This is an optimization exercise on Yosys and OpenROAD, whose aim is small area and a short achievable clock period, not a production implementation.
RTL that was checked went through simulation tests only; none was proved equivalent to the original.
Not every run is shown, and edits may drop behaviour that the tests do not exercise.
No functional check of the RTL was part of runs 3, 4 and 7 to 9.
Power figures rest on the tool's default switching activity, not on a simulated workload.

[design/flow/config.mk]
export PLATFORM = sky130hd
export DESIGN_NAME = easyobv_lb
export DESIGN_NICKNAME = easyobv_lb
export VERILOG_FILES = /design/flow/design.v
export SDC_FILE = /design/flow/constraint.sdc
export NUM_CORES = 4
export LEC_CHECK = 0
export CAP_MARGIN = 20
export CORE_MARGIN = 2
export CORE_UTILIZATION = 55
export CTS_CLUSTER_DIAMETER = 80
export CTS_CLUSTER_SIZE = 24
export SETUP_SLACK_MARGIN = 3.5
export SLEW_MARGIN = 20
export SYNTH_HIERARCHICAL = 1
export SYNTH_MINIMUM_KEEP_SIZE = 0
[design/flow/constraint.sdc]
create_clock -name core_clock -period 7.0 [get_ports {clk}]
set_input_delay 1.4000 -clock core_clock [delete_from_list [all_inputs] [get_ports {clk}]]
set_output_delay 1.4000 -clock core_clock [all_outputs]
set_load 0.01 [all_outputs]
[design/flow/design.v]
`timescale 1ns/1ps
`timescale 1ns/1ps
module keep_therm
(
    input logic [7:0] keep,
    output logic [7:0] therm
);
    logic [7:0] t;
    always_comb begin
        t = keep;
        {t[0], t[1]} = {t[0] | t[1], t[0] & t[1]};
        {t[2], t[3]} = {t[2] | t[3], t[2] & t[3]};
        {t[4], t[5]} = {t[4] | t[5], t[4] & t[5]};
        {t[6], t[7]} = {t[6] | t[7], t[6] & t[7]};
        {t[0], t[2]} = {t[0] | t[2], t[0] & t[2]};
        {t[1], t[3]} = {t[1] | t[3], t[1] & t[3]};
        {t[4], t[6]} = {t[4] | t[6], t[4] & t[6]};
        {t[5], t[7]} = {t[5] | t[7], t[5] & t[7]};
        {t[1], t[2]} = {t[1] | t[2], t[1] & t[2]};
        {t[5], t[6]} = {t[5] | t[6], t[5] & t[6]};
        {t[0], t[4]} = {t[0] | t[4], t[0] & t[4]};
        {t[1], t[5]} = {t[1] | t[5], t[1] & t[5]};
        {t[2], t[6]} = {t[2] | t[6], t[2] & t[6]};
        {t[3], t[7]} = {t[3] | t[7], t[3] & t[7]};
        {t[2], t[4]} = {t[2] | t[4], t[2] & t[4]};
        {t[3], t[5]} = {t[3] | t[5], t[3] & t[5]};
        {t[1], t[2]} = {t[1] | t[2], t[1] & t[2]};
        {t[3], t[4]} = {t[3] | t[4], t[3] & t[4]};
        {t[5], t[6]} = {t[5] | t[6], t[5] & t[6]};
        therm = t;
    end
endmodule
module therm_add
(
    input logic [3:0] lo,
    input logic [7:0] therm,
    output logic [4:0] sum
);
    logic [8:0] e;
    always_comb begin
        e[0] = ~therm[0];
        for (int j = 1; j < 8; j++)
            e[j] = therm[j-1] & ~therm[j];
        e[8] = therm[7];
        sum = '0;
        for (int j = 0; j < 9; j++)
            sum = sum | ({5{e[j]}} & ({1'b0, lo} + 5'(j)));
    end
endmodule
module inc_flip
(
    input logic [15:0] hi,
    output logic [15:0] flip
);
    always_comb begin
        flip[0] = 1'b1;
        for (int i = 1; i < 16; i++)
            flip[i] = flip[i-1] & hi[i-1];
    end
endmodule
module cond_inc
(
    input logic [15:0] hi,
    input logic [15:0] flip,
    input logic carry,
    output logic [15:0] hi_nxt
);
    assign hi_nxt = hi ^ (flip & {16{carry}});
endmodule
module size_next
(
    input logic [19:0] size,
    input logic [7:0] keep,
    output logic [19:0] size_nxt
);
    logic [7:0] therm;
    logic [4:0] lo;
    logic [15:0] flip;
    keep_therm u_therm (.keep(keep), .therm(therm));
    therm_add u_add (.lo(size[3:0]), .therm(therm), .sum(lo));
    inc_flip u_flip (.hi(size[19:4]), .flip(flip));
    cond_inc u_inc (.hi(size[19:4]), .flip(flip), .carry(lo[4]), .hi_nxt(size_nxt[19:4]));
    assign size_nxt[3:0] = lo[3:0];
endmodule
`timescale 1ns/1ps
module axis_gen
(
    input logic clk,
    input logic rst,
    input logic pause,
    input logic clear,
    output logic timeout,
    input logic [85:0] instr_tdata,
    input logic instr_tvalid,
    output logic instr_tready,
    output logic [63:0] traffic_tdata,
    output logic traffic_tvalid,
    output logic [7:0] traffic_tkeep,
    output logic traffic_tlast,
    output logic [3:0] traffic_tdest,
    input logic traffic_tready
);
    logic go;
    logic [7:0] repeat_cnt;
    logic repeat_zero;           
    logic [7:0] repeat_nxt;
    logic [77:0] instr_reg;
    logic [15:0] timeout_cnt;
    logic timeout_zero;          
    assign go = ~pause & traffic_tready;
    assign instr_tready = repeat_zero & go;
    always_comb begin
        repeat_nxt = repeat_cnt;
        if (go) begin
            if (~repeat_zero)
                repeat_nxt = repeat_cnt - 1'b1;
            else if (instr_tvalid && instr_tdata[85:78] != 8'd0)
                repeat_nxt = instr_tdata[85:78] - 1'b1;
        end
    end
    always_ff @(posedge clk) begin
        if (rst) begin
            repeat_cnt <= 8'd0;
            repeat_zero <= 1'b1;
        end
        else begin
            repeat_cnt <= repeat_nxt;
            repeat_zero <= repeat_nxt == 8'd0;
        end
    end
    always_ff @(posedge clk) begin
        if (rst)
            instr_reg <= '0;
        else if (instr_tready)
            instr_reg <= instr_tvalid ? instr_tdata[77:0] : 78'd0;
    end
    always_ff @(posedge clk) begin
        if (rst) begin
            traffic_tdata <= '0;
            traffic_tvalid <= 1'b0;
            traffic_tkeep <= '0;
            traffic_tlast <= 1'b0;
            traffic_tdest <= '0;
        end
        else if (go) begin
            traffic_tdata <= instr_reg[63:0];
            traffic_tvalid <= instr_reg[64];
            traffic_tkeep <= instr_reg[72:65];
            traffic_tlast <= instr_reg[73];
            traffic_tdest <= instr_reg[77:74];
        end
    end
    always_ff @(posedge clk) begin
        if (rst | traffic_tready) begin
            timeout_cnt <= 16'hffff;
            timeout_zero <= 1'b0;
        end
        else if (~timeout_zero) begin
            timeout_cnt <= timeout_cnt - 1'b1;
            timeout_zero <= timeout_cnt == 16'd1;
        end
    end
    always_ff @(posedge clk) begin
        if (rst | clear)
            timeout <= 1'b0;
        else if (timeout_zero)
            timeout <= 1'b1;
    end
endmodule
`timescale 1ns/1ps
module axis_mon
(
    input logic clk,
    input logic rst,
    input logic [63:0] tx_tdata,
    input logic tx_tvalid,
    input logic tx_tready,
    input logic [7:0] tx_tkeep,
    input logic tx_tlast,
    input logic [3:0] tx_tdest,
    input logic [63:0] rx_tdata,
    input logic rx_tvalid,
    input logic rx_tready,
    input logic [7:0] rx_tkeep,
    input logic rx_tlast,
    input logic [3:0] rx_tdest,
    output logic mismatch,
    output logic [19:0] time_cnt,
    output logic [19:0] tx_pkt_cnt,
    output logic [19:0] tx_time_elapsed,
    output logic [19:0] tx_transferred_size,
    output logic [19:0] rx_pkt_cnt,
    output logic [19:0] rx_time_elapsed,
    output logic [19:0] rx_transferred_size,
    output logic [19:0] latency_sum
);
    logic tx_hs, rx_hs;
    assign tx_hs = tx_tvalid & tx_tready;
    assign rx_hs = rx_tvalid & rx_tready;
    always_ff @(posedge clk) begin
        if (rst)
            time_cnt <= '0;
        else
            time_cnt <= time_cnt + 1'b1;
    end
    logic tx_started, rx_started;
    logic [19:0] tx_run, rx_run;
    always_ff @(posedge clk) begin
        if (rst) begin
            tx_started <= 1'b0;
            tx_run <= 20'd1;
            tx_time_elapsed <= '0;
        end
        else begin
            if (tx_hs) begin
                tx_started <= 1'b1;
                tx_time_elapsed <= tx_run;
            end
            if (tx_started)
                tx_run <= tx_run + 1'b1;
        end
    end
    always_ff @(posedge clk) begin
        if (rst) begin
            rx_started <= 1'b0;
            rx_run <= 20'd1;
            rx_time_elapsed <= '0;
        end
        else begin
            if (rx_hs) begin
                rx_started <= 1'b1;
                rx_time_elapsed <= rx_run;
            end
            if (rx_started)
                rx_run <= rx_run + 1'b1;
        end
    end
    logic [19:0] tx_size_nxt, rx_size_nxt;
    size_next u_tx_size (.size(tx_transferred_size), .keep(tx_tkeep), .size_nxt(tx_size_nxt));
    size_next u_rx_size (.size(rx_transferred_size), .keep(rx_tkeep), .size_nxt(rx_size_nxt));
    always_ff @(posedge clk) begin
        if (rst) begin
            tx_pkt_cnt <= '0;
            tx_transferred_size <= '0;
            rx_pkt_cnt <= '0;
            rx_transferred_size <= '0;
        end
        else begin
            if (tx_hs & tx_tlast)
                tx_pkt_cnt <= tx_pkt_cnt + 1'b1;
            if (tx_hs)
                tx_transferred_size <= tx_size_nxt;
            if (rx_hs & rx_tlast)
                rx_pkt_cnt <= rx_pkt_cnt + 1'b1;
            if (rx_hs)
                rx_transferred_size <= rx_size_nxt;
        end
    end
    localparam int VW = 77;
    logic [VW-1:0] tx_vec, cmp_head;
    logic [VW-1:0] cmp_mem [16];
    logic [4:0] cmp_cnt;
    logic [15:0] cmp_wp, cmp_rp;    
    logic cmp_empty, cmp_one, cmp_full;
    logic cmp_push, cmp_pop, cmp_head_new;
    assign tx_vec = {tx_tdest, tx_tlast, tx_tkeep, tx_tdata};
    assign cmp_empty = cmp_cnt == 5'd0;
    assign cmp_one = cmp_cnt == 5'd1;
    assign cmp_full = cmp_cnt == 5'd17;
    assign cmp_push = tx_hs & ~cmp_full;
    assign cmp_pop = rx_hs & ~mismatch & ~cmp_empty;
    assign cmp_head_new = cmp_empty | (cmp_pop & cmp_one);
    always_ff @(posedge clk) begin
        if (rst) begin
            cmp_cnt <= '0;
            cmp_wp <= 16'd1;
            cmp_rp <= 16'd1;
        end
        else begin
            cmp_cnt <= cmp_cnt + cmp_push - cmp_pop;
            if (cmp_push & ~cmp_head_new)
                cmp_wp <= {cmp_wp[14:0], cmp_wp[15]};
            if (cmp_pop & ~cmp_one)
                cmp_rp <= {cmp_rp[14:0], cmp_rp[15]};
        end
    end
    logic [VW-1:0] cmp_rd;
    always_comb begin
        cmp_rd = '0;
        for (int i = 0; i < 16; i++)
            cmp_rd = cmp_rd | ({VW{cmp_rp[i]}} & cmp_mem[i]);
    end
    always_ff @(posedge clk) begin
        if (cmp_head_new)
            cmp_head <= tx_vec;
        else if (cmp_pop)
            cmp_head <= cmp_rd;
    end
    always_ff @(posedge clk) begin
        for (int i = 0; i < 16; i++)
            if (cmp_push & ~cmp_head_new & cmp_wp[i])
                cmp_mem[i] <= tx_vec;
    end
    logic rx_diff;
    always_comb begin
        rx_diff = rx_tkeep != cmp_head[71:64] || rx_tlast != cmp_head[72] || rx_tdest != cmp_head[76:73];
        for (int b = 0; b < 8; b++)
            if (cmp_head[64+b] && rx_tdata[b*8+:8] != cmp_head[b*8+:8])
                rx_diff = 1'b1;
    end
    always_ff @(posedge clk) begin
        if (rst)
            mismatch <= 1'b0;
        else if (rx_hs & (rx_diff | cmp_empty))
            mismatch <= 1'b1;
    end
    logic [19:0] lat_mem [16];
    logic [19:0] lat_age, lat_next;
    logic [4:0] lat_cnt;
    logic [3:0] lat_wp;
    logic [15:0] lat_rp3;           
    logic lat_empty, lat_one, lat_two_up, lat_three_up, lat_full;
    logic lat_in, lat_out, lat_push, lat_pop, lat_head_new;
    assign lat_in = tx_hs & tx_tlast & ~mismatch;
    assign lat_out = rx_hs & rx_tlast & ~mismatch;
    assign lat_empty = lat_cnt == 5'd0;
    assign lat_one = lat_cnt == 5'd1;
    assign lat_three_up = lat_cnt >= 5'd3;
    assign lat_full = lat_cnt == 5'd17;
    assign lat_push = lat_in & ~lat_full;
    assign lat_pop = lat_out & ~lat_empty;
    assign lat_head_new = lat_empty | (lat_pop & lat_one);
    logic [19:0] lat_rd3;
    always_comb begin
        lat_rd3 = '0;
        for (int i = 0; i < 16; i++)
            lat_rd3 = lat_rd3 | ({20{lat_rp3[i]}} & lat_mem[i]);
    end
    always_ff @(posedge clk) begin
        if (rst) begin
            lat_cnt <= '0;
            lat_wp <= '0;
            lat_rp3 <= 16'd2;
            lat_age <= 20'hfffff;
        end
        else begin
            lat_cnt <= lat_cnt + lat_push - lat_pop;
            if (lat_push & ~lat_head_new)
                lat_wp <= lat_wp + 1'b1;
            if (lat_pop & ~lat_one)
                lat_rp3 <= {lat_rp3[14:0], lat_rp3[15]};
            if (lat_head_new)
                lat_age <= '0;
            else if (lat_pop)
                lat_age <= time_cnt - lat_next;
            else
                lat_age <= lat_age + 1'b1;
        end
    end
    always_ff @(posedge clk) begin
        if (lat_pop & lat_three_up)
            lat_next <= lat_rd3;
        else if (lat_pop | (lat_push & lat_one))
            lat_next <= time_cnt;
    end
    always_ff @(posedge clk) begin
        if (lat_push & ~lat_head_new)
            lat_mem[lat_wp] <= time_cnt;
    end
    always_ff @(posedge clk) begin
        if (rst)
            latency_sum <= '0;
        else if (lat_out)
            latency_sum <= latency_sum + lat_age + 1'b1;
    end
endmodule
`timescale 1ns/1ps
module easyobv_lb
(
    input logic clk,
    input logic rst,
    input logic pause,
    input logic clear,
    output logic timeout,
    input logic [87:0] instr_tdata,
    input logic instr_tvalid,
    output logic instr_tready,
    output logic [63:0] traffic_tdata,
    output logic traffic_tvalid,
    output logic [7:0] traffic_tkeep,
    output logic traffic_tlast,
    output logic [3:0] traffic_tdest,
    input logic traffic_tready,
    input logic [63:0] rx_mon_tdata,
    input logic rx_mon_tvalid,
    input logic rx_mon_tready,
    input logic [7:0] rx_mon_tkeep,
    input logic rx_mon_tlast,
    input logic [3:0] rx_mon_tdest,
    output logic mismatch,
    output logic [19:0] time_cnt,
    output logic [19:0] tx_pkt_cnt,
    output logic [19:0] tx_time_elapsed,
    output logic [19:0] tx_transferred_size,
    output logic [19:0] rx_pkt_cnt,
    output logic [19:0] rx_time_elapsed,
    output logic [19:0] rx_transferred_size,
    output logic [19:0] latency_sum
);
    axis_gen u_axis_gen (
        .clk            (clk),
        .rst            (rst),
        .pause          (pause),
        .clear          (clear),
        .timeout        (timeout),
        .instr_tdata    (instr_tdata[85:0]),
        .instr_tvalid   (instr_tvalid),
        .instr_tready   (instr_tready),
        .traffic_tdata  (traffic_tdata),
        .traffic_tvalid (traffic_tvalid),
        .traffic_tkeep  (traffic_tkeep),
        .traffic_tlast  (traffic_tlast),
        .traffic_tdest  (traffic_tdest),
        .traffic_tready (traffic_tready)
    );
    axis_mon u_axis_mon (
        .clk                 (clk),
        .rst                 (rst | clear),
        .tx_tdata            (traffic_tdata),
        .tx_tvalid           (traffic_tvalid),
        .tx_tready           (traffic_tready),
        .tx_tkeep            (traffic_tkeep),
        .tx_tlast            (traffic_tlast),
        .tx_tdest            (traffic_tdest),
        .rx_tdata            (rx_mon_tdata),
        .rx_tvalid           (rx_mon_tvalid),
        .rx_tready           (rx_mon_tready),
        .rx_tkeep            (rx_mon_tkeep),
        .rx_tlast            (rx_mon_tlast),
        .rx_tdest            (rx_mon_tdest),
        .mismatch            (mismatch),
        .time_cnt            (time_cnt),
        .tx_pkt_cnt          (tx_pkt_cnt),
        .tx_time_elapsed     (tx_time_elapsed),
        .tx_transferred_size (tx_transferred_size),
        .rx_pkt_cnt          (rx_pkt_cnt),
        .rx_time_elapsed     (rx_time_elapsed),
        .rx_transferred_size (rx_transferred_size),
        .latency_sum         (latency_sum)
    );
endmodule
[design/flow/flow/run.sh]
#!/bin/bash
# The standard layout, with plain buf_1 cells as the port buffers instead of the
# delay buffers buffer_ports picks by default.
set -euo pipefail
export BUFFER_PORTS_ARGS="-buffer_cell sky130_fd_sc_hd__buf_1"
bash standard.sh > standard_flow.log 2>&1
[design/flow/standard.sh]
#!/bin/bash
# synth_recipe.tcl (not shown) runs the flow's synth.tcl, then flattens the netlist and writes it again
# the make line also repeats each setting of config.mk as NAME=value (left out here)
make -C /OpenROAD-flow-scripts/flow DESIGN_CONFIG=/design/flow/config.mk WORK_HOME=/design/flow/orfs CLKGATE_MAP_FILE= SYNTH_SCRIPT=/design/flow/synth_recipe.tcl "${@:-finish}"
Figure 1. Clock wires, drivers and flops (run 1).
(1.5 px per um)
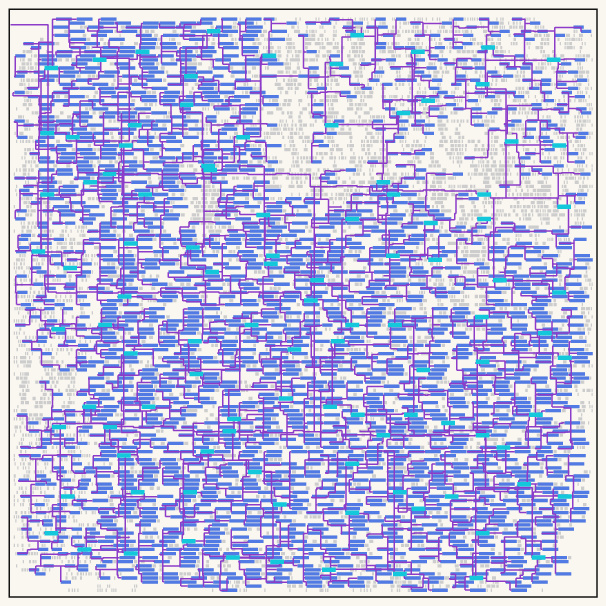
Key: cells driving clock nets = cyan [count 106]; flip-flops = blue [count 2,117]; clock wires = purple [length 21.3 mm]
Position of the flops: spread over the die.

Figure 2. Placed cells, one colour a class (run 1).
(1 px per um) Fill, decap, tap and diode cells in grey.
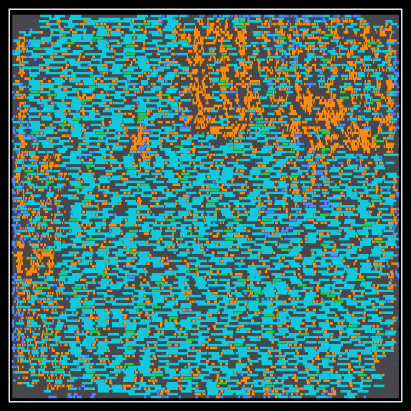
Key: clock drivers and dummy loads = green [cells 187, share of their area 3.8%]; flops = cyan [cells 2,117, share of their area 67%]; other buffers and delay cells = blue [cells 575, share of their area 3.6%]; all other logic = orange [cells 3,513, share of their area 26%]
Post-Layout Inst Area: 90,400 um2
Final Util: 0.610

==> qor.csv, run 1 <==
metric;value;unit
status;finished clean;
globalplace.congestion;0.847;
cp.required;5600;ps
skew;31.0;ps
reg2reg_to;u_axis_mon.lat_mem[2][7]$_DFFE_PP_;
syn_inst;5976;
htree_levels;3;
synth_seq_area_share;0.715;
overflow;0;
ys_seq_elements;2117;
mostFrequentLayoutCell;edfxtp_1;
final_cells;8327;
power-per-cell-area;238;nW/um2
synthDistinctLibCells;102;
yosysTopAreaCell;edfxtp_1;
placed_cell_area;86500;um2
largest_register_ffs;1232;
synth-edff-count;1649;
row_count;141;
path_clk_slew;90;ps
crit_type;primary input to output port;
ff2ff_path_depth;6;
worstSetupStartpointType;primary input;
p_leak;29.9;nW
post_drt_wl_per_cell;29.8;um
track_usage;0.318;
yosys_warnings;12;
cp-end-kind;output port;
io_buffers;411;
r2r-start;u_axis_gen.traffic_tvalid$_SDFFE_PP0P_;
via_per_inst;6.53;
first_pass_iters;6;
slowest_delay;160;ps
fin_nets;6574;
drv_slew;0;
synthFlopType;edfxtp_1;
path_max_fanout;4;
cts_buffers;106;
cp_top_family;buffers and inverters;
min_period;3480;ps
synthesis.area;82300;um2
syn_to_final_growth;9.85;%
clockBufferDepth;3;
min_period_over_period;0.497;
routed_wl;248;mm
dp_hpwl;140;mm
worstMarginPinSlew;1140;ps
setup_viol;0;
fillCellCount;11500;
ant_nets;0;
postSynth.asyncResetShare;0;
start_util;0.556;
cts_tree;yes;
yosysTopAreaCellShare;0.601;
cp.depth;6;
route.vias.total;54400;
synth.area.top_cells;edfxtp_1, dfxtp_1, a22oi_1, nand2_1, a21oi_1;
root_buffer;clkbuf_16;
die-area;153000;um2
crit_buf_inv;4;
antenna_found_initial;17;
endpoint;instr_tready;
dp.cells;8093;
hold_path.class;flop to flop;
slowest_stage;and2b_4;
hold_start;u_axis_gen.instr_reg[68]$_SDFFE_PP0P_;
dpl_worst_slack;1820;ps
cts_hold_buf;0;
tns;0;ps
layout_common_cells;edfxtp_1, nand2_1, a22oi_1, dfxtp_1, buf_1;
cp_cell_sequence;buf_12, buf_8, and2b_4, nand2_2, inv_2, buf_2;
cp.arrival;2080;ps
drc;0;
drive_gt1_frac;0.0790;
fin_ws;3520;ps
reg2reg_slack;3610;ps
die_w;391;um
grt_first_pass_wirelength;353;mm
cts.sinks;2117;
hold_viol;0;
dr.first_iter.drc_count;6709;
clk_latency;760;ps
cap_violations;0;
fmax;287;MHz
io_pins;414;
crit_start;traffic_tready;
die_h;391;um
peakVddDrop;0.000199;V
first_global_vias;50400;
synth.avg_cell_area;13.8;um2
relSlewSlack;0.239;
rsz0062_at_grt;yes;
grt_max_degree;234;
Figure 3. Placed standard cells (run 1).
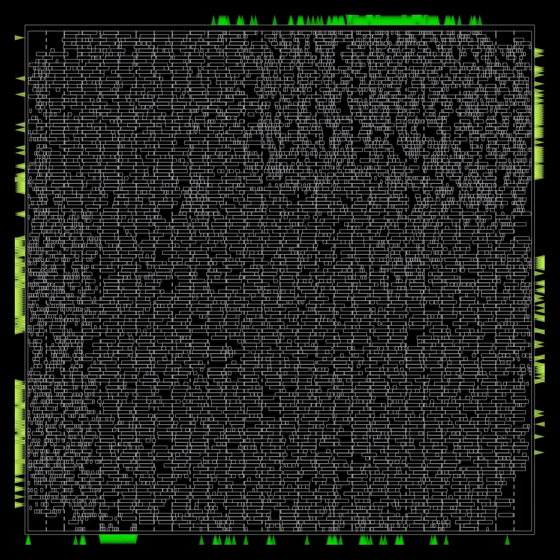
Core ar.: 148,000 um2
number of sequential cells: 2,117

Figure 4. A small window of the routed layout (run 1).
Window x 175 to 215, y 175 to 215 um. Cells in grey, sequential cells in the stronger grey; small squares are vias.
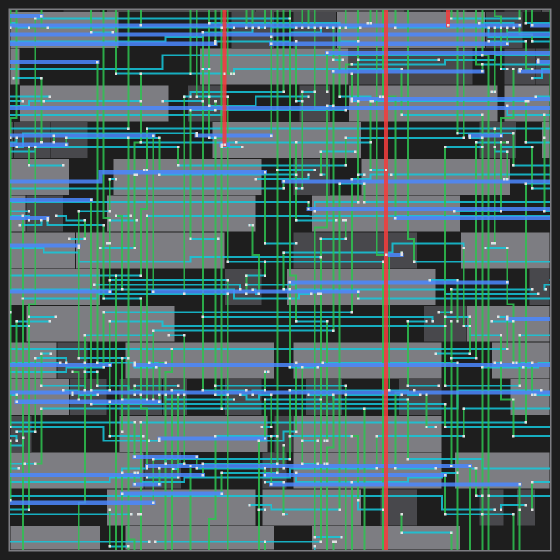
Key: met2 = green; met4 = red; met3 = blue; met1 = cyan
Sequential cells in the window: 28. 58 logic cells have their middle in the window. Netlist names of flops here include u_axis_mon.cmp_mem (25), u_axis_gen.traffic_tdata (2). Most frequent: edfxtp_1 (26), a22oi_1 (11), nand4_1 (4).

run 1: where the power goes:
part           internal [mW]  switching, mW
registers               13.5          0.128
clock network           3.15           4.04
logic                  0.249          0.454
run 1: Yosys stat by module, one instance, submodules excluded, a selection:
| module | cells | area (um2) |
|---|---|---|
| axis_gen | 872 | 7000 |
| axis_mon | 4731 | 72900 |
| cond_inc | 34 | 244 |
| easyobv_lb | 1 | 6.26 |
| inc_flip | 29 | 173 |
| keep_therm | 50 | 315 |
| therm_add | 73 | 498 |
run 1: kinds of logic after synthesis:
family | after synthesis | synth area share
other cells | 2 | 0.0000912
buf+inv | 465 | 0.0233
simple gates | 1538 | 0.0882
mux | 21 | 0.00267
xor+xnor | 257 | 0.0273
compound gates | 1484 | 0.129
fa+ha+maj | 92 | 0.0143
flops | 2117 | 0.715
run 1: layout make-up:
| type | count | area [um2] | area share |
|---|---|---|---|
| diodes | 5 | 12.5 | 0.000138 |
| clock buffers | 153 | 2970 | 0.0328 |
| clock inverters | 34 | 400 | 0.00443 |
| inverters | 105 | 452 | 0.00499 |
| multi-input cells | 3402 | 22000 | 0.244 |
| flip-flops and latches | 2117 | 59000 | 0.652 |
| well taps | 1930 | 2410 | 0.0267 |
| repair buffers | 575 | 3170 | 0.0351 |
| repair inverters | 6 | 37.5 | 0.000415 |
run 1: cell usage after synthesis (9+ instances only):
cell      instances
nand3_1         206
buf_1            51
buf_2            14
a21o_1           23
o22ai_1          12
o22a_1           78
a221oi_1        168
nor2_1          214
xor2_1           93
and4_1            9
ha_1             84
o21ai_0          79
o21a_1           10
or3_1            21
dfxtp_1         468
nand2_2          11
a31oi_1          14
clkbuf_1        268
a22o_1          167
nand2b_1         23
edfxtp_1       1649
nor2b_1          17
buf_4            13
and2_1           12
nor4_1           14
o211ai_1         17
a22oi_1         447
inv_1           103
mux2i_1          15
nand2_1         682
a41oi_1          19
nor3_1           44
xnor2_1         164
and3_1           55
a21oi_1         382
nand4_1         171
run 1: through the flow:
stage | power [mW] | hold WS (ps)
after floorplan | 14.3 | 432
after global placement | 14.6 | 438
after detailed placement | 14.6 | 443
after CTS | 21.6 | 457
after global routing | 22.1 | 462
final | 21.5 | 453
run 1: what timing repair did:
item,CTS,global route
cloned,11,3
hold endpoints to repair,0,0
endpoints found under the setup margin,1504,350
setup buffers,18,9
pin swaps,14,0
resized for setup,31,24
run 1: worst register-to-register path: stages, from the launching register on:
cell,delay [ps]
dfxtp_1,700
and3_1,530
o311ai_0,430
nor2_4,340
nand2_2,340
nor3_4,270
buf_4,430
run 1: worst min path at each step:
stage                                           endpoint  slack [ps]  depth (start not counted)
2_1_floorplan         u_axis_mon.cmp_wp[15]$_SDFFE_PP0P_         430                          2
3_3_place_gp   u_axis_gen.traffic_tdata[46]$_SDFFE_PP0P_         440                          2
3_5_place_dp       u_axis_gen.traffic_tlast$_SDFFE_PP0P_         440                          2
4_1_cts            u_axis_gen.traffic_tlast$_SDFFE_PP0P_         460                          2
5_1_grt            u_axis_gen.traffic_tlast$_SDFFE_PP0P_         460                          2
6_report        u_axis_gen.traffic_tkeep[3]$_SDFFE_PP0P_         450                          2
run 1: layer usage:
metal | up-vias | share of wire | track usage
met1 | 27600 | 0.43 | 0.490
met5 | - | 0.000044 | 0
li1 | 23600 | - | -
met2 | 2824 | 0.44 | 0.478
met4 | 2 | 0.020 | 0.0614
met3 | 282 | 0.11 | 0.0561
==> run 2, diff against run 1 <==
--- a/design/flow/config.mk
+++ b/design/flow/config.mk
@@ -10,7 +10,7 @@
 export CORE_UTILIZATION = 55
 export CTS_CLUSTER_DIAMETER = 80
 export CTS_CLUSTER_SIZE = 24
-export SETUP_SLACK_MARGIN = 3.5
+export SETUP_SLACK_MARGIN = 3.8
 export SLEW_MARGIN = 20
 export SYNTH_HIERARCHICAL = 1
 export SYNTH_MINIMUM_KEEP_SIZE = 0
Figure 5. Placed cells, one colour a class (run 2).
(1 px per um) Fill, decap, tap and diode cells in grey.
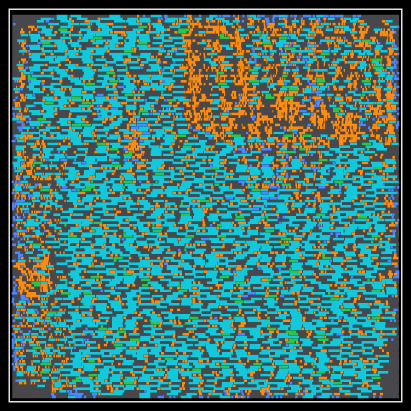
Key: other buffers and delay cells = blue [cells 581, share of their area 3.8%]; clock drivers and dummy loads = green [cells 201, share of their area 4.2%]; flops = cyan [cells 2,117, share of their area 66%]; all other logic = orange [cells 3,523, share of their area 26%]

==> run 2 against run 1 <==
Against the previous run:
- still clean on timing, DRC and antenna
- fmax down 0.85%
- flip-flop and latch count unchanged
- clock power up 6.0%
- final cell count up 0.38%
- die area unchanged
- register-to-register slack better by 130 ps
- combinational power up 3.7%
- largest cell class unchanged
==> qor.csv, run 2 <==
metric;value;unit
syn_inst;5976;
multi_input_area;22400;um2
core_area;148000;um2
htree_levels;3;
synth-edff-count;1649;
start_util;0.556;
p_leak;30.6;nW
r2r-start;u_axis_mon.cmp_cnt[2]$_SDFF_PP0_;
synthFlopType;edfxtp_1;
io_buffers;411;
relSlewSlack;0.213;
die_w;391;um
status;finished clean;
rsz0062_at_grt;yes;
die-area;153000;um2
layout_common_cells;edfxtp_1, nand2_1, a22oi_1;
seqCellArea;59000;um2
cts.sinks;2117;
ant_nets;0;
power_switching;4.73;mW
p_seq_frac;0.620;
cp.required;5600;ps
grt_max_degree;185;
post_drt_wl_per_cell;30.1;um
worstSetupStartpointType;primary input;
pwr-share-comb;0.033;
io_pins;414;
hold_start;u_axis_gen.instr_reg[28]$_SDFFE_PP0P_;
cts_buffers;109;
synth_seq_area_share;0.715;
reg2reg_to;u_axis_mon.cmp_mem[8][53]$_DFFE_PP_;
ys_seq_elements;2117;
hold_viol;0;
via_per_inst;6.53;
min_period_over_period;0.502;
hold_path.class;flop to flop;
synth.area.top_cells;edfxtp_1, dfxtp_1, a22oi_1, nand2_1, a21oi_1;
path_clk_slew;100;ps
cts_hold_buf;0;
first_global_vias;50500;
synthDistinctLibCells;102;
root_buffer;clkbuf_16;
dr.first_iter.drc_count;6360;
grt_first_pass_wirelength;357;mm
globalplace.congestion;0.836;
internal-power;17.2;mW
cap_violations;0;
die_h;391;um
hold_end;u_axis_gen.traffic_tdata[28]$_SDFFE_PP0P_;
fmax;285;MHz
reg2reg_slack;3740;ps
switching_share;0.215;
whs_path_depth;2;
peakVddDrop;0.000238;V
row_count;141;
ys_top_cells_by_count;edfxtp_1, nand2_1, dfxtp_1;
clockBufferDepth;3;
yosysTopAreaCellShare;0.601;
fin_ws;3490;ps
largest_register_ffs;1232;
cp-end-kind;output port;
yosysTopAreaCell;edfxtp_1;
first_pass_iters;6;
ff2ff_path_depth;8;
dpl_worst_slack;1800;ps
syn_to_final_growth;11.2;%
path_max_fanout;5;
routed_wl;251;mm
fillCellCount;11400;
clk_latency;780;ps
fin_nets;6593;
tns;0;ps
worstMarginPinSlew;1180;ps
final_cells;8359;
drv_slew;0;
overflow;0;
synth_most_common_cell;edfxtp_1;
mostFrequentLayoutCell;edfxtp_1;
hold_ws;424;ps
setup_viol;0;
crit_type;primary input to output port;
synth.avg_cell_area;13.8;um2
drive_gt1_frac;0.101;
cp.arrival;2110;ps
cts_tree;yes;
yosys_warnings;12;
min_period;3510;ps
drc;0;
power-per-cell-area;240;nW/um2
route.vias.total;54600;
synthesis.area;82300;um2
postSynth.asyncResetShare;0;
antenna_found_initial;15;
track_usage;0.322;
dp_hpwl;140;mm
dp.cells;8077;
Figure 6. Clock wires, drivers and flops (run 2).
(1.5 px per um)
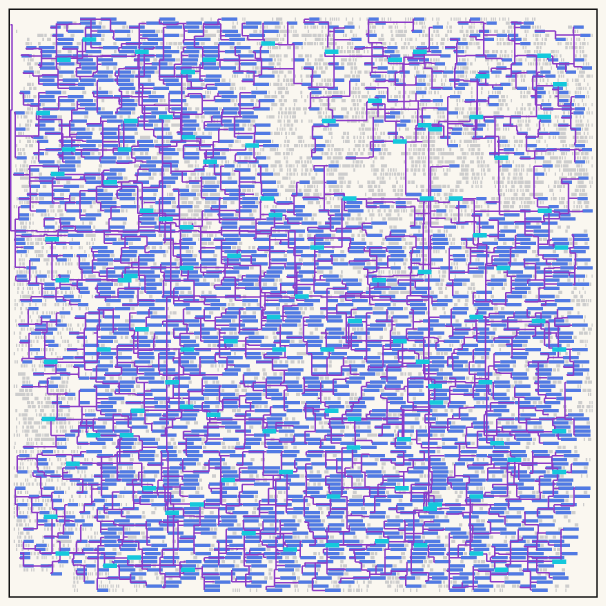
Key: cells driving clock nets = cyan [count 109]; clock wires = purple [length 21.4 mm]; flip-flops = blue [count 2,117]
Position of the flops: spread over the die. There are 110 routed clock nets.
Layout Skew: 46.9 ps
Clk pwr share: 0.347
Clock net power: 7.62 mW

-- run 2: worst max-delay path by stage --
stage,start,end,slack [ps],depth (start not counted)
2_1_floorplan,traffic_tready,u_axis_mon.cmp_mem[0][0]$_DFFE_PP_,3430,7
3_3_place_gp,traffic_tready,u_axis_mon.cmp_mem[13][66]$_DFFE_PP_,1840,7
3_5_place_dp,traffic_tready,u_axis_mon.cmp_mem[13][57]$_DFFE_PP_,1800,7
4_1_cts,traffic_tready,instr_tready,3400,6
5_1_grt,traffic_tready,instr_tready,3470,6
6_report,traffic_tready,instr_tready,3490,6
-- run 2: area by class of cell --
type | instances | share of cell area
Sequential cell | 2117 | 0.645
Inverter | 105 | 0.00502
Timing Repair Buffer | 581 | 0.0371
Clock inverter | 39 | 0.00641
Clock buffer | 162 | 0.0341
Multi-Input combinational cell | 3410 | 0.245
Timing Repair inverter | 8 | 0.000656
Antenna cell | 7 | 0.000191
Tap cell | 1930 | 0.0264
-- run 2: stage by stage --
step	util	cell area [um2]	power, mW
final	0.618	91500	22.0
after global routing	0.618	91500	22.5
after CTS	0.613	90800	22.0
after detailed placement	0.583	86400	14.6
after global placement	0.583	86400	14.6
after floorplan	-	82800	14.3
-- run 2: power groups by stage --
| stage | sequential [mW] | clock, mW | combinational (mW) |
|---|---|---|---|
| 6_report | 13.6 | 7.62 | 0.729 |
| 5_1_grt | 13.6 | 8.12 | 0.786 |
| 4_1_cts | 13.6 | 7.70 | 0.710 |
| 3_5_place_dp | 13.9 | 0 | 0.690 |
| 3_3_place_gp | 13.9 | 0 | 0.686 |
| 2_1_floorplan | 13.8 | 0 | 0.449 |
-- run 2: kinds of logic after synthesis --
family,synth area share
DFF,0.715
and+or+nand+nor,0.0882
AOI/OAI and AO/OA,0.129
buffers and inverters,0.0233
xor gates and xnor gates,0.0273
adders and majority gates,0.0143
muxes,0.00267
other,0.0000912
-- run 2: worst max-delay path: stages --
cell and delay [ps]:
buf_12 120, buf_8 130, and2b_4 180, nand2_8 100, clkinv_4 60, buf_6 110
-- run 2: per-module statistics from Yosys (local to each module, per instance), a selection --
module / flops+latches / cells inside / times used
keep_therm: 0 / 50 / 2
therm_add: 0 / 73 / 2
axis_mon: 1934 / 4731 / 1
easyobv_lb: 0 / 1 / 1
axis_gen: 183 / 872 / 1
inc_flip: 0 / 29 / 2
cond_inc: 0 / 34 / 2
-- run 2: per-layer routing --
layer,wire length [um],up-vias,GRT usage
met2,112000,2947,0.483
met3,28900,275,0.0651
met5,0,-,0
li1,-,23700,-
met4,5560,0,0.0770
met1,105000,27700,0.485
-- run 2: timing repair --
item                                     CTS  global route
endpoints found under the setup margin  1790          1118
pin swaps                                 17            35
resized for setup                        123           114
buffers inserted                          28            21
cloned                                    24             1
Figure 7. A small window of the routed layout (run 2).
Window x 175 to 215, y 175 to 215 um. Cells in grey, sequential cells in the stronger grey; small squares are vias.
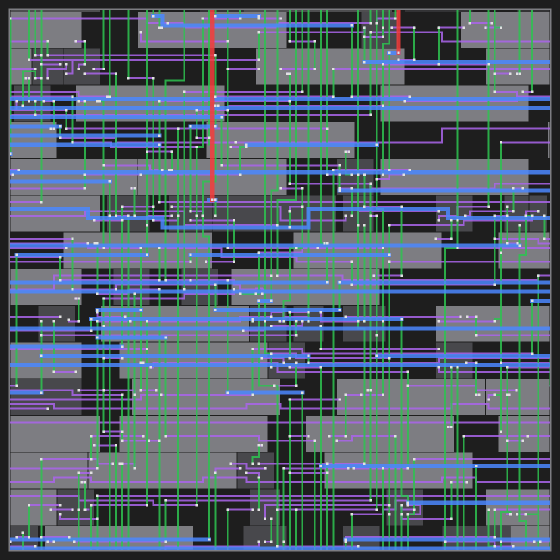

==> run 3, diff against run 2 <==
--- a/design/flow/design.v
+++ b/design/flow/design.v
@@ -82,6 +82,26 @@
     cond_inc u_inc (.hi(size[19:4]), .flip(flip), .carry(lo[4]), .hi_nxt(size_nxt[19:4]));
     assign size_nxt[3:0] = lo[3:0];
 endmodule
+module fifo_count
+(
+    input logic [4:0] cnt,
+    input logic push,
+    input logic pop,
+    output logic [4:0] cnt_nxt
+);
+    logic [4:0] cnt_inc, cnt_dec;
+    count_step u_inc (.cnt(cnt), .down(1'b0), .cnt_nxt(cnt_inc));
+    count_step u_dec (.cnt(cnt), .down(1'b1), .cnt_nxt(cnt_dec));
+    assign cnt_nxt = (push & ~pop) ? cnt_inc : (pop & ~push) ? cnt_dec : cnt;
+endmodule
+module count_step
+(
+    input logic [4:0] cnt,
+    input logic down,
+    output logic [4:0] cnt_nxt
+);
+    assign cnt_nxt = down ? cnt - 1'b1 : cnt + 1'b1;
+endmodule
 `timescale 1ns/1ps
 module axis_gen
 (
@@ -107,8 +127,10 @@
     logic [77:0] instr_reg;
     logic [15:0] timeout_cnt;
     logic timeout_zero;          
+    logic instr_en;
     assign go = ~pause & traffic_tready;
-    assign instr_tready = repeat_zero & go;
+    assign instr_en = repeat_zero & go;
+    ready_gate u_ready (.repeat_zero(repeat_zero), .pause(pause), .traffic_tready(traffic_tready), .ready(instr_tready));
     always_comb begin
         repeat_nxt = repeat_cnt;
         if (go) begin
@@ -125,13 +147,18 @@
         end
         else begin
             repeat_cnt <= repeat_nxt;
-            repeat_zero <= repeat_nxt == 8'd0;
+            if (go) begin
+                if (~repeat_zero)
+                    repeat_zero <= repeat_cnt == 8'd1;
+                else if (instr_tvalid && instr_tdata[85:78] != 8'd0)
+                    repeat_zero <= instr_tdata[85:78] == 8'd1;
+            end
         end
     end
     always_ff @(posedge clk) begin
         if (rst)
             instr_reg <= '0;
-        else if (instr_tready)
+        else if (instr_en)
             instr_reg <= instr_tvalid ? instr_tdata[77:0] : 78'd0;
     end
     always_ff @(posedge clk) begin
@@ -167,6 +194,15 @@
             timeout <= 1'b1;
     end
 endmodule
+module ready_gate
+(
+    input logic repeat_zero,
+    input logic pause,
+    input logic traffic_tready,
+    output logic ready
+);
+    assign ready = repeat_zero & ~pause & traffic_tready;
+endmodule
 `timescale 1ns/1ps
 module axis_mon
 (
@@ -270,6 +306,8 @@
     assign cmp_push = tx_hs & ~cmp_full;
     assign cmp_pop = rx_hs & ~mismatch & ~cmp_empty;
     assign cmp_head_new = cmp_empty | (cmp_pop & cmp_one);
+    logic [4:0] cmp_cnt_nxt;
+    fifo_count u_cmp_cnt (.cnt(cmp_cnt), .push(cmp_push), .pop(cmp_pop), .cnt_nxt(cmp_cnt_nxt));
     always_ff @(posedge clk) begin
         if (rst) begin
             cmp_cnt <= '0;
@@ -277,7 +315,7 @@
             cmp_rp <= 16'd1;
         end
         else begin
-            cmp_cnt <= cmp_cnt + cmp_push - cmp_pop;
+            cmp_cnt <= cmp_cnt_nxt;
             if (cmp_push & ~cmp_head_new)
                 cmp_wp <= {cmp_wp[14:0], cmp_wp[15]};
             if (cmp_pop & ~cmp_one)
@@ -330,6 +368,8 @@
     assign lat_push = lat_in & ~lat_full;
     assign lat_pop = lat_out & ~lat_empty;
     assign lat_head_new = lat_empty | (lat_pop & lat_one);
+    logic [4:0] lat_cnt_nxt;
+    fifo_count u_lat_cnt (.cnt(lat_cnt), .push(lat_push), .pop(lat_pop), .cnt_nxt(lat_cnt_nxt));
     logic [19:0] lat_rd3;
     always_comb begin
         lat_rd3 = '0;
@@ -344,7 +384,7 @@
             lat_age <= 20'hfffff;
         end
         else begin
-            lat_cnt <= lat_cnt + lat_push - lat_pop;
+            lat_cnt <= lat_cnt_nxt;
             if (lat_push & ~lat_head_new)
                 lat_wp <= lat_wp + 1'b1;
             if (lat_pop & ~lat_one)
==> design/flow/config.mk (replaced) <==
export PLATFORM = sky130hd
export DESIGN_NAME = easyobv_lb
export DESIGN_NICKNAME = easyobv_lb
export VERILOG_FILES = /design/flow/design.v
export SDC_FILE = /design/flow/constraint.sdc
export NUM_CORES = 4
export LEC_CHECK = 0
export CAP_MARGIN = 40
export CORE_MARGIN = 2
export CORE_UTILIZATION = 55
export CTS_CLUSTER_DIAMETER = 80
export CTS_CLUSTER_SIZE = 24
export SETUP_SLACK_MARGIN = 3.6
export SLEW_MARGIN = 60
export SYNTH_HIERARCHICAL = 1
export SYNTH_MINIMUM_KEEP_SIZE = 0
Figure 8. A small window of the routed layout (run 3).
Window x 176 to 216, y 176 to 216 um. Cells in grey, sequential cells in the stronger grey; small squares are vias.
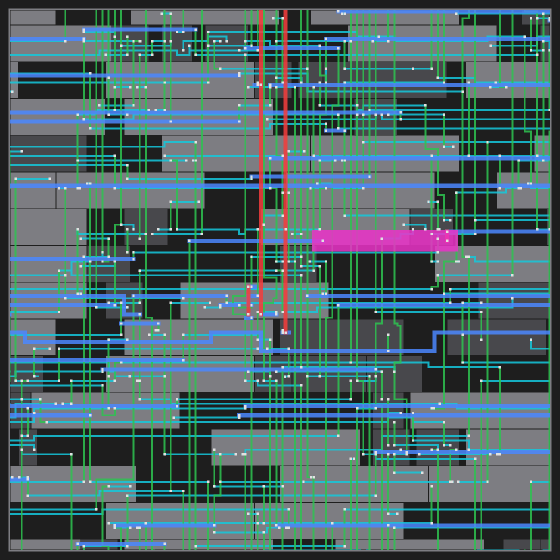
Key: met3 = blue; met5 = magenta; met4 = red; met2 = green; met1 = cyan
Netlist names of flops here include u_axis_mon.cmp_mem (25), u_axis_mon.cmp_head (2). Sequential cells in the window: 27. Most frequent: edfxtp_1 (27), a22oi_1 (6), buf_12 (3). 52 logic cells have their middle in the window.

Figure 9. Placed standard cells (run 3).
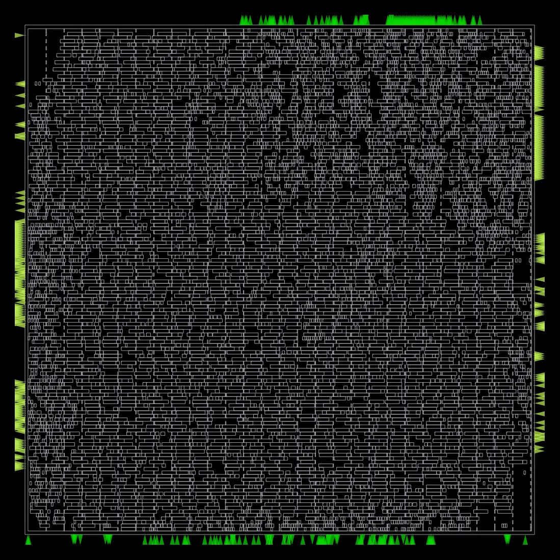
sequential cell area share: 0.637
fillers: 11,600

==> run 3 against run 2 <==
Against the previous run:
- clock skew down 3.3 ps
- via count down 1.0%
- combinational power down about 30%
- worst hold slack better by 6.4 ps
- non-clock buffer count up 50
- clock power down 3.9%
- critical path depth down 2
- still clean
- count of clock-buffer cells in the layout up 4
- synthesized cell count up 1.1%
==> qor.csv, run 3 <==
metric;value;unit
hold_path.class;flop to flop;
relSlewSlack;0.585;
drive_gt1_frac;0.100;
fin_ws;3600;ps
hold_start;u_axis_gen.instr_reg[25]$_SDFFE_PP0P_;
status;finished clean;
synth_most_common_cell;edfxtp_1;
skew;43.6;ps
fmax;295;MHz
io_pins;414;
cp.required;5600;ps
synth.avg_cell_area;13.7;um2
cap_violations;0;
synthDistinctLibCells;95;
io_buffers;411;
die_h;392;um
crit_type;primary input to output port;
min_period;3400;ps
die_w;392;um
start_util;0.553;
ant_nets;0;
crit_start;traffic_tready;
first_global_vias;50700;
synth.mux.area_fraction;0.00516;
first_pass_iters;7;
final_area;92700;um2
yosysTopAreaCellShare;0.599;
cts.sinks;2117;
core_area;150000;um2
globalplace.congestion;0.819;
syn_inst;6041;
dpl_worst_slack;2210;ps
synthAdderAreaFrac;0.0147;
worstSetupStartpointType;primary input;
dp_hpwl;137;mm
clk_latency;780;ps
syn_to_final_growth;12.0;%
tns;0;ps
p_leak;31.2;nW
largest_register_ffs;1232;
synthFlopType;edfxtp_1;
synth-edff-count;1649;
cp_cell_sequence;buf_6, buf_12, and3b_1, buf_2;
synth_seq_area_share;0.712;
synthesis.area;82700;um2
slowest_delay;180;ps
path_max_fanout;4;
yosys_warnings;12;
cp.arrival;2000;ps
layout_common_cells;edfxtp_1, nand2_1, a22oi_1;
die-area;154000;um2
clockBufferDepth;3;
routed_wl;238;mm
synth.area.top_cells;edfxtp_1, dfxtp_1, a22oi_1, nand2_1, a21oi_1;
peakVddDrop;0.000221;V
fin_nets;6700;
setup_viol;0;
grt_max_degree;79;
mostFrequentLayoutCell;edfxtp_1;
drv_slew;0;
min_period_over_period;0.485;
synthSimpleGateAreaFrac;0.0875;
track_usage;0.303;
postSynth.asyncResetShare;0;
cts_tree;yes;
root_buffer;clkbuf_16;
grt_first_pass_wirelength;341;mm
drc;0;
htree_levels;3;
hold_viol;0;
ys_top_cells_by_count;edfxtp_1, nand2_1, a22oi_1;
cp_top_family;buffers and inverters;
worstMarginPinSlew;623;ps
placed_cell_area;88600;um2
dr.first_iter.drc_count;5576;
post_drt_wl_per_cell;27.9;um
ys_seq_elements;2117;
synth_compound_gate_area_share;0.129;
synth_xor_area_frac;0.0286;
synth_top_family_by_area;compound AO/OA/AOI/OAI gates;
path_clk_slew;100;ps
via_per_inst;6.32;
yosysTopAreaCell;edfxtp_1;
cts_buffers;109;
cp-end-kind;output port;
cts_hold_buf;0;
power-per-cell-area;230;nW/um2
overflow;0;
r2r-start;u_axis_mon.cmp_cnt[1]$_SDFF_PP0_;
route.vias.total;54000;
rsz0062_at_grt;yes;
slowest_stage;and3b_1;
row_count;142;
antenna_found_initial;6;
[run 3: cell count changes in the layout (fill, tap and decap cells not counted), moves of 20 or more]
cell     change
mux2i_1     +22
buf_4       -35
and3_1      -22
buf_16      +21
xnor2_1     +26
buf_8       +34
buf_6       +22
conb_1      +20
a22oi_1     +33
a21oi_1     +20
[run 3: cell type report]
cell class | instances | area, um2 | area share
diodes | 2 | 5.00 | 0.0000540
clock buffers | 166 | 3160 | 0.0341
clock inverters | 40 | 374 | 0.00404
inverters | 102 | 439 | 0.00474
multi-input cells | 3476 | 22600 | 0.244
flip-flops and latches | 2117 | 59000 | 0.637
well taps | 2016 | 2520 | 0.0272
repair buffers | 631 | 4540 | 0.0490
[run 3: worst paths after layout]
path | to | slack (ps) | depth (start not counted)
worst max register to register | u_axis_mon.cmp_mem[7][53]$_DFFE_PP_ | 3690 | 10
worst max-delay path | instr_tready | 3600 | 4
worst min-delay path | u_axis_gen.traffic_tdata[25]$_SDFFE_PP0P_ | 430 | 2
worst min register to register | u_axis_gen.traffic_tdata[25]$_SDFFE_PP0P_ | 430 | 2
[run 3: modules after synthesis (local to each module, per instance), a selection]
module | area, um2 | flops+latches | copies in the design | cells inside
axis_gen | 7010 | 183 | 1 | 874
keep_therm | 315 | 0 | 2 | 50
cond_inc | 244 | 0 | 2 | 34
fifo_count | 174 | 0 | 2 | 19
count_step | 146 | 0 | 4 | 18
easyobv_lb | 6.26 | 0 | 1 | 1
[run 3: metal layers]
metal  global-route usage  vias up  wire (um)
met1                0.447    27400     101000
met3               0.0469      246      21900
li1                     -    24000          -
met2                0.476     2362     110000
met4               0.0700        2       5100
met5                    0        -          9
[run 3: logic make-up (layout without fill, tap and decap cells)]
kind of cell	after synthesis	in the layout
AOI/OAI and AO/OA	1498	1498
DFF	2117	2117
muxes	42	42
buffers and inverters	468	939
xor gates and xnor gates	270	270
and+or+nand+nor	1546	1550
adders and majority gates	94	94
other	6	24
[run 3: worst reg2reg max path, cell delays in order (launching register included)]
cell and delay, ps:
dfxtp_1 410, nor4_2 470, buf_2 460, nand2_8 260, and2_1 260, buf_4 240
nand2_4 110, clkinvlp_4 160, buf_8 210, buf_16 170, buf_12 240
[run 3: stage by stage]
step                hold WS, ps   util  std cells
finish                      431  0.620       8550
CTS                         436  0.617       8532
global placement            436  0.580       8227
detailed placement          434  0.592       8313
floorplan                   432      -       6057
global route                447  0.620       8548
[run 3: repair_timing]
action,4_1_cts,5_1_grt
gates resized for setup,18,29
cloned,2,4
endpoints found under the setup margin,993,372
pin swaps,4,9
buffers inserted,11,9
hold endpoints to repair,0,0
[run 3: power by group]
group / switching, mW / leakage, nW / internal [mW]
sequential: 0.0632 / 21.1 / 13.4
combinational: 0.324 / 8.36 / 0.187
clock: 4.09 / 1.72 / 3.23
total: 4.48 / 31.2 / 16.8
Figure 10. Clock wires, drivers and flops (run 3).
(1.5 px per um)
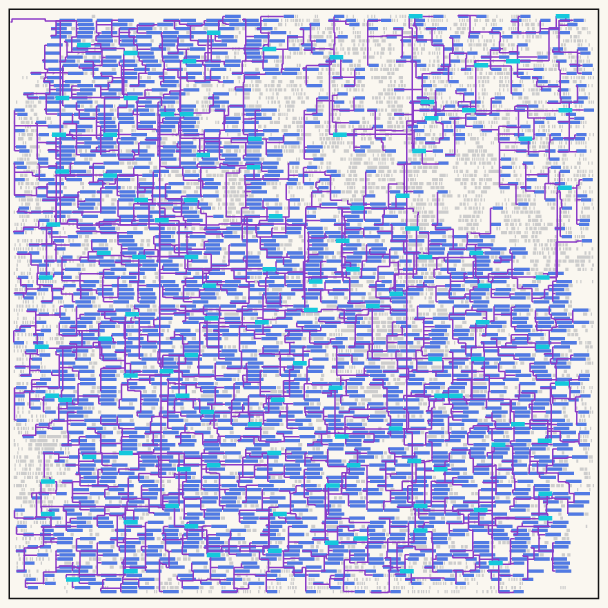

==> run 4, diff against run 3 <==
--- a/design/flow/design.v
+++ b/design/flow/design.v
@@ -102,6 +102,14 @@
 );
     assign cnt_nxt = down ? cnt - 1'b1 : cnt + 1'b1;
 endmodule
+module rst_or
+(
+    input logic a,
+    input logic b,
+    output logic y
+);
+    assign y = a | b;
+endmodule
 `timescale 1ns/1ps
 module axis_gen
 (
@@ -155,22 +163,43 @@
             end
         end
     end
+    logic instr_en_hi;
+    ready_gate u_en_hi (.repeat_zero(repeat_zero), .pause(pause), .traffic_tready(traffic_tready), .ready(instr_en_hi));
     always_ff @(posedge clk) begin
         if (rst)
-            instr_reg <= '0;
+            instr_reg[38:0] <= '0;
         else if (instr_en)
-            instr_reg <= instr_tvalid ? instr_tdata[77:0] : 78'd0;
+            instr_reg[38:0] <= instr_tvalid ? instr_tdata[38:0] : 39'd0;
+    end
+    always_ff @(posedge clk) begin
+        if (rst)
+            instr_reg[77:39] <= '0;
+        else if (instr_en_hi)
+            instr_reg[77:39] <= instr_tvalid ? instr_tdata[77:39] : 39'd0;
+    end
+    logic go_lo, go_hi;
+    go_gate u_go_lo (.pause(pause), .traffic_tready(traffic_tready), .go(go_lo));
+    go_gate u_go_hi (.pause(pause), .traffic_tready(traffic_tready), .go(go_hi));
+    always_ff @(posedge clk) begin
+        if (rst)
+            traffic_tdata[31:0] <= '0;
+        else if (go_lo)
+            traffic_tdata[31:0] <= instr_reg[31:0];
+    end
+    always_ff @(posedge clk) begin
+        if (rst)
+            traffic_tdata[63:32] <= '0;
+        else if (go_hi)
+            traffic_tdata[63:32] <= instr_reg[63:32];
     end
     always_ff @(posedge clk) begin
         if (rst) begin
-            traffic_tdata <= '0;
             traffic_tvalid <= 1'b0;
             traffic_tkeep <= '0;
             traffic_tlast <= 1'b0;
             traffic_tdest <= '0;
         end
         else if (go) begin
-            traffic_tdata <= instr_reg[63:0];
             traffic_tvalid <= instr_reg[64];
             traffic_tkeep <= instr_reg[72:65];
             traffic_tlast <= instr_reg[73];
@@ -203,11 +232,20 @@
 );
     assign ready = repeat_zero & ~pause & traffic_tready;
 endmodule
+module go_gate
+(
+    input logic pause,
+    input logic traffic_tready,
+    output logic go
+);
+    assign go = ~pause & traffic_tready;
+endmodule
 `timescale 1ns/1ps
 module axis_mon
 (
     input logic clk,
-    input logic rst,
+    input logic sys_rst,
+    input logic clear,
     input logic [63:0] tx_tdata,
     input logic tx_tvalid,
     input logic tx_tready,
@@ -230,11 +268,27 @@
     output logic [19:0] rx_transferred_size,
     output logic [19:0] latency_sum
 );
+    logic rst_0;
+    rst_or u_rst_0 (.a(sys_rst), .b(clear), .y(rst_0));
+    logic rst_1;
+    rst_or u_rst_1 (.a(sys_rst), .b(clear), .y(rst_1));
+    logic rst_2;
+    rst_or u_rst_2 (.a(sys_rst), .b(clear), .y(rst_2));
+    logic rst_3;
+    rst_or u_rst_3 (.a(sys_rst), .b(clear), .y(rst_3));
+    logic rst_4;
+    rst_or u_rst_4 (.a(sys_rst), .b(clear), .y(rst_4));
+    logic rst_5;
+    rst_or u_rst_5 (.a(sys_rst), .b(clear), .y(rst_5));
+    logic rst_6;
+    rst_or u_rst_6 (.a(sys_rst), .b(clear), .y(rst_6));
+    logic rst_7;
+    rst_or u_rst_7 (.a(sys_rst), .b(clear), .y(rst_7));
     logic tx_hs, rx_hs;
     assign tx_hs = tx_tvalid & tx_tready;
     assign rx_hs = rx_tvalid & rx_tready;
     always_ff @(posedge clk) begin
-        if (rst)
+        if (rst_0)
             time_cnt <= '0;
         else
             time_cnt <= time_cnt + 1'b1;
@@ -242,7 +296,7 @@
     logic tx_started, rx_started;
     logic [19:0] tx_run, rx_run;
     always_ff @(posedge clk) begin
-        if (rst) begin
+        if (rst_1) begin
             tx_started <= 1'b0;
             tx_run <= 20'd1;
             tx_time_elapsed <= '0;
@@ -257,7 +311,7 @@
         end
     end
     always_ff @(posedge clk) begin
-        if (rst) begin
+        if (rst_2) begin
             rx_started <= 1'b0;
             rx_run <= 20'd1;
             rx_time_elapsed <= '0;
@@ -275,17 +329,25 @@
     size_next u_tx_size (.size(tx_transferred_size), .keep(tx_tkeep), .size_nxt(tx_size_nxt));
     size_next u_rx_size (.size(rx_transferred_size), .keep(rx_tkeep), .size_nxt(rx_size_nxt));
     always_ff @(posedge clk) begin
-        if (rst) begin
+        if (rst_3) begin
             tx_pkt_cnt <= '0;
             tx_transferred_size <= '0;
-            rx_pkt_cnt <= '0;
-            rx_transferred_size <= '0;
         end
         else begin
             if (tx_hs & tx_tlast)
                 tx_pkt_cnt <= tx_pkt_cnt + 1'b1;
             if (tx_hs)
                 tx_transferred_size <= tx_size_nxt;
+        end
+    end
+    logic rst_8;
+    rst_or u_rst_8 (.a(sys_rst), .b(clear), .y(rst_8));
+    always_ff @(posedge clk) begin
+        if (rst_8) begin
+            rx_pkt_cnt <= '0;
+            rx_transferred_size <= '0;
+        end
+        else begin
             if (rx_hs & rx_tlast)
                 rx_pkt_cnt <= rx_pkt_cnt + 1'b1;
             if (rx_hs)
@@ -309,7 +371,7 @@
     logic [4:0] cmp_cnt_nxt;
     fifo_count u_cmp_cnt (.cnt(cmp_cnt), .push(cmp_push), .pop(cmp_pop), .cnt_nxt(cmp_cnt_nxt));
     always_ff @(posedge clk) begin
-        if (rst) begin
+        if (rst_4) begin
             cmp_cnt <= '0;
             cmp_wp <= 16'd1;
             cmp_rp <= 16'd1;
@@ -347,7 +409,7 @@
                 rx_diff = 1'b1;
     end
     always_ff @(posedge clk) begin
-        if (rst)
+        if (rst_5)
             mismatch <= 1'b0;
         else if (rx_hs & (rx_diff | cmp_empty))
             mismatch <= 1'b1;
@@ -377,7 +439,7 @@
             lat_rd3 = lat_rd3 | ({20{lat_rp3[i]}} & lat_mem[i]);
     end
     always_ff @(posedge clk) begin
-        if (rst) begin
+        if (rst_6) begin
             lat_cnt <= '0;
             lat_wp <= '0;
             lat_rp3 <= 16'd2;
@@ -408,7 +470,7 @@
             lat_mem[lat_wp] <= time_cnt;
     end
     always_ff @(posedge clk) begin
-        if (rst)
+        if (rst_7)
             latency_sum <= '0;
         else if (lat_out)
             latency_sum <= latency_sum + lat_age + 1'b1;
@@ -465,7 +527,8 @@
     );
     axis_mon u_axis_mon (
         .clk                 (clk),
-        .rst                 (rst | clear),
+        .sys_rst             (rst),
+        .clear               (clear),
         .tx_tdata            (traffic_tdata),
         .tx_tvalid           (traffic_tvalid),
         .tx_tready           (traffic_tready),
==> design/flow/config.mk (replaced) <==
export PLATFORM = sky130hd
export DESIGN_NAME = easyobv_lb
export DESIGN_NICKNAME = easyobv_lb
export VERILOG_FILES = /design/flow/design.v
export SDC_FILE = /design/flow/constraint.sdc
export NUM_CORES = 4
export LEC_CHECK = 0
export CAP_MARGIN = 20
export CORE_MARGIN = 2
export CORE_UTILIZATION = 55
export CTS_CLUSTER_DIAMETER = 80
export CTS_CLUSTER_SIZE = 24
export SETUP_SLACK_MARGIN = 3.9
export SLEW_MARGIN = 20
export SYNTH_HIERARCHICAL = 1
export SYNTH_MINIMUM_KEEP_SIZE = 0
Figure 11. Clock wires, drivers and flops (run 4).
(1.5 px per um)
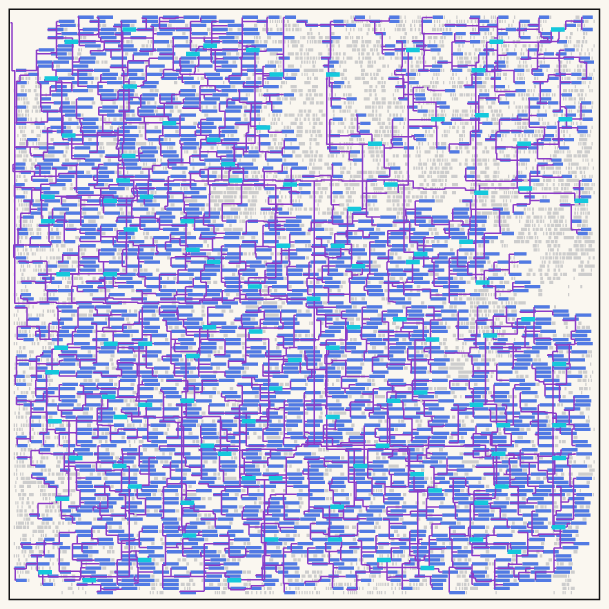
Key: flip-flops = blue [count 2,117]; clock wires = purple [length 21.3 mm]; cells driving clock nets = cyan [count 109]
There are 110 routed clock nets. Position of the flops: spread over the die.

Figure 12. Placed standard cells (run 4).
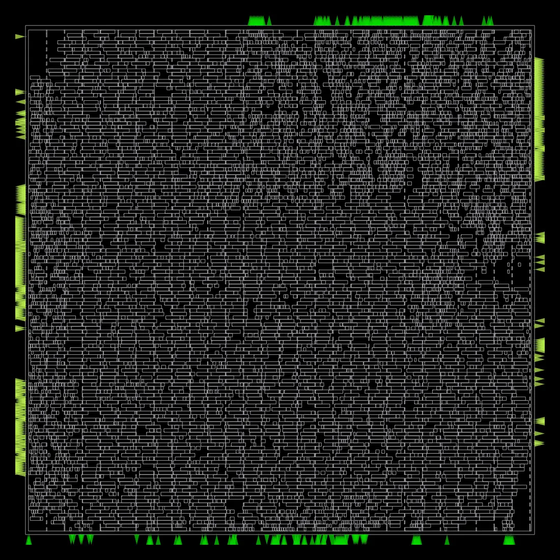
tap cells: 2,016
Final Util: 0.620
fillers: 11,700
Core ar.: 150,000 um2

==> run 4 against run 3 <==
Against the previous run:
- largest cell class unchanged
- die area rose by 0.31%
- sequential share of layout area fell by 0.076 points
- first-iteration DRC count rose by 6.6%
- fmax rose by 1.4%
- largest power group unchanged
==> qor.csv, run 4 <==
metric;value;unit
skew;36.1;ps
worstMarginPinSlew;1080;ps
die_w;392;um
drive_gt1_frac;0.107;
route.vias.total;54000;
ff2ff_path_depth;14;
hold_viol;0;
layout_common_cells;edfxtp_1, a22oi_1, nand2_1;
cp.arrival;1950;ps
mostFrequentLayoutCell;edfxtp_1;
use_met2;0.478;
synth-edff-count;1649;
synth.avg_cell_area;13.9;um2
r2r-start;u_axis_gen.traffic_tkeep[2]$_SDFFE_PP0P_;
grt_first_pass_wirelength;349;mm
hold_ws;446;ps
clk_latency;770;ps
hold_start;u_axis_gen.instr_reg[77]$_SDFFE_PP0P_;
syn_inst;5974;
hold_end;u_axis_gen.traffic_tdest[3]$_SDFFE_PP0P_;
crit_type;primary input to output port;
yosysTopAreaCellShare;0.597;
clockBufferDepth;3;
grt_max_degree;65;
first_pass_iters;6;
antenna_found_initial;9;
path_max_fanout;2;
status;finished clean;
yosysTopAreaCell;edfxtp_1;
reg2reg_slack;4020;ps
grt_use_met1;0.455;
syn_to_final_growth;11.9;%
routed_wl;246;mm
worstSetupStartpointType;primary input;
reg2reg_to;u_axis_mon.tx_transferred_size[8]$_SDFFE_PP0P_;
synth_seq_area_share;0.710;
post_drt_wl_per_cell;29.0;um
row_count;142;
rsz0062_at_grt;yes;
synth_most_common_cell;edfxtp_1;
die-area;154000;um2
overflow;0;
drc;0;
relSlewSlack;0.279;
tns;0;ps
cts_buffers;109;
track_usage;0.312;
yosys_warnings;12;
die_h;392;um
fin_nets;6643;
cap_violations;0;
io_buffers;411;
antenna_cells;0;
ys_seq_elements;2117;
root_buffer;clkbuf_16;
synthesis.area;83000;um2
htree_levels;3;
peakVddDrop;0.000189;V
cts.sinks;2117;
drv_slew;0;
largest_register_ffs;1232;
whs_path_depth;2;
path_clk_slew;90;ps
min_period_over_period;0.479;
via_per_inst;6.37;
cts_tree;yes;
dr.first_iter.drc_count;5946;
start_util;0.554;
ys_top_cells_by_count;edfxtp_1, nand2_1, a22oi_1;
globalRoute.busiestLayer;met2;
dp_hpwl;134;mm
use_met3;0.0732;
fmax;299;MHz
synthFlopType;edfxtp_1;
min_period;3350;ps
globalplace.congestion;0.820;
p_leak;27.7;nW
cts_hold_buf;0;
setup_viol;0;
cp-end-kind;output port;
hold_path.class;flop to flop;
postSynth.asyncResetShare;0;
cp.required;5600;ps
synth.area.top_cells;edfxtp_1, dfxtp_1, a22oi_1, nand2_1, a21oi_1;
power-per-cell-area;231;nW/um2
ant_nets;0;
io_pins;414;
first_global_vias;50600;
synthDistinctLibCells;98;
[run 4: modules after synthesis, one instance, submodules excluded, a selection]
module      cell area (um2)  flip-flops and latches
cond_inc                244                       0
go_gate                13.8                       0
axis_gen               7070                     183
ready_gate             8.76                       0
therm_add               498                       0
keep_therm              315                       0
count_step              146                       0
[run 4: how the worst max path moves through the flow]
stage | endpoint | slack (ps) | cells after the start | from
after floorplan | u_axis_mon.cmp_mem[0][0]$_DFFE_PP_ | 3260 | 8 | rx_mon_tvalid
after global placement | u_axis_mon.cmp_mem[13][18]$_DFFE_PP_ | 1780 | 9 | rx_mon_tvalid
after detailed placement | u_axis_mon.cmp_mem[3][63]$_DFFE_PP_ | 1780 | 9 | rx_mon_tvalid
after CTS | instr_tready | 3650 | 4 | traffic_tready
after global routing | u_axis_mon.rx_transferred_size[8]$_SDFFE_PP0P_ | 3640 | 14 | rx_mon_tkeep[0]
final | instr_tready | 3650 | 4 | traffic_tready
[run 4: worst max-delay path: stages]
cell and delay, ps:
buf_12 100, buf_12 130, and3b_1 180, buf_2 140
[run 4: repair_timing]
| item | CTS | global route |
|---|---|---|
| gates resized for setup | 216 | 110 |
| pin swaps | 37 | 39 |
| setup endpoints to repair | 1778 | 921 |
| gates cloned | 16 | 8 |
| setup buffers | 47 | 17 |
[run 4: logic make-up after synthesis]
| group | synth area share |
|---|---|
| AND/OR/NAND/NOR | 0.0859 |
| other | 0.000271 |
| multiplexers | 0.0130 |
| XOR/XNOR | 0.0280 |
| flip-flops | 0.710 |
| AO/OA/AOI/OAI | 0.126 |
| buffers and inverters | 0.0226 |
| adder cells (fa/ha/maj) | 0.0146 |
[run 4: layout make-up]
cell class,instances,area [um2]
inverter,107,458
clock buffer,159,3090
tap,2016,2520
clock inverter,44,536
sequential,2117,59100
fill,11700,56900
timing repair buffer,619,4010
multi-input combinational,3422,23100
timing repair inverter,4,30.0
[run 4: where the power goes]
| part | switching [mW] | total (mW) | internal, mW |
|---|---|---|---|
| combinational | 0.319 | 0.519 | 0.199 |
| clock | 4.09 | 7.47 | 3.38 |
| sequential | 0.0655 | 13.5 | 13.4 |
| total | 4.48 | 21.5 | 17.0 |
[run 4: metal layers]
layer,wire length [um],vias to the layer above
met2,111000,2651
met5,13,-
met4,5640,2
met3,27000,285
li1,-,23800
met1,103000,27300
[run 4: stage by stage]
stage                     power, mW   util  setup slack (ps)  area (um2)  std cells
after detailed placement       14.2  0.582              1780       87200       8197
after global placement         14.2  0.582              1780       87200       8197
after CTS                      21.5  0.615              3650       92100       8463
final                          21.5  0.620              3650       92900       8488
after global routing           22.0  0.620              3640       92900       8488
after floorplan                14.1      -              3260       83400       5990
Figure 13. Placed cells, one colour a class (run 4).
(1 px per um) Fill, decap, tap and diode cells in grey.
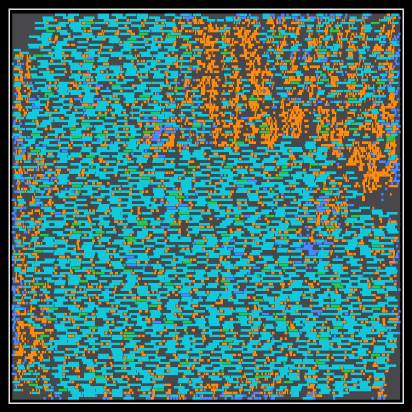

==> run 5, diff against run 4 <==
--- a/design/flow/design.v
+++ b/design/flow/design.v
@@ -47,6 +47,19 @@
             sum = sum | ({5{e[j]}} & ({1'b0, lo} + 5'(j)));
     end
 endmodule
+module therm_carry
+(
+    input logic [3:0] lo,
+    input logic [7:0] therm,
+    output logic carry
+);
+    always_comb begin
+        carry = 1'b0;
+        for (int l = 8; l < 16; l++)
+            if (lo == l)
+                carry = therm[15-l];
+    end
+endmodule
 module inc_flip
 (
     input logic [15:0] hi,
@@ -75,11 +88,13 @@
 );
     logic [7:0] therm;
     logic [4:0] lo;
+    logic carry;
     logic [15:0] flip;
     keep_therm u_therm (.keep(keep), .therm(therm));
     therm_add u_add (.lo(size[3:0]), .therm(therm), .sum(lo));
+    therm_carry u_carry (.lo(size[3:0]), .therm(therm), .carry(carry));
     inc_flip u_flip (.hi(size[19:4]), .flip(flip));
-    cond_inc u_inc (.hi(size[19:4]), .flip(flip), .carry(lo[4]), .hi_nxt(size_nxt[19:4]));
+    cond_inc u_inc (.hi(size[19:4]), .flip(flip), .carry(carry), .hi_nxt(size_nxt[19:4]));
     assign size_nxt[3:0] = lo[3:0];
 endmodule
 module fifo_count
@@ -378,9 +393,9 @@
         end
         else begin
             cmp_cnt <= cmp_cnt_nxt;
-            if (cmp_push & ~cmp_head_new)
+            if (cmp_push & ~cmp_empty)
                 cmp_wp <= {cmp_wp[14:0], cmp_wp[15]};
-            if (cmp_pop & ~cmp_one)
+            if (cmp_pop & (~cmp_one | cmp_push))
                 cmp_rp <= {cmp_rp[14:0], cmp_rp[15]};
         end
     end
@@ -398,7 +413,7 @@
     end
     always_ff @(posedge clk) begin
         for (int i = 0; i < 16; i++)
-            if (cmp_push & ~cmp_head_new & cmp_wp[i])
+            if (cmp_push & ~cmp_empty & cmp_wp[i])
                 cmp_mem[i] <= tx_vec;
     end
     logic rx_diff;
@@ -447,9 +462,9 @@
         end
         else begin
             lat_cnt <= lat_cnt_nxt;
-            if (lat_push & ~lat_head_new)
+            if (lat_push & ~lat_empty)
                 lat_wp <= lat_wp + 1'b1;
-            if (lat_pop & ~lat_one)
+            if (lat_pop & (~lat_one | lat_push))
                 lat_rp3 <= {lat_rp3[14:0], lat_rp3[15]};
             if (lat_head_new)
                 lat_age <= '0;
@@ -466,7 +481,7 @@
             lat_next <= time_cnt;
     end
     always_ff @(posedge clk) begin
-        if (lat_push & ~lat_head_new)
+        if (lat_push & ~lat_empty)
             lat_mem[lat_wp] <= time_cnt;
     end
     always_ff @(posedge clk) begin
Figure 14. Placed cells, one colour a class (run 5).
(1 px per um) Fill, decap, tap and diode cells in grey.
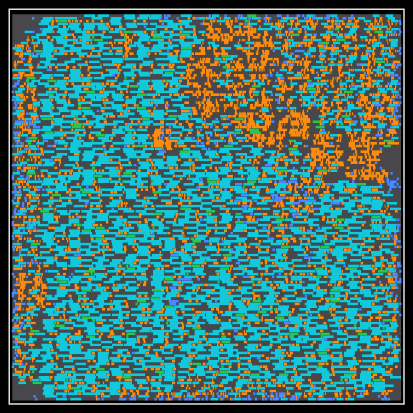
Key: other buffers and delay cells = blue [cells 585, share of their area 3.9%]; flops = cyan [cells 2,117, share of their area 66%]; clock drivers and dummy loads = green [cells 203, share of their area 3.9%]; all other logic = orange [cells 3,578, share of their area 27%]

==> run 5 against run 4 <==
Against the previous run:
- synthesized area is 0.41% higher
- non-clock buffer count shrank 34
- routed wire length is 0.92% higher
- flip-flop and latch count unchanged
- combinational power grew 5.4%
- worst hold slack got worse by 2.8 ps
- global-route usage grew 0.22 points
- highest routed layer unchanged
==> qor.csv, run 5 <==
metric;value;unit
status;finished clean;
io_pins;414;
switching_share;0.213;
power-per-cell-area;231;nW/um2
path_max_fanout;3;
path_clk_slew;100;ps
cts.sinks;2117;
fmax;298;MHz
cp.required;5600;ps
die-area;155000;um2
core_area;150000;um2
drv_slew;0;
syn_to_final_growth;11.0;%
die_h;393;um
cts_tree;yes;
cts_buffers;108;
tns;0;ps
drive_gt1_frac;0.100;
dr.first_iter.drc_count;6212;
hold_path.class;flop to flop;
worstMarginPinSlew;1100;ps
crit_buf_inv;3;
cp_cell_sequence;clkbuf_16, buf_12, and3b_1, buf_2;
ant_nets;0;
overflow;0;
crit_type;primary input to output port;
grt_first_pass_wirelength;352;mm
setup_viol;0;
drc;0;
power_switching;4.54;mW
via_per_inst;6.39;
dp_hpwl;136;mm
clockBufferDepth;3;
io_buffers;411;
first_pass_iters;5;
synthesis.area;83300;um2
cts_hold_buf;0;
row_count;142;
final_area;92500;um2
die_w;393;um
grt_max_degree;80;
hold_viol;0;
antenna_found_initial;10;
start_util;0.555;
globalplace.congestion;0.829;
mostFrequentLayoutCell;edfxtp_1;
root_buffer;clkbuf_16;
slowest_delay;170;ps
rsz0062_at_grt;yes;
synth.avg_cell_area;13.8;um2
post_drt_wl_per_cell;29.2;um
layout_common_cells;edfxtp_1, a22oi_1, nor2_1;
multi_input_area;23300;um2
peakVddDrop;0.000267;V
placed_cell_area;87700;um2
fillCellCount;11600;
yosys_warnings;13;
largest_register_ffs;1232;
seqCellArea;59100;um2
relSlewSlack;0.269;
route.vias.total;54300;
htree_levels;3;
min_period_over_period;0.480;
p_leak;27.7;nW
dp.cells;8240;
syn_inst;6021;
p_seq_frac;0.631;
routed_wl;249;mm
cp_top_family;buffers and inverters;
first_global_vias;50800;
fin_nets;6651;
final_cells;8503;
track_usage;0.314;
cp.arrival;1960;ps
cap_violations;0;
pwr-share-comb;0.026;
worstSetupStartpointType;primary input;
internal-power;16.8;mW
slowest_stage;and3b_1;
min_period;3360;ps
cp-end-kind;output port;
Figure 15. Clock wires, drivers and flops (run 5).
(1.5 px per um)
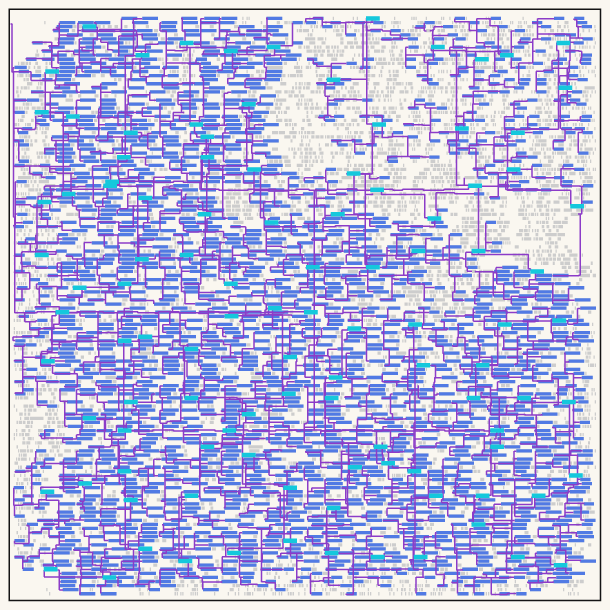
Key: cells driving clock nets = cyan [count 108]; clock wires = purple [length 21.5 mm]; flip-flops = blue [count 2,117]
Position of the flops: spread over the die.
Clk pwr share: 0.344
Clock net power: 7.34 mW
latest clock arrival within the worst-skew pair: 780 ps
Layout Skew: 54.6 ps

==> run 5: worst paths after layout <==
check | start | end | slack, ps | cells after the start
max | traffic_tready | instr_tready | 3640 | 4
min | u_axis_gen.instr_reg[76]$_SDFFE_PP0P_ | u_axis_gen.traffic_tdest[2]$_SDFFE_PP0P_ | 440 | 2
max reg2reg | u_axis_mon.cmp_rp[9]$_SDFFE_PP0P_ | u_axis_mon.cmp_head[40]$_DFFE_PP_ | 3950 | 5
min reg2reg | u_axis_gen.instr_reg[76]$_SDFFE_PP0P_ | u_axis_gen.traffic_tdest[2]$_SDFFE_PP0P_ | 440 | 2
==> run 5: final cells by class <==
cell class	instances	share of cell area
clock buffers	164	0.0331
flip-flops and latches	2117	0.639
diodes	4	0.000108
repair buffers	585	0.0379
multi-input cells	3455	0.252
well taps	2016	0.0273
clock inverters	39	0.00475
inverters	117	0.00537
repair inverters	6	0.000487
==> run 5: timing repair <==
action                                  4_1_cts  5_1_grt
endpoints found under the hold margin         0        0
setup buffers                                30       13
endpoints found under the setup margin     1708      613
resized for setup                           140      109
cloned                                       10        3
pin swaps                                     9       29
==> run 5: worst register-to-register path, stage by stage, from the launching register on <==
cell and delay (ps):
dfxtp_4 1030, buf_4 780, a221oi_1 230, nand3_1 130, nor2_1 60, a21oi_1 550
==> run 5: power by group through the flow <==
stage               registers, mW  logic (mW)  clock network (mW)
floorplan                    13.7       0.333                   0
global placement             13.8       0.517                   0
detailed placement           13.8       0.525                   0
CTS                          13.5       0.535                7.43
global route                 13.5       0.599                7.85
finish                       13.5       0.547                7.34
==> run 5: layer usage <==
metal / part of all wire / track usage / routed length, um
met3: 0.10 / 0.0579 / 24900
met1: 0.42 / 0.463 / 104000
met2: 0.46 / 0.489 / 114000
met5: 0.000093 / 0 / 23
met4: 0.024 / 0.0681 / 5980
==> run 5: stage by stage <==
step / hold slack (ps) / total power, mW / util / setup WS [ps]
2_1_floorplan: 427 / 14.1 / - / 3050
3_3_place_gp: 436 / 14.3 / 0.584 / 1940
3_5_place_dp: 437 / 14.3 / 0.584 / 1930
4_1_cts: 444 / 21.4 / 0.612 / 3630
5_1_grt: 456 / 21.9 / 0.616 / 3630
6_report: 444 / 21.4 / 0.616 / 3640
Figure 16. Placed standard cells (run 5).
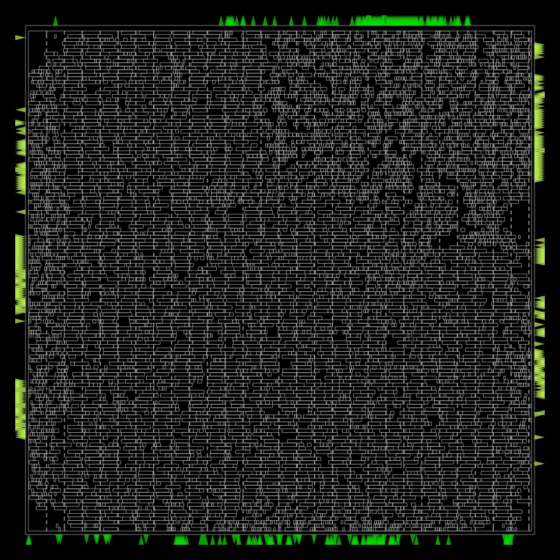

==> run 6, diff against run 5 <==
--- a/design/flow/config.mk
+++ b/design/flow/config.mk
@@ -7,7 +7,7 @@
 export LEC_CHECK = 0
 export CAP_MARGIN = 20
 export CORE_MARGIN = 2
-export CORE_UTILIZATION = 55
+export CORE_UTILIZATION = 70
 export CTS_CLUSTER_DIAMETER = 80
 export CTS_CLUSTER_SIZE = 24
 export SETUP_SLACK_MARGIN = 3.9
Figure 17. Placed standard cells (run 6).
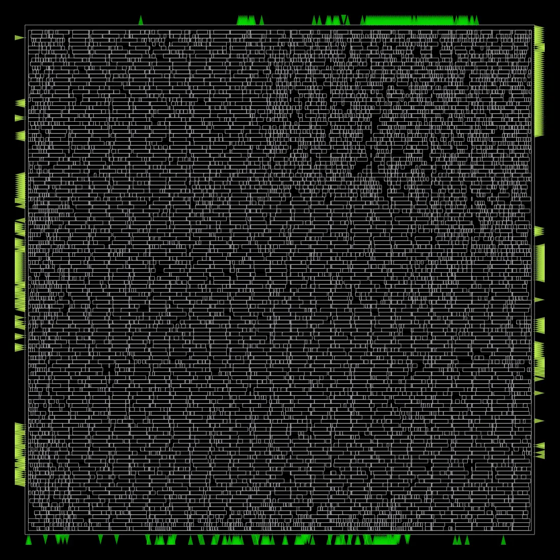
tap cells: 1,536
Core ar.: 118,000 um2

==> run 6 against run 5 <==
Against the previous run:
- power fell by 3.3%
- critical path depth unchanged
- fmax hardly changed
- first-iteration DRC count up 42%
- synthesized area did not move
- final cell count fell by 5.7%
- global-route usage increased by 6.3 points
- via count grew 1.8%
- register-to-register slack about the same
- clock power decreased by 9.4%
- synthesized cell count unchanged
- largest cell class unchanged
==> qor.csv, run 6 <==
metric;value;unit
die_w;349;um
setup_viol;0;
yosys_warnings;13;
io_buffers;411;
peakVddDrop;0.000245;V
dp_hpwl;128;mm
root_buffer;clkbuf_16;
path_clk_slew;90;ps
die-area;122000;um2
syn_to_final_growth;9.87;%
cp.arrival;1960;ps
power-per-cell-area;226;nW/um2
worstSetupStartpointType;primary input;
route.vias.total;55300;
cp.required;5600;ps
largest_register_ffs;1232;
path_max_fanout;3;
overflow;0;
clk_latency;740;ps
post_drt_wl_per_cell;29.3;um
relSlewSlack;0.187;
p_leak;27.4;nW
layout_common_cells;edfxtp_1, a22oi_1, nor2_1;
htree_levels;3;
drc;0;
min_period;3360;ps
seqCellArea;59100;um2
hold_viol;0;
cts.sinks;2117;
crit_type;primary input to output port;
fmax;298;MHz
hold_path.class;flop to flop;
globalplace.congestion;0.881;
ff2ff_path_depth;5;
cp-end-kind;output port;
cts_buffers;99;
grt_max_degree;171;
placed_cell_area;86900;um2
synth.avg_cell_area;13.8;um2
multi_input_area;23400;um2
synthesis.area;83300;um2
status;finished clean;
track_usage;0.377;
mostFrequentLayoutCell;edfxtp_1;
drv_slew;0;
fin_nets;6660;
rsz0062_at_grt;yes;
skew;28.6;ps
syn_inst;6021;
via_per_inst;6.90;
tns;0;ps
total_power;20.7;mW
fillCellCount;7053;
drive_gt1_frac;0.0980;
clockBufferDepth;3;
io_pins;414;
cap_violations;0;
cts_hold_buf;0;
die_h;349;um
routed_wl;235;mm
cts_tree;yes;
grt_first_pass_wirelength;337;mm
ant_nets;0;
start_util;0.706;
worstMarginPinSlew;1220;ps
first_global_vias;51400;
min_period_over_period;0.480;
antenna_found_initial;5;
whs_path_depth;2;
dr.first_iter.drc_count;8852;
first_pass_iters;6;
Figure 18. Placed cells, one colour a class (run 6).
(1.5 px per um) Fill, decap, tap and diode cells in grey.
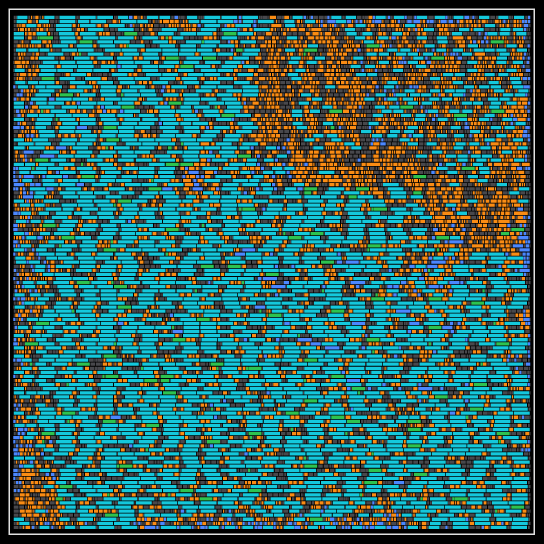
Key: all other logic = orange [cells 3,582, share of their area 27%]; other buffers and delay cells = blue [cells 599, share of their area 4.1%]; clock drivers and dummy loads = green [cells 183, share of their area 3.3%]; flops = cyan [cells 2,117, share of their area 66%]
Post-Layout Inst Area: 91,600 um2
Row Count: 126
sequential cell area share: 0.645
Final Util: 0.775

## run 6: metal layers
metal  up-vias  track usage  part of all wire  routed length, um
li1      23800            -                 -                  -
met1     27200        0.546              0.37              87300
met2      3867        0.575              0.45             105000
met3       479       0.0893              0.14              33900
met4         2        0.118             0.036               8430
met5         -            0          0.000051                 12
## run 6: report_power, final
part	internal [mW]	switching [mW]	leakage, nW
Sequential	13.4	0.0694	16.8
Clock	2.86	3.79	1.43
Combinational	0.198	0.337	9.20
## run 6: worst max-delay path, stage by stage
cell     delay, ps
buf_12         100
buf_12         120
and3b_2        210
buf_6          120
## run 6: area by class of cell
type	instances	share of cell area
flip-flops and latches	2117	0.645
diodes	3	0.0000820
repair inverters	7	0.000519
well taps	1536	0.0210
repair buffers	599	0.0400
clock buffers	175	0.0317
clock inverters	8	0.00101
inverters	117	0.00541
multi-input cells	3458	0.255
## run 6: what timing repair did
item	in CTS	in global routing
buffers inserted	31	33
endpoints found under the setup margin	1829	855
gates resized for setup	128	128
pin swaps	16	27
cloned	18	5
## run 6: final timing paths
kind                                                            start                                  endpoint  slack, ps
worst max-delay path                                   traffic_tready                              instr_tready       3640
worst min-delay path            u_axis_gen.instr_reg[76]$_SDFFE_PP0P_  u_axis_gen.traffic_tdest[2]$_SDFFE_PP0P_        450
worst max register to register       u_axis_mon.cmp_cnt[4]$_SDFF_PP0_       u_axis_mon.cmp_mem[9][25]$_DFFE_PP_       3940
worst min register to register  u_axis_gen.instr_reg[76]$_SDFFE_PP0P_  u_axis_gen.traffic_tdest[2]$_SDFFE_PP0P_        450
## run 6: through the flow
stage               hold slack, ps  setup WS (ps)  std cells
finish                         450           3640       8020
global route                   468           3600       8017
CTS                            447           3650       7979
detailed placement             440           1620       7747
global placement               434           1630       7746
floorplan                      427           3050       6037
Figure 19. Clock wires, drivers and flops (run 6).
(1.5 px per um)
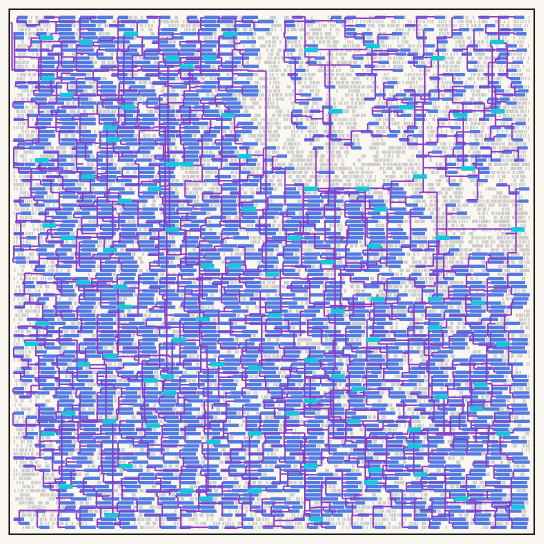

--- run 7 (changed files replaced; the others as in run 6) ---
removed: design/flow/flow/run.sh
removed: design/flow/standard.sh
==> design/flow/design.v <==
`timescale 1ns/1ps
`timescale 1ns/1ps
`timescale 1ns/1ps
module axis_gen
(
    input logic clk,
    input logic rst,
    input logic pause,
    input logic clear,
    output logic timeout,
    input logic [85:0] instr_tdata,
    input logic instr_tvalid,
    output logic instr_tready,
    output logic [63:0] traffic_tdata,
    output logic traffic_tvalid,
    output logic [7:0] traffic_tkeep,
    output logic traffic_tlast,
    output logic [3:0] traffic_tdest,
    input logic traffic_tready
);
    logic go;
    logic [7:0] repeat_cnt;
    logic repeat_zero;           
    logic [7:0] repeat_nxt;
    logic [77:0] instr_reg;
    logic [15:0] timeout_cnt;
    logic timeout_zero;          
    assign go = ~pause & traffic_tready;
    assign instr_tready = repeat_zero & go;
    always_comb begin
        repeat_nxt = repeat_cnt;
        if (go) begin
            if (~repeat_zero)
                repeat_nxt = repeat_cnt - 1'b1;
            else if (instr_tvalid && instr_tdata[85:78] != 8'd0)
                repeat_nxt = instr_tdata[85:78] - 1'b1;
        end
    end
    always_ff @(posedge clk) begin
        if (rst) begin
            repeat_cnt <= 8'd0;
            repeat_zero <= 1'b1;
        end
        else begin
            repeat_cnt <= repeat_nxt;
            repeat_zero <= repeat_nxt == 8'd0;
        end
    end
    always_ff @(posedge clk) begin
        if (rst)
            instr_reg <= '0;
        else if (instr_tready)
            instr_reg <= instr_tvalid ? instr_tdata[77:0] : 78'd0;
    end
    always_ff @(posedge clk) begin
        if (rst) begin
            traffic_tdata <= '0;
            traffic_tvalid <= 1'b0;
            traffic_tkeep <= '0;
            traffic_tlast <= 1'b0;
            traffic_tdest <= '0;
        end
        else if (go) begin
            traffic_tdata <= instr_reg[63:0];
            traffic_tvalid <= instr_reg[64];
            traffic_tkeep <= instr_reg[72:65];
            traffic_tlast <= instr_reg[73];
            traffic_tdest <= instr_reg[77:74];
        end
    end
    always_ff @(posedge clk) begin
        if (rst | traffic_tready) begin
            timeout_cnt <= 16'hffff;
            timeout_zero <= 1'b0;
        end
        else if (~timeout_zero) begin
            timeout_cnt <= timeout_cnt - 1'b1;
            timeout_zero <= timeout_cnt == 16'd1;
        end
    end
    always_ff @(posedge clk) begin
        if (rst | clear)
            timeout <= 1'b0;
        else if (timeout_zero)
            timeout <= 1'b1;
    end
endmodule
`timescale 1ns/1ps
module axis_mon
(
    input logic clk,
    input logic rst,
    input logic [63:0] tx_tdata,
    input logic tx_tvalid,
    input logic tx_tready,
    input logic [7:0] tx_tkeep,
    input logic tx_tlast,
    input logic [3:0] tx_tdest,
    input logic [63:0] rx_tdata,
    input logic rx_tvalid,
    input logic rx_tready,
    input logic [7:0] rx_tkeep,
    input logic rx_tlast,
    input logic [3:0] rx_tdest,
    output logic mismatch,
    output logic [19:0] time_cnt,
    output logic [19:0] tx_pkt_cnt,
    output logic [19:0] tx_time_elapsed,
    output logic [19:0] tx_transferred_size,
    output logic [19:0] rx_pkt_cnt,
    output logic [19:0] rx_time_elapsed,
    output logic [19:0] rx_transferred_size,
    output logic [19:0] latency_sum
);
    logic tx_hs, rx_hs;
    assign tx_hs = tx_tvalid & tx_tready;
    assign rx_hs = rx_tvalid & rx_tready;
    always_ff @(posedge clk) begin
        if (rst)
            time_cnt <= '0;
        else
            time_cnt <= time_cnt + 1'b1;
    end
    logic tx_started, rx_started;
    logic [19:0] tx_run, rx_run;
    always_ff @(posedge clk) begin
        if (rst) begin
            tx_started <= 1'b0;
            tx_run <= 20'd1;
            tx_time_elapsed <= '0;
        end
        else begin
            if (tx_hs) begin
                tx_started <= 1'b1;
                tx_time_elapsed <= tx_run;
            end
            if (tx_started)
                tx_run <= tx_run + 1'b1;
        end
    end
    always_ff @(posedge clk) begin
        if (rst) begin
            rx_started <= 1'b0;
            rx_run <= 20'd1;
            rx_time_elapsed <= '0;
        end
        else begin
            if (rx_hs) begin
                rx_started <= 1'b1;
                rx_time_elapsed <= rx_run;
            end
            if (rx_started)
                rx_run <= rx_run + 1'b1;
        end
    end
    logic [3:0] tx_bytes, rx_bytes;
    always_comb begin
        tx_bytes = '0;
        rx_bytes = '0;
        for (int i = 0; i < 8; i++) begin
            tx_bytes = tx_bytes + tx_tkeep[i];
            rx_bytes = rx_bytes + rx_tkeep[i];
        end
    end
    always_ff @(posedge clk) begin
        if (rst) begin
            tx_pkt_cnt <= '0;
            tx_transferred_size <= '0;
            rx_pkt_cnt <= '0;
            rx_transferred_size <= '0;
        end
        else begin
            if (tx_hs & tx_tlast)
                tx_pkt_cnt <= tx_pkt_cnt + 1'b1;
            if (tx_hs)
                tx_transferred_size <= tx_transferred_size + tx_bytes;
            if (rx_hs & rx_tlast)
                rx_pkt_cnt <= rx_pkt_cnt + 1'b1;
            if (rx_hs)
                rx_transferred_size <= rx_transferred_size + rx_bytes;
        end
    end
    localparam int VW = 77;
    logic [VW-1:0] tx_vec, cmp_head;
    logic [VW-1:0] cmp_mem [16];
    logic [4:0] cmp_cnt;
    logic [3:0] cmp_wp, cmp_rp;
    logic cmp_empty, cmp_one, cmp_full;
    logic cmp_push, cmp_pop, cmp_head_new;
    assign tx_vec = {tx_tdest, tx_tlast, tx_tkeep, tx_tdata};
    assign cmp_empty = cmp_cnt == 5'd0;
    assign cmp_one = cmp_cnt == 5'd1;
    assign cmp_full = cmp_cnt == 5'd17;
    assign cmp_push = tx_hs & ~cmp_full;
    assign cmp_pop = rx_hs & ~mismatch & ~cmp_empty;
    assign cmp_head_new = cmp_empty | (cmp_pop & cmp_one);
    always_ff @(posedge clk) begin
        if (rst) begin
            cmp_cnt <= '0;
            cmp_wp <= '0;
            cmp_rp <= '0;
        end
        else begin
            cmp_cnt <= cmp_cnt + cmp_push - cmp_pop;
            if (cmp_push & ~cmp_head_new)
                cmp_wp <= cmp_wp + 1'b1;
            if (cmp_pop & ~cmp_one)
                cmp_rp <= cmp_rp + 1'b1;
        end
    end
    always_ff @(posedge clk) begin
        if (cmp_head_new)
            cmp_head <= tx_vec;
        else if (cmp_pop)
            cmp_head <= cmp_mem[cmp_rp];
    end
    always_ff @(posedge clk) begin
        if (cmp_push & ~cmp_head_new)
            cmp_mem[cmp_wp] <= tx_vec;
    end
    logic rx_diff;
    always_comb begin
        rx_diff = rx_tkeep != cmp_head[71:64] || rx_tlast != cmp_head[72] || rx_tdest != cmp_head[76:73];
        for (int b = 0; b < 8; b++)
            if (cmp_head[64+b] && rx_tdata[b*8+:8] != cmp_head[b*8+:8])
                rx_diff = 1'b1;
    end
    always_ff @(posedge clk) begin
        if (rst)
            mismatch <= 1'b0;
        else if (rx_hs & (rx_diff | cmp_empty))
            mismatch <= 1'b1;
    end
    logic [19:0] lat_mem [16];
    logic [19:0] lat_age;
    logic [4:0] lat_cnt;
    logic [3:0] lat_wp, lat_rp;
    logic lat_empty, lat_one, lat_full;
    logic lat_in, lat_out, lat_push, lat_pop, lat_head_new;
    assign lat_in = tx_hs & tx_tlast & ~mismatch;
    assign lat_out = rx_hs & rx_tlast & ~mismatch;
    assign lat_empty = lat_cnt == 5'd0;
    assign lat_one = lat_cnt == 5'd1;
    assign lat_full = lat_cnt == 5'd17;
    assign lat_push = lat_in & ~lat_full;
    assign lat_pop = lat_out & ~lat_empty;
    assign lat_head_new = lat_empty | (lat_pop & lat_one);
    always_ff @(posedge clk) begin
        if (rst) begin
            lat_cnt <= '0;
            lat_wp <= '0;
            lat_rp <= '0;
            lat_age <= 20'hfffff;
        end
        else begin
            lat_cnt <= lat_cnt + lat_push - lat_pop;
            if (lat_push & ~lat_head_new)
                lat_wp <= lat_wp + 1'b1;
            if (lat_pop & ~lat_one)
                lat_rp <= lat_rp + 1'b1;
            if (lat_head_new)
                lat_age <= '0;
            else if (lat_pop)
                lat_age <= time_cnt - lat_mem[lat_rp];
            else
                lat_age <= lat_age + 1'b1;
        end
    end
    always_ff @(posedge clk) begin
        if (lat_push & ~lat_head_new)
            lat_mem[lat_wp] <= time_cnt;
    end
    always_ff @(posedge clk) begin
        if (rst)
            latency_sum <= '0;
        else if (lat_out)
            latency_sum <= latency_sum + lat_age + 1'b1;
    end
endmodule
`timescale 1ns/1ps
module easyobv_lb
(
    input logic clk,
    input logic rst,
    input logic pause,
    input logic clear,
    output logic timeout,
    input logic [87:0] instr_tdata,
    input logic instr_tvalid,
    output logic instr_tready,
    output logic [63:0] traffic_tdata,
    output logic traffic_tvalid,
    output logic [7:0] traffic_tkeep,
    output logic traffic_tlast,
    output logic [3:0] traffic_tdest,
    input logic traffic_tready,
    input logic [63:0] rx_mon_tdata,
    input logic rx_mon_tvalid,
    input logic rx_mon_tready,
    input logic [7:0] rx_mon_tkeep,
    input logic rx_mon_tlast,
    input logic [3:0] rx_mon_tdest,
    output logic mismatch,
    output logic [19:0] time_cnt,
    output logic [19:0] tx_pkt_cnt,
    output logic [19:0] tx_time_elapsed,
    output logic [19:0] tx_transferred_size,
    output logic [19:0] rx_pkt_cnt,
    output logic [19:0] rx_time_elapsed,
    output logic [19:0] rx_transferred_size,
    output logic [19:0] latency_sum
);
    axis_gen u_axis_gen (
        .clk            (clk),
        .rst            (rst),
        .pause          (pause),
        .clear          (clear),
        .timeout        (timeout),
        .instr_tdata    (instr_tdata[85:0]),
        .instr_tvalid   (instr_tvalid),
        .instr_tready   (instr_tready),
        .traffic_tdata  (traffic_tdata),
        .traffic_tvalid (traffic_tvalid),
        .traffic_tkeep  (traffic_tkeep),
        .traffic_tlast  (traffic_tlast),
        .traffic_tdest  (traffic_tdest),
        .traffic_tready (traffic_tready)
    );
    axis_mon u_axis_mon (
        .clk                 (clk),
        .rst                 (rst | clear),
        .tx_tdata            (traffic_tdata),
        .tx_tvalid           (traffic_tvalid),
        .tx_tready           (traffic_tready),
        .tx_tkeep            (traffic_tkeep),
        .tx_tlast            (traffic_tlast),
        .tx_tdest            (traffic_tdest),
        .rx_tdata            (rx_mon_tdata),
        .rx_tvalid           (rx_mon_tvalid),
        .rx_tready           (rx_mon_tready),
        .rx_tkeep            (rx_mon_tkeep),
        .rx_tlast            (rx_mon_tlast),
        .rx_tdest            (rx_mon_tdest),
        .mismatch            (mismatch),
        .time_cnt            (time_cnt),
        .tx_pkt_cnt          (tx_pkt_cnt),
        .tx_time_elapsed     (tx_time_elapsed),
        .tx_transferred_size (tx_transferred_size),
        .rx_pkt_cnt          (rx_pkt_cnt),
        .rx_time_elapsed     (rx_time_elapsed),
        .rx_transferred_size (rx_transferred_size),
        .latency_sum         (latency_sum)
    );
endmodule
==> design/flow/run.sh <==
#!/bin/bash
# synth_recipe.tcl (not shown) runs the flow's synth.tcl, then flattens the netlist and writes it again
# the make line also repeats each setting of config.mk as NAME=value (left out here)
make -C /OpenROAD-flow-scripts/flow DESIGN_CONFIG=/design/flow/config.mk WORK_HOME=/design/flow/orfs CLKGATE_MAP_FILE= SYNTH_SCRIPT=/design/flow/synth_recipe.tcl finish
==> design/flow/config.mk <==
export PLATFORM = sky130hd
export DESIGN_NAME = easyobv_lb
export DESIGN_NICKNAME = easyobv_lb
export VERILOG_FILES = /design/flow/design.v
export SDC_FILE = /design/flow/constraint.sdc
export NUM_CORES = 4
export LEC_CHECK = 0
export CAP_MARGIN = 20
export CORE_MARGIN = 2
export CORE_UTILIZATION = 40
export SLEW_MARGIN = 20
Figure 20. Clock wires, drivers and flops (run 7).
(1 px per um)
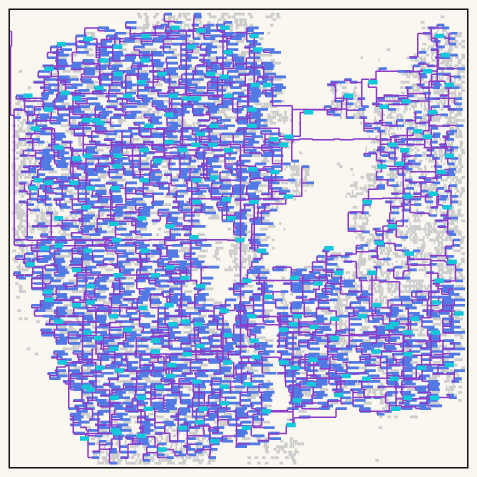
Key: clock wires = purple [length 24.5 mm]; flip-flops = blue [count 2,069]; cells driving clock nets = cyan [count 210]
There are 211 routed clock nets. Position of the flops: spread over the die.

==> run 7 against run 6 <==
Against the previous run:
- die area rose by 72%
- sequential power barely moved
- power rose by 23%
- clock skew rose by 70 ps
- highest routed layer unchanged
- flip-flop and latch count fell by 48
- combinational power rose by about 70%
- cell area rose by 5.9%
- worst hold slack got worse by 2.2 ps
- final cell count rose by 3.1%
- synthesized cell count fell by 19%
==> qor.csv, run 7 <==
metric;value;unit
status;finished clean;
io_buffers;411;
synthesis.area;82100;um2
cts_hold_buf;0;
clk_latency;870;ps
first_global_vias;44900;
first_pass_iters;5;
cp.required;7660;ps
track_usage;0.204;
layout_common_cells;edfxtp_1, mux4_2, nand2_1;
ys_top_cells_by_count;edfxtp_1, mux4_2, nand2_1;
total_power;25.3;mW
fin_ws;1540;ps
synth_seq_area_share;0.703;
setup_viol;0;
min_period;5460;ps
crit_type;primary input to flop;
synth-edff-count;1629;
min_period_over_period;0.780;
syn_inst;4906;
yosysTopAreaCell;edfxtp_1;
start_util;0.402;
dr.first_iter.drc_count;4163;
fin_nets;5667;
final_area;97000;um2
die_w;457;um
antenna_found_initial;15;
drive_gt1_frac;0.186;
clockBufferDepth;3;
hold_start;u_axis_gen.instr_reg[45]$_SDFFE_PP0P_;
die_h;457;um
grt_first_pass_wirelength;312;mm
syn_to_final_growth;18.1;%
ant_nets;0;
synthFlopType;edfxtp_1;
hold_viol;0;
dpl_worst_slack;691;ps
ys_seq_elements;2069;
synthAdderAreaFrac;0.0164;
htree_levels;4;
path_clk_slew;60;ps
routed_wl;216;mm
yosys_warnings;2;
hold_path.class;flop to flop;
hold_ws;447;ps
root_buffer;clkbuf_16;
worstSetupStartpointType;primary input;
rsz0062_at_grt;no;
worstMarginPinSlew;1090;ps
route.vias.total;45300;
dp_hpwl;126;mm
cp.arrival;6120;ps
multi_input_area;23300;um2
fillCellCount;17400;
cts.sinks;2069;
overflow;0;
post_cts_resized;0;
postSynth.asyncResetShare;0;
synthDistinctLibCells;63;
synth_xor_area_frac;0.0285;
crit_start;rx_mon_tkeep[0];
r2r-start;u_axis_gen.traffic_tkeep[0]$_SDFFE_PP0P_;
power-per-cell-area;261;nW/um2
drv_slew;0;
synthSimpleGateAreaFrac;0.0600;
cts_tree;yes;
peakVddDrop;0.000274;V
synth.avg_cell_area;16.7;um2
cts_setup_buffers;0;
post_drt_wl_per_cell;26.1;um
yosysTopAreaCellShare;0.596;
largest_register_ffs;1232;
seqCellArea;57700;um2
synth_compound_gate_area_share;0.0319;
synth_top_family_by_area;multiplexers;
synth_most_common_cell;edfxtp_1;
globalplace.congestion;0.812;
synth.mux.area_fraction;0.145;
fmax;183;MHz
path_max_fanout;7;
relSlewSlack;0.276;
grt_max_degree;200;
tns;0;ps
dp.cells;7869;
cap_violations;0;
cp-end-kind;flop;
drc;0;
via_per_inst;5.48;
placed_cell_area;90100;um2
die-area;209000;um2
p_leak;33.1;nW
skew;98.6;ps
io_pins;414;
core_area;204000;um2
synth.area.top_cells;edfxtp_1, mux4_2, dfxtp_1, nand2_1, a21oi_1;
mostFrequentLayoutCell;edfxtp_1;
cts_buffers;210;
Figure 21. Placed standard cells (run 7).
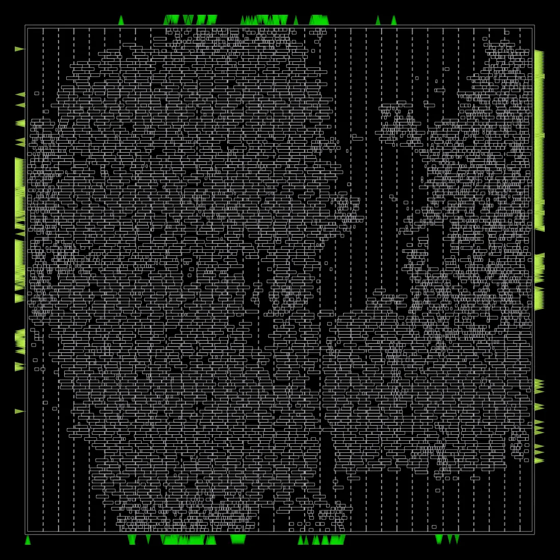
fin cells: 8,270
number of sequential cells: 2,069
Final Util: 0.474
tap cells: 2,688
Row Count: 166

[run 7: worst max-delay path, stage by stage]
cell	delay, ps
clkdlybuf4s50_1	460
ha_1	300
inv_1	50
fa_1	800
fa_1	530
fa_1	430
fa_1	560
inv_1	70
ha_1	270
a21o_1	180
a21oi_1	250
o21bai_1	150
nor2b_1	150
buf_4	160
and3_1	190
xnor2_1	140
nor2_1	50
[run 7: cells by family after synthesis]
family                   after synthesis
multiplexers                         571
adder cells (fa/ha/maj)               99
XOR/XNOR                             267
AO/OA/AOI/OAI                        460
buffers and inverters                340
flip-flops                          2069
AND/OR/NAND/NOR                     1100
[run 7: area by class of cell]
type / instances / share of cell area
sequential: 2069 / 0.596
multi-input combinational: 2497 / 0.241
clock buffer: 296 / 0.0597
timing repair buffer: 526 / 0.0547
tap: 2688 / 0.0347
clock inverter: 100 / 0.0111
inverter: 91 / 0.00354
antenna: 3 / 0.0000774
[run 7: final timing paths]
check | endpoint | slack, ps | cells after the start
worst max-delay path | u_axis_mon.rx_transferred_size[9]$_SDFFE_PP0P_ | 1540 | 17
worst min-delay path | u_axis_gen.traffic_tdata[45]$_SDFFE_PP0P_ | 450 | 2
worst max register to register | u_axis_mon.tx_transferred_size[13]$_SDFFE_PP0P_ | 1910 | 15
worst min register to register | u_axis_gen.traffic_tdata[45]$_SDFFE_PP0P_ | 450 | 2
[run 7: where the power goes]
| group | total, mW | internal, mW | switching (mW) |
|---|---|---|---|
| Combinational | 0.911 | 0.375 | 0.537 |
| Sequential | 13.4 | 13.2 | 0.133 |
| Clock | 11.0 | 6.22 | 4.83 |
| Total | 25.3 | 19.8 | 5.50 |
[run 7: routing by layer]
| layer | vias to the layer above | global-route usage | part of all wire | wire (um) |
|---|---|---|---|---|
| li1 | 20000 | - | - | - |
| met4 | 20 | 0.0582 | 0.026 | 5630 |
| met1 | 23600 | 0.274 | 0.42 | 90900 |
| met3 | 312 | 0.0422 | 0.063 | 13600 |
| met5 | - | 0 | 0.00052 | 113 |
| met2 | 1406 | 0.335 | 0.49 | 106000 |
Figure 22. Placed cells, one colour a class (run 7).
(1 px per um) Fill, decap, tap and diode cells in grey.
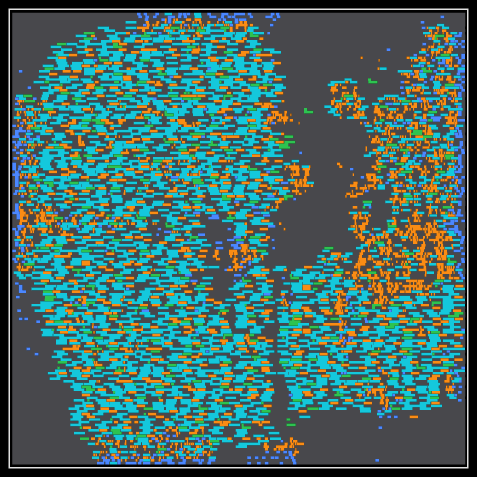

==> run 8, diff against run 7 <==
--- a/design/flow/config.mk
+++ b/design/flow/config.mk
@@ -5,7 +5,9 @@
 export SDC_FILE = /design/flow/constraint.sdc
 export NUM_CORES = 4
 export LEC_CHECK = 0
+export ABC_CLOCK_PERIOD_IN_PS = 3500
 export CAP_MARGIN = 20
 export CORE_MARGIN = 2
-export CORE_UTILIZATION = 40
+export CORE_UTILIZATION = 55
+export SETUP_SLACK_MARGIN = 3.3
 export SLEW_MARGIN = 20
Figure 23. Placed cells, one colour a class (run 8).
(1 px per um) Fill, decap, tap and diode cells in grey.
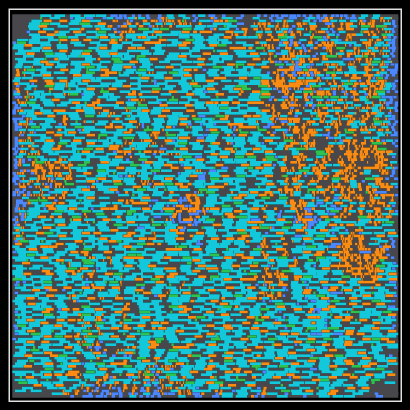
Key: other buffers and delay cells = blue [cells 616, share of their area 6.6%]; flops = cyan [cells 2,069, share of their area 61%]; all other logic = orange [cells 2,593, share of their area 26%]; clock drivers and dummy loads = green [cells 389, share of their area 6.8%]

Figure 24. Clock wires, drivers and flops (run 8).
(1.5 px per um)
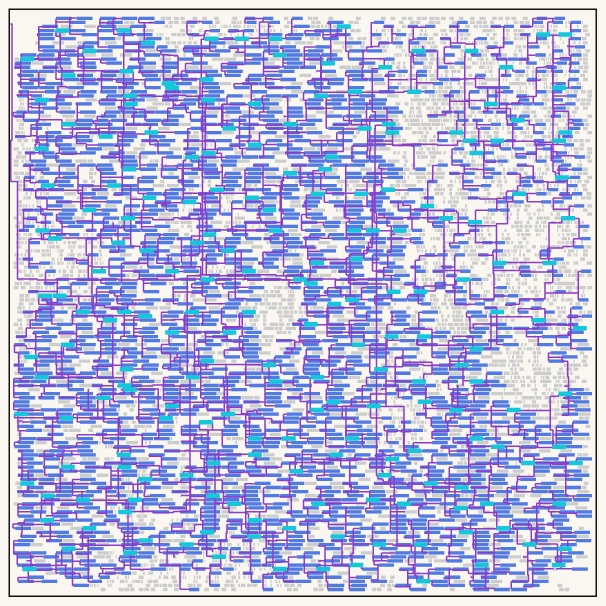
Key: clock wires = purple [length 22.9 mm]; cells driving clock nets = cyan [count 206]; flip-flops = blue [count 2,069]
There are 207 routed clock nets. Position of the flops: spread over the die.
Layout Skew: 43.0 ps
Clock net power: 10.6 mW
latest clock arrival within the worst-skew pair: 840 ps
Clk pwr share: 0.425

==> run 8 against run 7 <==
Against the previous run:
- still clean
- flip-flop and latch count unchanged
- die area down 27%
- synthesized area unchanged
- global-route usage up 7.0 points
- fmax up 27%
- synthesized cell count unchanged
- non-clock buffer count up 90
- combinational power up 2%
- sequential share of layout area down 0.091 points
==> qor.csv, run 8 <==
metric;value;unit
yosys_warnings;2;
root_buffer;clkbuf_16;
worstSetupStartpointType;primary input;
track_usage;0.274;
routed_wl;208;mm
synthesis.area;82100;um2
cts_tree;yes;
p_leak;33.7;nW
peakVddDrop;0.000242;V
via_per_inst;6.04;
cp.arrival;4950;ps
synthDistinctLibCells;63;
dp_hpwl;118;mm
cts_hold_buf;0;
synthFlopType;edfxtp_1;
rsz0062_at_grt;yes;
synth-edff-count;1629;
min_period;4290;ps
clockBufferDepth;3;
setup_viol;0;
grt_first_pass_wirelength;305;mm
ys_seq_elements;2069;
cp.required;7660;ps
cts.sinks;2069;
path_clk_slew;60;ps
relSlewSlack;0.319;
first_pass_iters;5;
yosysTopAreaCellShare;0.596;
grt_max_degree;118;
crit_type;primary input to flop;
total_power;24.9;mW
mostFrequentLayoutCell;edfxtp_1;
cap_violations;0;
min_period_over_period;0.613;
die-area;152000;um2
hold_path.class;flop to flop;
globalplace.congestion;0.831;
layout_common_cells;edfxtp_1, mux4_2, nand2_1;
row_count;141;
route.vias.total;45900;
htree_levels;4;
die_w;390;um
ys_top_cells_by_count;edfxtp_1, mux4_2, nand2_1;
first_global_vias;45200;
worstMarginPinSlew;1020;ps
syn_inst;4906;
overflow;0;
synth_most_common_cell;edfxtp_1;
synth_seq_area_share;0.703;
start_util;0.555;
path_max_fanout;4;
largest_register_ffs;1232;
status;finished clean;
die_h;390;um
post_drt_wl_per_cell;27.3;um
postSynth.asyncResetShare;0;
cp-end-kind;flop;
syn_to_final_growth;18.5;%
io_buffers;411;
fmax;233;MHz
cts_buffers;206;
tns;0;ps
ant_nets;0;
power-per-cell-area;256;nW/um2
drive_gt1_frac;0.228;
drv_slew;0;
synth.avg_cell_area;16.7;um2
io_pins;414;
hold_viol;0;
yosysTopAreaCell;edfxtp_1;
core_area;148000;um2
synth.area.top_cells;edfxtp_1, mux4_2, dfxtp_1, nand2_1, a21oi_1;
dr.first_iter.drc_count;4034;
fin_nets;5758;
antenna_found_initial;12;
drc;0;
==> run 8: cell counts after synthesis <==
No cell type changed its count.
==> run 8: kinds of logic after synthesis <==
group | count (synthesis) | synth area share
DFF | 2069 | 0.703
and+or+nand+nor | 1100 | 0.0600
xor gates and xnor gates | 267 | 0.0285
AOI/OAI and AO/OA | 460 | 0.0319
muxes | 571 | 0.145
adders and majority gates | 99 | 0.0164
buffers and inverters | 340 | 0.0158
==> run 8: metrics by stage <==
step / hold slack, ps / cell area [um2] / utilization / worst slack [ps] / std cells
2_1_floorplan: 432 / 82300 / - / 2160 / 4906
3_3_place_gp: 435 / 89100 / 0.602 / 1280 / 7105
3_5_place_dp: 443 / 89100 / 0.602 / 1270 / 7105
4_1_cts: 446 / 96900 / 0.655 / 2710 / 7579
5_1_grt: 455 / 97300 / 0.657 / 2620 / 7599
6_report: 438 / 97300 / 0.657 / 2710 / 7600
==> run 8: worst max-delay path, stage by stage <==
cell,delay (ps)
buf_8,100
ha_4,250
inv_2,30
fa_1,480
fa_1,440
fa_2,360
fa_1,500
inv_2,60
buf_6,110
fa_2,380
a21oi_2,190
nor2_2,70
nor2_4,170
buf_4,150
buf_6,90
or3_1,90
a21oi_1,60
==> run 8: report_power, final <==
group	internal [mW]	switching (mW)
clock network	5.96	4.60
registers	13.2	0.136
logic	0.391	0.538
total	19.6	5.27
==> run 8: layout make-up <==
cell class                      count  area, um2
Sequential cell                  2069      57800
Fill cell                       10400      50700
Multi-Input combinational cell   2502      23900
Timing Repair Buffer              616       6260
Clock buffer                      278       5620
Tap cell                         1930       2410
Clock inverter                    111        867
Inverter                           91        343
Antenna cell                        3       7.51
==> run 8: path summary, 6_finish.rpt <==
kind / from / to / slack, ps / cells past startpoint
max: rx_mon_tkeep[1] / u_axis_mon.rx_transferred_size[18]$_SDFFE_PP0P_ / 2710 / 17
min: u_axis_gen.instr_reg[29]$_SDFFE_PP0P_ / u_axis_gen.traffic_tdata[29]$_SDFFE_PP0P_ / 440 / 2
max reg2reg: u_axis_gen.traffic_tkeep[1]$_SDFFE_PP0P_ / u_axis_mon.tx_transferred_size[18]$_SDFFE_PP0P_ / 2920 / 15
min reg2reg: u_axis_gen.instr_reg[29]$_SDFFE_PP0P_ / u_axis_gen.traffic_tdata[29]$_SDFFE_PP0P_ / 440 / 2
==> run 8: timing repair <==
item | 4_1_cts | 5_1_grt
setup endpoints to repair | 1189 | 647
hold endpoints to repair | 0 | 0
gates resized for setup | 161 | 79
gates cloned | 9 | 0
pin swaps | 55 | 38
setup buffers | 76 | 18
==> run 8: metal layers <==
metal  up-vias  share of wire  GRT usage
li1      20200              -          -
met1     23800           0.41      0.386
met2      1582           0.49      0.444
met3       292          0.073     0.0531
met4        18          0.023     0.0687
met5         -        0.00058          0
Figure 25. Placed standard cells (run 8).
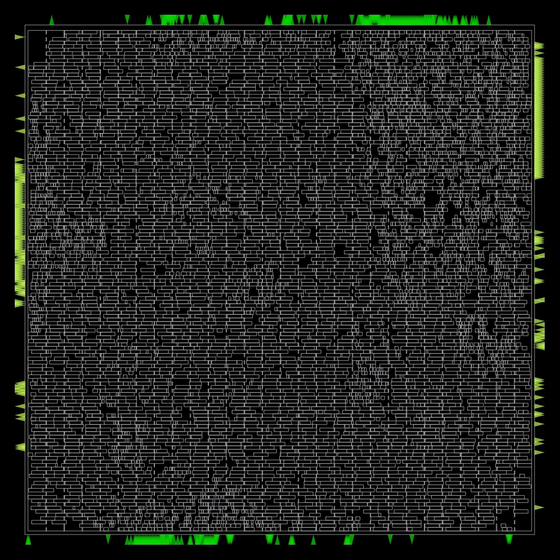

==> run 9, diff against run 8 <==
--- a/design/flow/design.v
+++ b/design/flow/design.v
@@ -153,15 +153,23 @@
                 rx_run <= rx_run + 1'b1;
         end
     end
-    logic [3:0] tx_bytes, rx_bytes;
-    always_comb begin
-        tx_bytes = '0;
-        rx_bytes = '0;
-        for (int i = 0; i < 8; i++) begin
-            tx_bytes = tx_bytes + tx_tkeep[i];
-            rx_bytes = rx_bytes + rx_tkeep[i];
-        end
-    end
+    function automatic logic [3:0] keep_count(input logic [7:0] k);
+        logic [1:0] a, b, c, d;
+        logic [2:0] e, f;
+        a = k[0] + k[1];
+        b = k[2] + k[3];
+        c = k[4] + k[5];
+        d = k[6] + k[7];
+        e = a + b;
+        f = c + d;
+        keep_count = e + f;
+    endfunction
+    logic [4:0] tx_lo, rx_lo;
+    logic [15:0] tx_hi_inc, rx_hi_inc;
+    assign tx_lo = tx_transferred_size[3:0] + keep_count(tx_tkeep);
+    assign rx_lo = rx_transferred_size[3:0] + keep_count(rx_tkeep);
+    assign tx_hi_inc = tx_transferred_size[19:4] + 1'b1;
+    assign rx_hi_inc = rx_transferred_size[19:4] + 1'b1;
     always_ff @(posedge clk) begin
         if (rst) begin
             tx_pkt_cnt <= '0;
@@ -173,11 +181,11 @@
             if (tx_hs & tx_tlast)
                 tx_pkt_cnt <= tx_pkt_cnt + 1'b1;
             if (tx_hs)
-                tx_transferred_size <= tx_transferred_size + tx_bytes;
+                tx_transferred_size <= {tx_lo[4] ? tx_hi_inc : tx_transferred_size[19:4], tx_lo[3:0]};
             if (rx_hs & rx_tlast)
                 rx_pkt_cnt <= rx_pkt_cnt + 1'b1;
             if (rx_hs)
-                rx_transferred_size <= rx_transferred_size + rx_bytes;
+                rx_transferred_size <= {rx_lo[4] ? rx_hi_inc : rx_transferred_size[19:4], rx_lo[3:0]};
         end
     end
     localparam int VW = 77;
@@ -208,11 +216,17 @@
                 cmp_rp <= cmp_rp + 1'b1;
         end
     end
+    logic [VW-1:0] cmp_rd;
+    always_comb begin
+        cmp_rd = '0;
+        for (int i = 0; i < 16; i++)
+            cmp_rd = cmp_rd | ({VW{cmp_rp == i}} & cmp_mem[i]);
+    end
     always_ff @(posedge clk) begin
         if (cmp_head_new)
             cmp_head <= tx_vec;
         else if (cmp_pop)
-            cmp_head <= cmp_mem[cmp_rp];
+            cmp_head <= cmp_rd;
     end
     always_ff @(posedge clk) begin
         if (cmp_push & ~cmp_head_new)
@@ -245,6 +259,12 @@
     assign lat_push = lat_in & ~lat_full;
     assign lat_pop = lat_out & ~lat_empty;
     assign lat_head_new = lat_empty | (lat_pop & lat_one);
+    logic [19:0] lat_rd;
+    always_comb begin
+        lat_rd = '0;
+        for (int i = 0; i < 16; i++)
+            lat_rd = lat_rd | ({20{lat_rp == i}} & lat_mem[i]);
+    end
     always_ff @(posedge clk) begin
         if (rst) begin
             lat_cnt <= '0;
@@ -261,7 +281,7 @@
             if (lat_head_new)
                 lat_age <= '0;
             else if (lat_pop)
-                lat_age <= time_cnt - lat_mem[lat_rp];
+                lat_age <= time_cnt - lat_rd;
             else
                 lat_age <= lat_age + 1'b1;
         end
==> design/flow/config.mk (replaced) <==
export PLATFORM = sky130hd
export DESIGN_NAME = easyobv_lb
export DESIGN_NICKNAME = easyobv_lb
export VERILOG_FILES = /design/flow/design.v
export SDC_FILE = /design/flow/constraint.sdc
export NUM_CORES = 4
export LEC_CHECK = 0
export CAP_MARGIN = 20
export CORE_MARGIN = 2
export CORE_UTILIZATION = 55
export SETUP_SLACK_MARGIN = 3.5
export SLEW_MARGIN = 20
Figure 26. Placed standard cells (run 9).
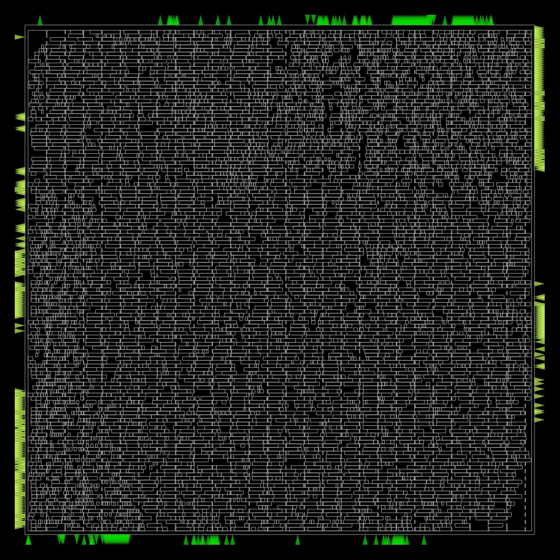
fin cells: 8,188
sequential cell area share: 0.607
Row Count: 138
Final Util: 0.671

Figure 27. Clock wires, drivers and flops (run 9).
(1.5 px per um)
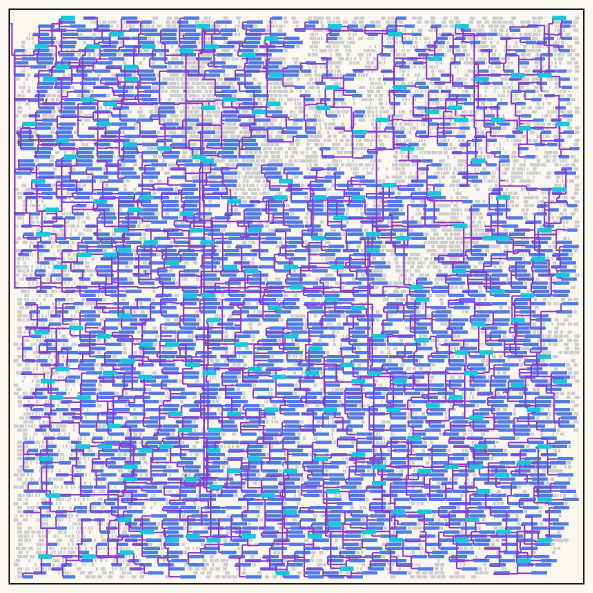
Key: flip-flops = blue [count 2,061]; cells driving clock nets = cyan [count 203]; clock wires = purple [length 22.6 mm]
There are 204 routed clock nets.

==> run 9 against run 8 <==
Against the previous run:
- still clean on timing, DRC and antenna
- utilization is 1.4 points higher
- final cell count increased by 7.7%
- die area decreased by 4.2%
- worst hold slack better by 4.7 ps
- clock skew down 3.8 ps
- first-iteration DRC count increased by 65%
- synthesized area fell by 4.3%
- critical path type unchanged
- largest cell class unchanged
==> qor.csv, run 9 <==
metric;value;unit
slowest_delay;520;ps
synth.avg_cell_area;14.2;um2
min_period;4140;ps
globalplace.congestion;0.832;
grt_first_pass_wirelength;344;mm
synth.area.top_cells;edfxtp_1, dfxtp_1, a22oi_1, nand2_1, a21oi_1;
pwr-share-comb;0.046;
seqCellArea;57800;um2
die_w;382;um
fin_nets;6383;
clock_power_share;0.421;
crit_start;rx_mon_tkeep[0];
yosysTopAreaCell;edfxtp_1;
clockBufferDepth;3;
rsz0062_at_grt;yes;
synth_most_common_cell;edfxtp_1;
root_buffer;clkbuf_16;
ys_top_cells_by_count;edfxtp_1, nand2_1, a22oi_1;
fmax;241;MHz
yosysTopAreaCellShare;0.622;
synth_seq_area_share;0.732;
cap_violations;0;
cts_tree;yes;
min_period_over_period;0.592;
worstSetupStartpointType;primary input;
crit_type;primary input to flop;
core_area;142000;um2
p_seq_frac;0.533;
start_util;0.555;
synthDistinctLibCells;68;
route.vias.total;52200;
multi_input_area;21200;um2
dp.cells;7648;
endpoint;u_axis_mon.rx_transferred_size[11]$_SDFFE_PP0P_;
relSlewSlack;0.238;
reg2reg_slack;2870;ps
internal-power;19.8;mW
via_per_inst;6.37;
track_usage;0.328;
path_max_fanout;5;
slowest_stage;fa_1;
yosys_warnings;2;
hold_path.class;flop to flop;
synthFlopType;edfxtp_1;
ys_seq_elements;2061;
p_leak;29.9;nW
fillCellCount;10200;
power_switching;5.63;mW
final_area;95200;um2
ant_nets;0;
path_clk_slew;60;ps
antenna_found_initial;14;
routed_wl;252;mm
dp_hpwl;137;mm
cpMostUsedCell;fa_1;
drv_slew;0;
cp.required;7660;ps
clk_latency;840;ps
reg2reg_to;u_axis_mon.lat_age[10]$_SDFF_PP1_;
drc;0;
io_buffers;411;
first_pass_iters;7;
tns;0;ps
syn_inst;5536;
cts_buffers;203;
syn_to_final_growth;21.1;%
largest_register_ffs;1232;
mostFrequentLayoutCell;edfxtp_1;
cts_hold_buf;0;
hold_viol;0;
peakVddDrop;0.000185;V
power-per-cell-area;267;nW/um2
dpl_worst_slack;1440;ps
fin_ws;2860;ps
die_h;382;um
skew;39.1;ps
die-area;146000;um2
first_global_vias;48900;
dr.first_iter.drc_count;6640;
postSynth.asyncResetShare;0;
ff2ff_path_depth;21;
setup_viol;0;
drive_gt1_frac;0.142;
cp_cell_sequence;buf_8, fa_1, inv_1, fa_1, fa_1, inv_2, fa_2, fa_2, a21o_1, a21oi_4, nor2_4, nand4_1, buf_6, nor3_2, xnor2_1, nor2_1;
overflow;0;
cp.arrival;4810;ps
cp-end-kind;flop;
synth-edff-count;1629;
switching_share;0.221;
status;finished clean;
worstMarginPinSlew;1140;ps
post_drt_wl_per_cell;30.8;um
cts.sinks;2061;
synthesis.area;78600;um2
layout_common_cells;edfxtp_1, nand2_1, a22oi_1;
io_pins;414;
placed_cell_area;85600;um2
htree_levels;4;
grt_max_degree;224;
r2r-start;u_axis_mon.lat_rp[1]$_SDFFE_PP0P_;
## run 9: changes by cell type after synthesis, moves of 29 or more
cell / previous run / this run
nand4_1: 53 / 110
and3_1: 34 / 76
a221oi_1: 2 / 164
a41oi_1: 0 / 36
mux4_2: 484 / 0
a22o_1: 0 / 166
nor2_1: 246 / 366
nand3_1: 166 / 205
and2_1: 9 / 38
clkbuf_1: 198 / 237
a22oi_1: 4 / 443
a21oi_1: 278 / 338
mux2_2: 78 / 1
## run 9: what timing repair did
item,in CTS,in global routing
endpoints found under the setup margin,1709,381
gates cloned,4,12
buffers inserted,100,26
resized for setup,343,189
pin swaps,97,102
## run 9: kinds of logic (layout without fill, tap and decap cells)
logic type / Yosys count / in the layout / synth area share
flops: 2061 / 2061 / 0.732
simple gates: 1393 / 1406 / 0.0810
compound gates: 1300 / 1300 / 0.118
buf+inv: 395 / 1132 / 0.0194
xor+xnor: 267 / 267 / 0.0297
fa+ha+maj: 105 / 105 / 0.0180
mux: 15 / 15 / 0.00193
other cells: 0 / 12 / 0
## run 9: worst min-delay path by stage
stage                                     startpoint                                        end  slack, ps  cells past startpoint
2_1_floorplan  u_axis_gen.instr_reg[64]$_SDFFE_PP0P_     u_axis_gen.traffic_tvalid$_SDFFE_PP0P_        430                      2
3_3_place_gp   u_axis_gen.instr_reg[10]$_SDFFE_PP0P_  u_axis_gen.traffic_tdata[10]$_SDFFE_PP0P_        440                      2
3_5_place_dp   u_axis_gen.instr_reg[20]$_SDFFE_PP0P_  u_axis_gen.traffic_tdata[20]$_SDFFE_PP0P_        440                      2
4_1_cts        u_axis_gen.instr_reg[32]$_SDFFE_PP0P_  u_axis_gen.traffic_tdata[32]$_SDFFE_PP0P_        440                      2
5_1_grt        u_axis_gen.instr_reg[52]$_SDFFE_PP0P_  u_axis_gen.traffic_tdata[52]$_SDFFE_PP0P_        460                      2
6_report       u_axis_gen.instr_reg[28]$_SDFFE_PP0P_  u_axis_gen.traffic_tdata[28]$_SDFFE_PP0P_        440                      2
## run 9: layer usage
layer	part of all wire	vias up	GRT usage
met5	0	-	0
li1	-	22500	-
met2	0.45	3007	0.495
met1	0.40	26300	0.466
met3	0.12	354	0.0948
met4	0.026	0	0.0936
## run 9: through the flow
| step | total power [mW] | hold WS (ps) |
|---|---|---|
| detailed placement | 15.0 | 443 |
| global route | 26.1 | 464 |
| CTS | 25.5 | 444 |
| global placement | 14.9 | 437 |
| finish | 25.4 | 443 |
| floorplan | 14.3 | 432 |
## run 9: worst max-delay path: cells and delay by family
family	cells	cell delay, ps
compound gates	2	430
buf+inv	4	350
xor+xnor	1	130
fa+ha+maj	5	2200
simple gates	4	300
## run 9: cell type report
type	instances	share of cell area
Clock inverter	106	0.0101
Multi-Input combinational cell	3093	0.223
Timing Repair Buffer	672	0.0736
Sequential cell	2061	0.607
Antenna cell	12	0.000315
Clock buffer	280	0.0582
Inverter	74	0.00301
Tap cell	1890	0.0248
## run 9: power groups by stage
stage	sequential, mW	clock (mW)	combinational [mW]
2_1_floorplan	13.7	0	0.652
3_3_place_gp	13.8	0	1.11
3_5_place_dp	13.8	0	1.13
4_1_cts	13.6	10.8	1.14
5_1_grt	13.6	11.2	1.26
6_report	13.6	10.7	1.17

==> gallery <==
A small window of the routed layout.
shot_01.png
Window x 155 to 195, y 155 to 195 um. Cells in grey, sequential cells in the stronger grey; small squares are vias.
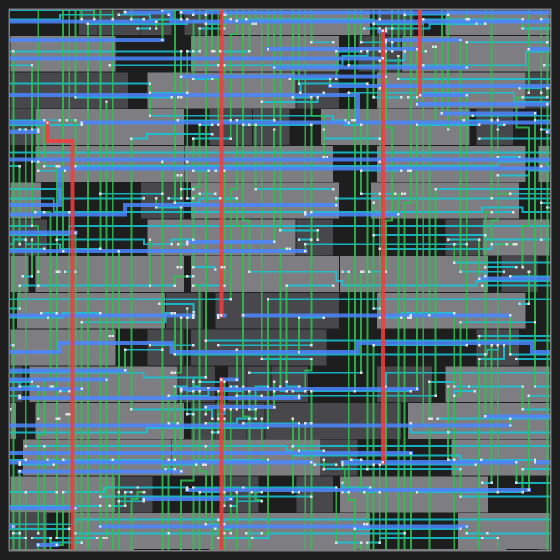
shot_02.png
Window x 176 to 216, y 176 to 216 um. Cells in grey, sequential cells in the stronger grey; small squares are vias.
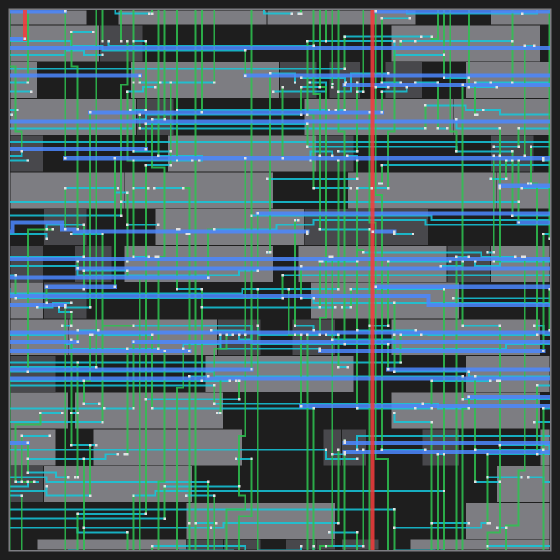
shot_03.png
Window x 171 to 211, y 171 to 211 um. Cells in grey, sequential cells in the stronger grey; small squares are vias.
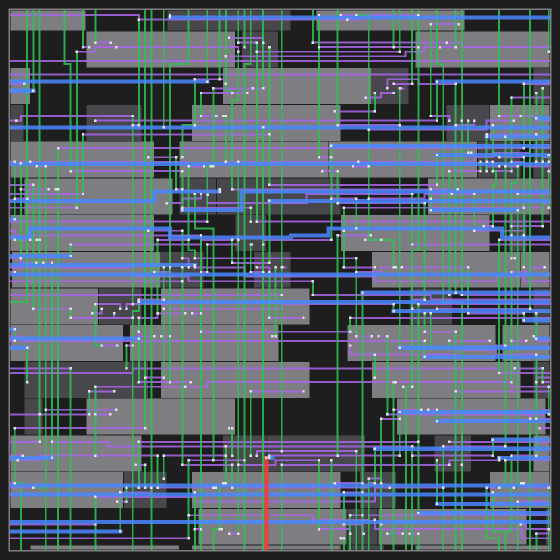
shot_04.png
Window x 175 to 215, y 175 to 215 um. Cells in grey, sequential cells in the stronger grey; small squares are vias.
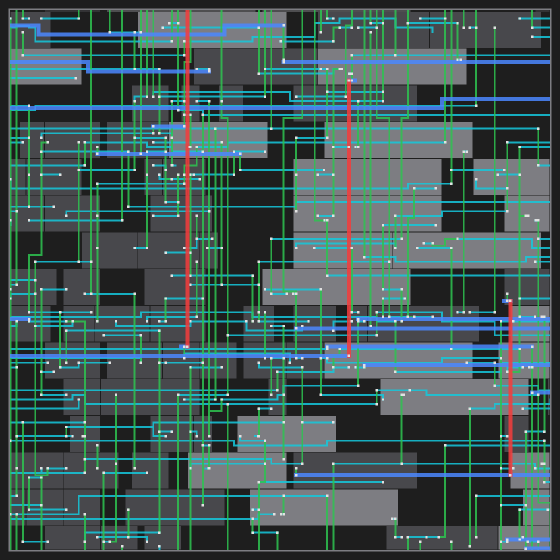
shot_05.png
Window x 209 to 249, y 209 to 249 um. Cells in grey, sequential cells in the stronger grey; small squares are vias.
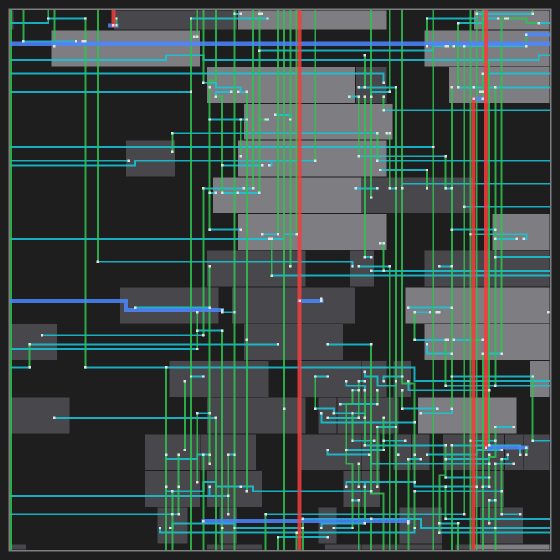
shot_06.png
Window x 177 to 217, y 177 to 217 um. Cells in grey, sequential cells in the stronger grey; small squares are vias.
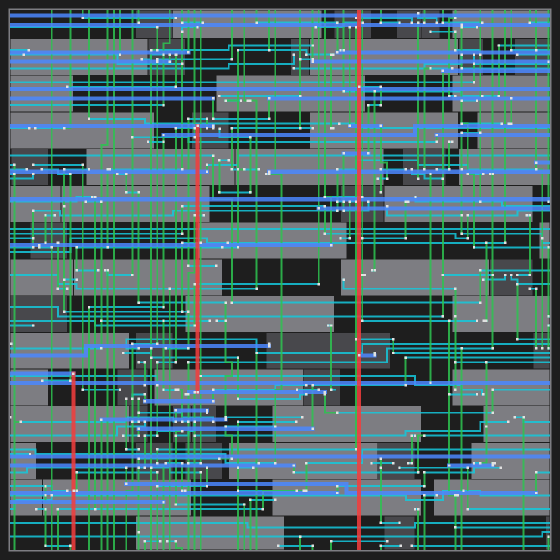
Run 9 is shot_03.png.
Run 7 is shot_05.png.
Run 4 is shot_02.png.
Run 5 is shot_06.png.
Run 6 is shot_01.png.
Run 8 is shot_04.png.

Key to shot_03.png:
Key: met1 = purple; met3 = blue; met4 = red; met2 = green
Sequential cells in the window: 29. Netlist names of flops here include u_axis_mon.cmp_mem (29). Most frequent: edfxtp_1 (29), a22oi_1 (5), a22o_1 (4). 52 logic cells have their middle in the window.

[port drivers added, routing unchanged]
The results above use ideal ports. As a check the final layouts listed here were re-extracted and re-timed, cells and wires unchanged.
Step 1: set_driving_cell puts a clkbuf_16 on clk and a buf_2 on each other input, an assumption about the parent block.
Step 2 adds t to the input delays and takes it off the output delays; t is the mean of the earliest and latest rising clock arrival at the registers after step 1. Input paths then give back, and output paths get back, about the clock's delay inside the block.
Slacks: ideal ports / drivers / drivers and shift; pairs: ideal ports / drivers.
| run | shift t [ns] | setup WS [ns] | latest minus earliest clock arrival (ns) |
|---|---|---|---|
| run 1 | 0.827 | 3.519 / 3.454 / 2.763 | 0.033 / 0.032 |
| run 2 | 0.836 | 3.489 / 3.442 / 2.753 | 0.050 / 0.050 |
| run 3 | 0.853 | 3.604 / 3.573 / 2.851 | 0.043 / 0.043 |
| run 4 | 0.837 | 3.650 / 3.589 / 2.954 | 0.041 / 0.041 |
| run 5 | 0.841 | 3.639 / 3.598 / 2.997 | 0.056 / 0.056 |
| run 6 | 0.812 | 3.639 / 3.592 / 3.090 | 0.038 / 0.037 |
| run 7 | 0.909 | 1.537 / 1.604 / 0.695 | 0.099 / 0.100 |
| run 8 | 0.895 | 2.710 / 2.730 / 1.835 | 0.044 / 0.044 |
| run 9 | 0.903 | 2.856 / 2.865 / 1.967 | 0.042 / 0.043 |
After both steps setup and hold are still met in every run listed. For run 9, which loses most, drivers alone change the setup slack by +0.009 ns; drivers and shift together by -0.889 ns.
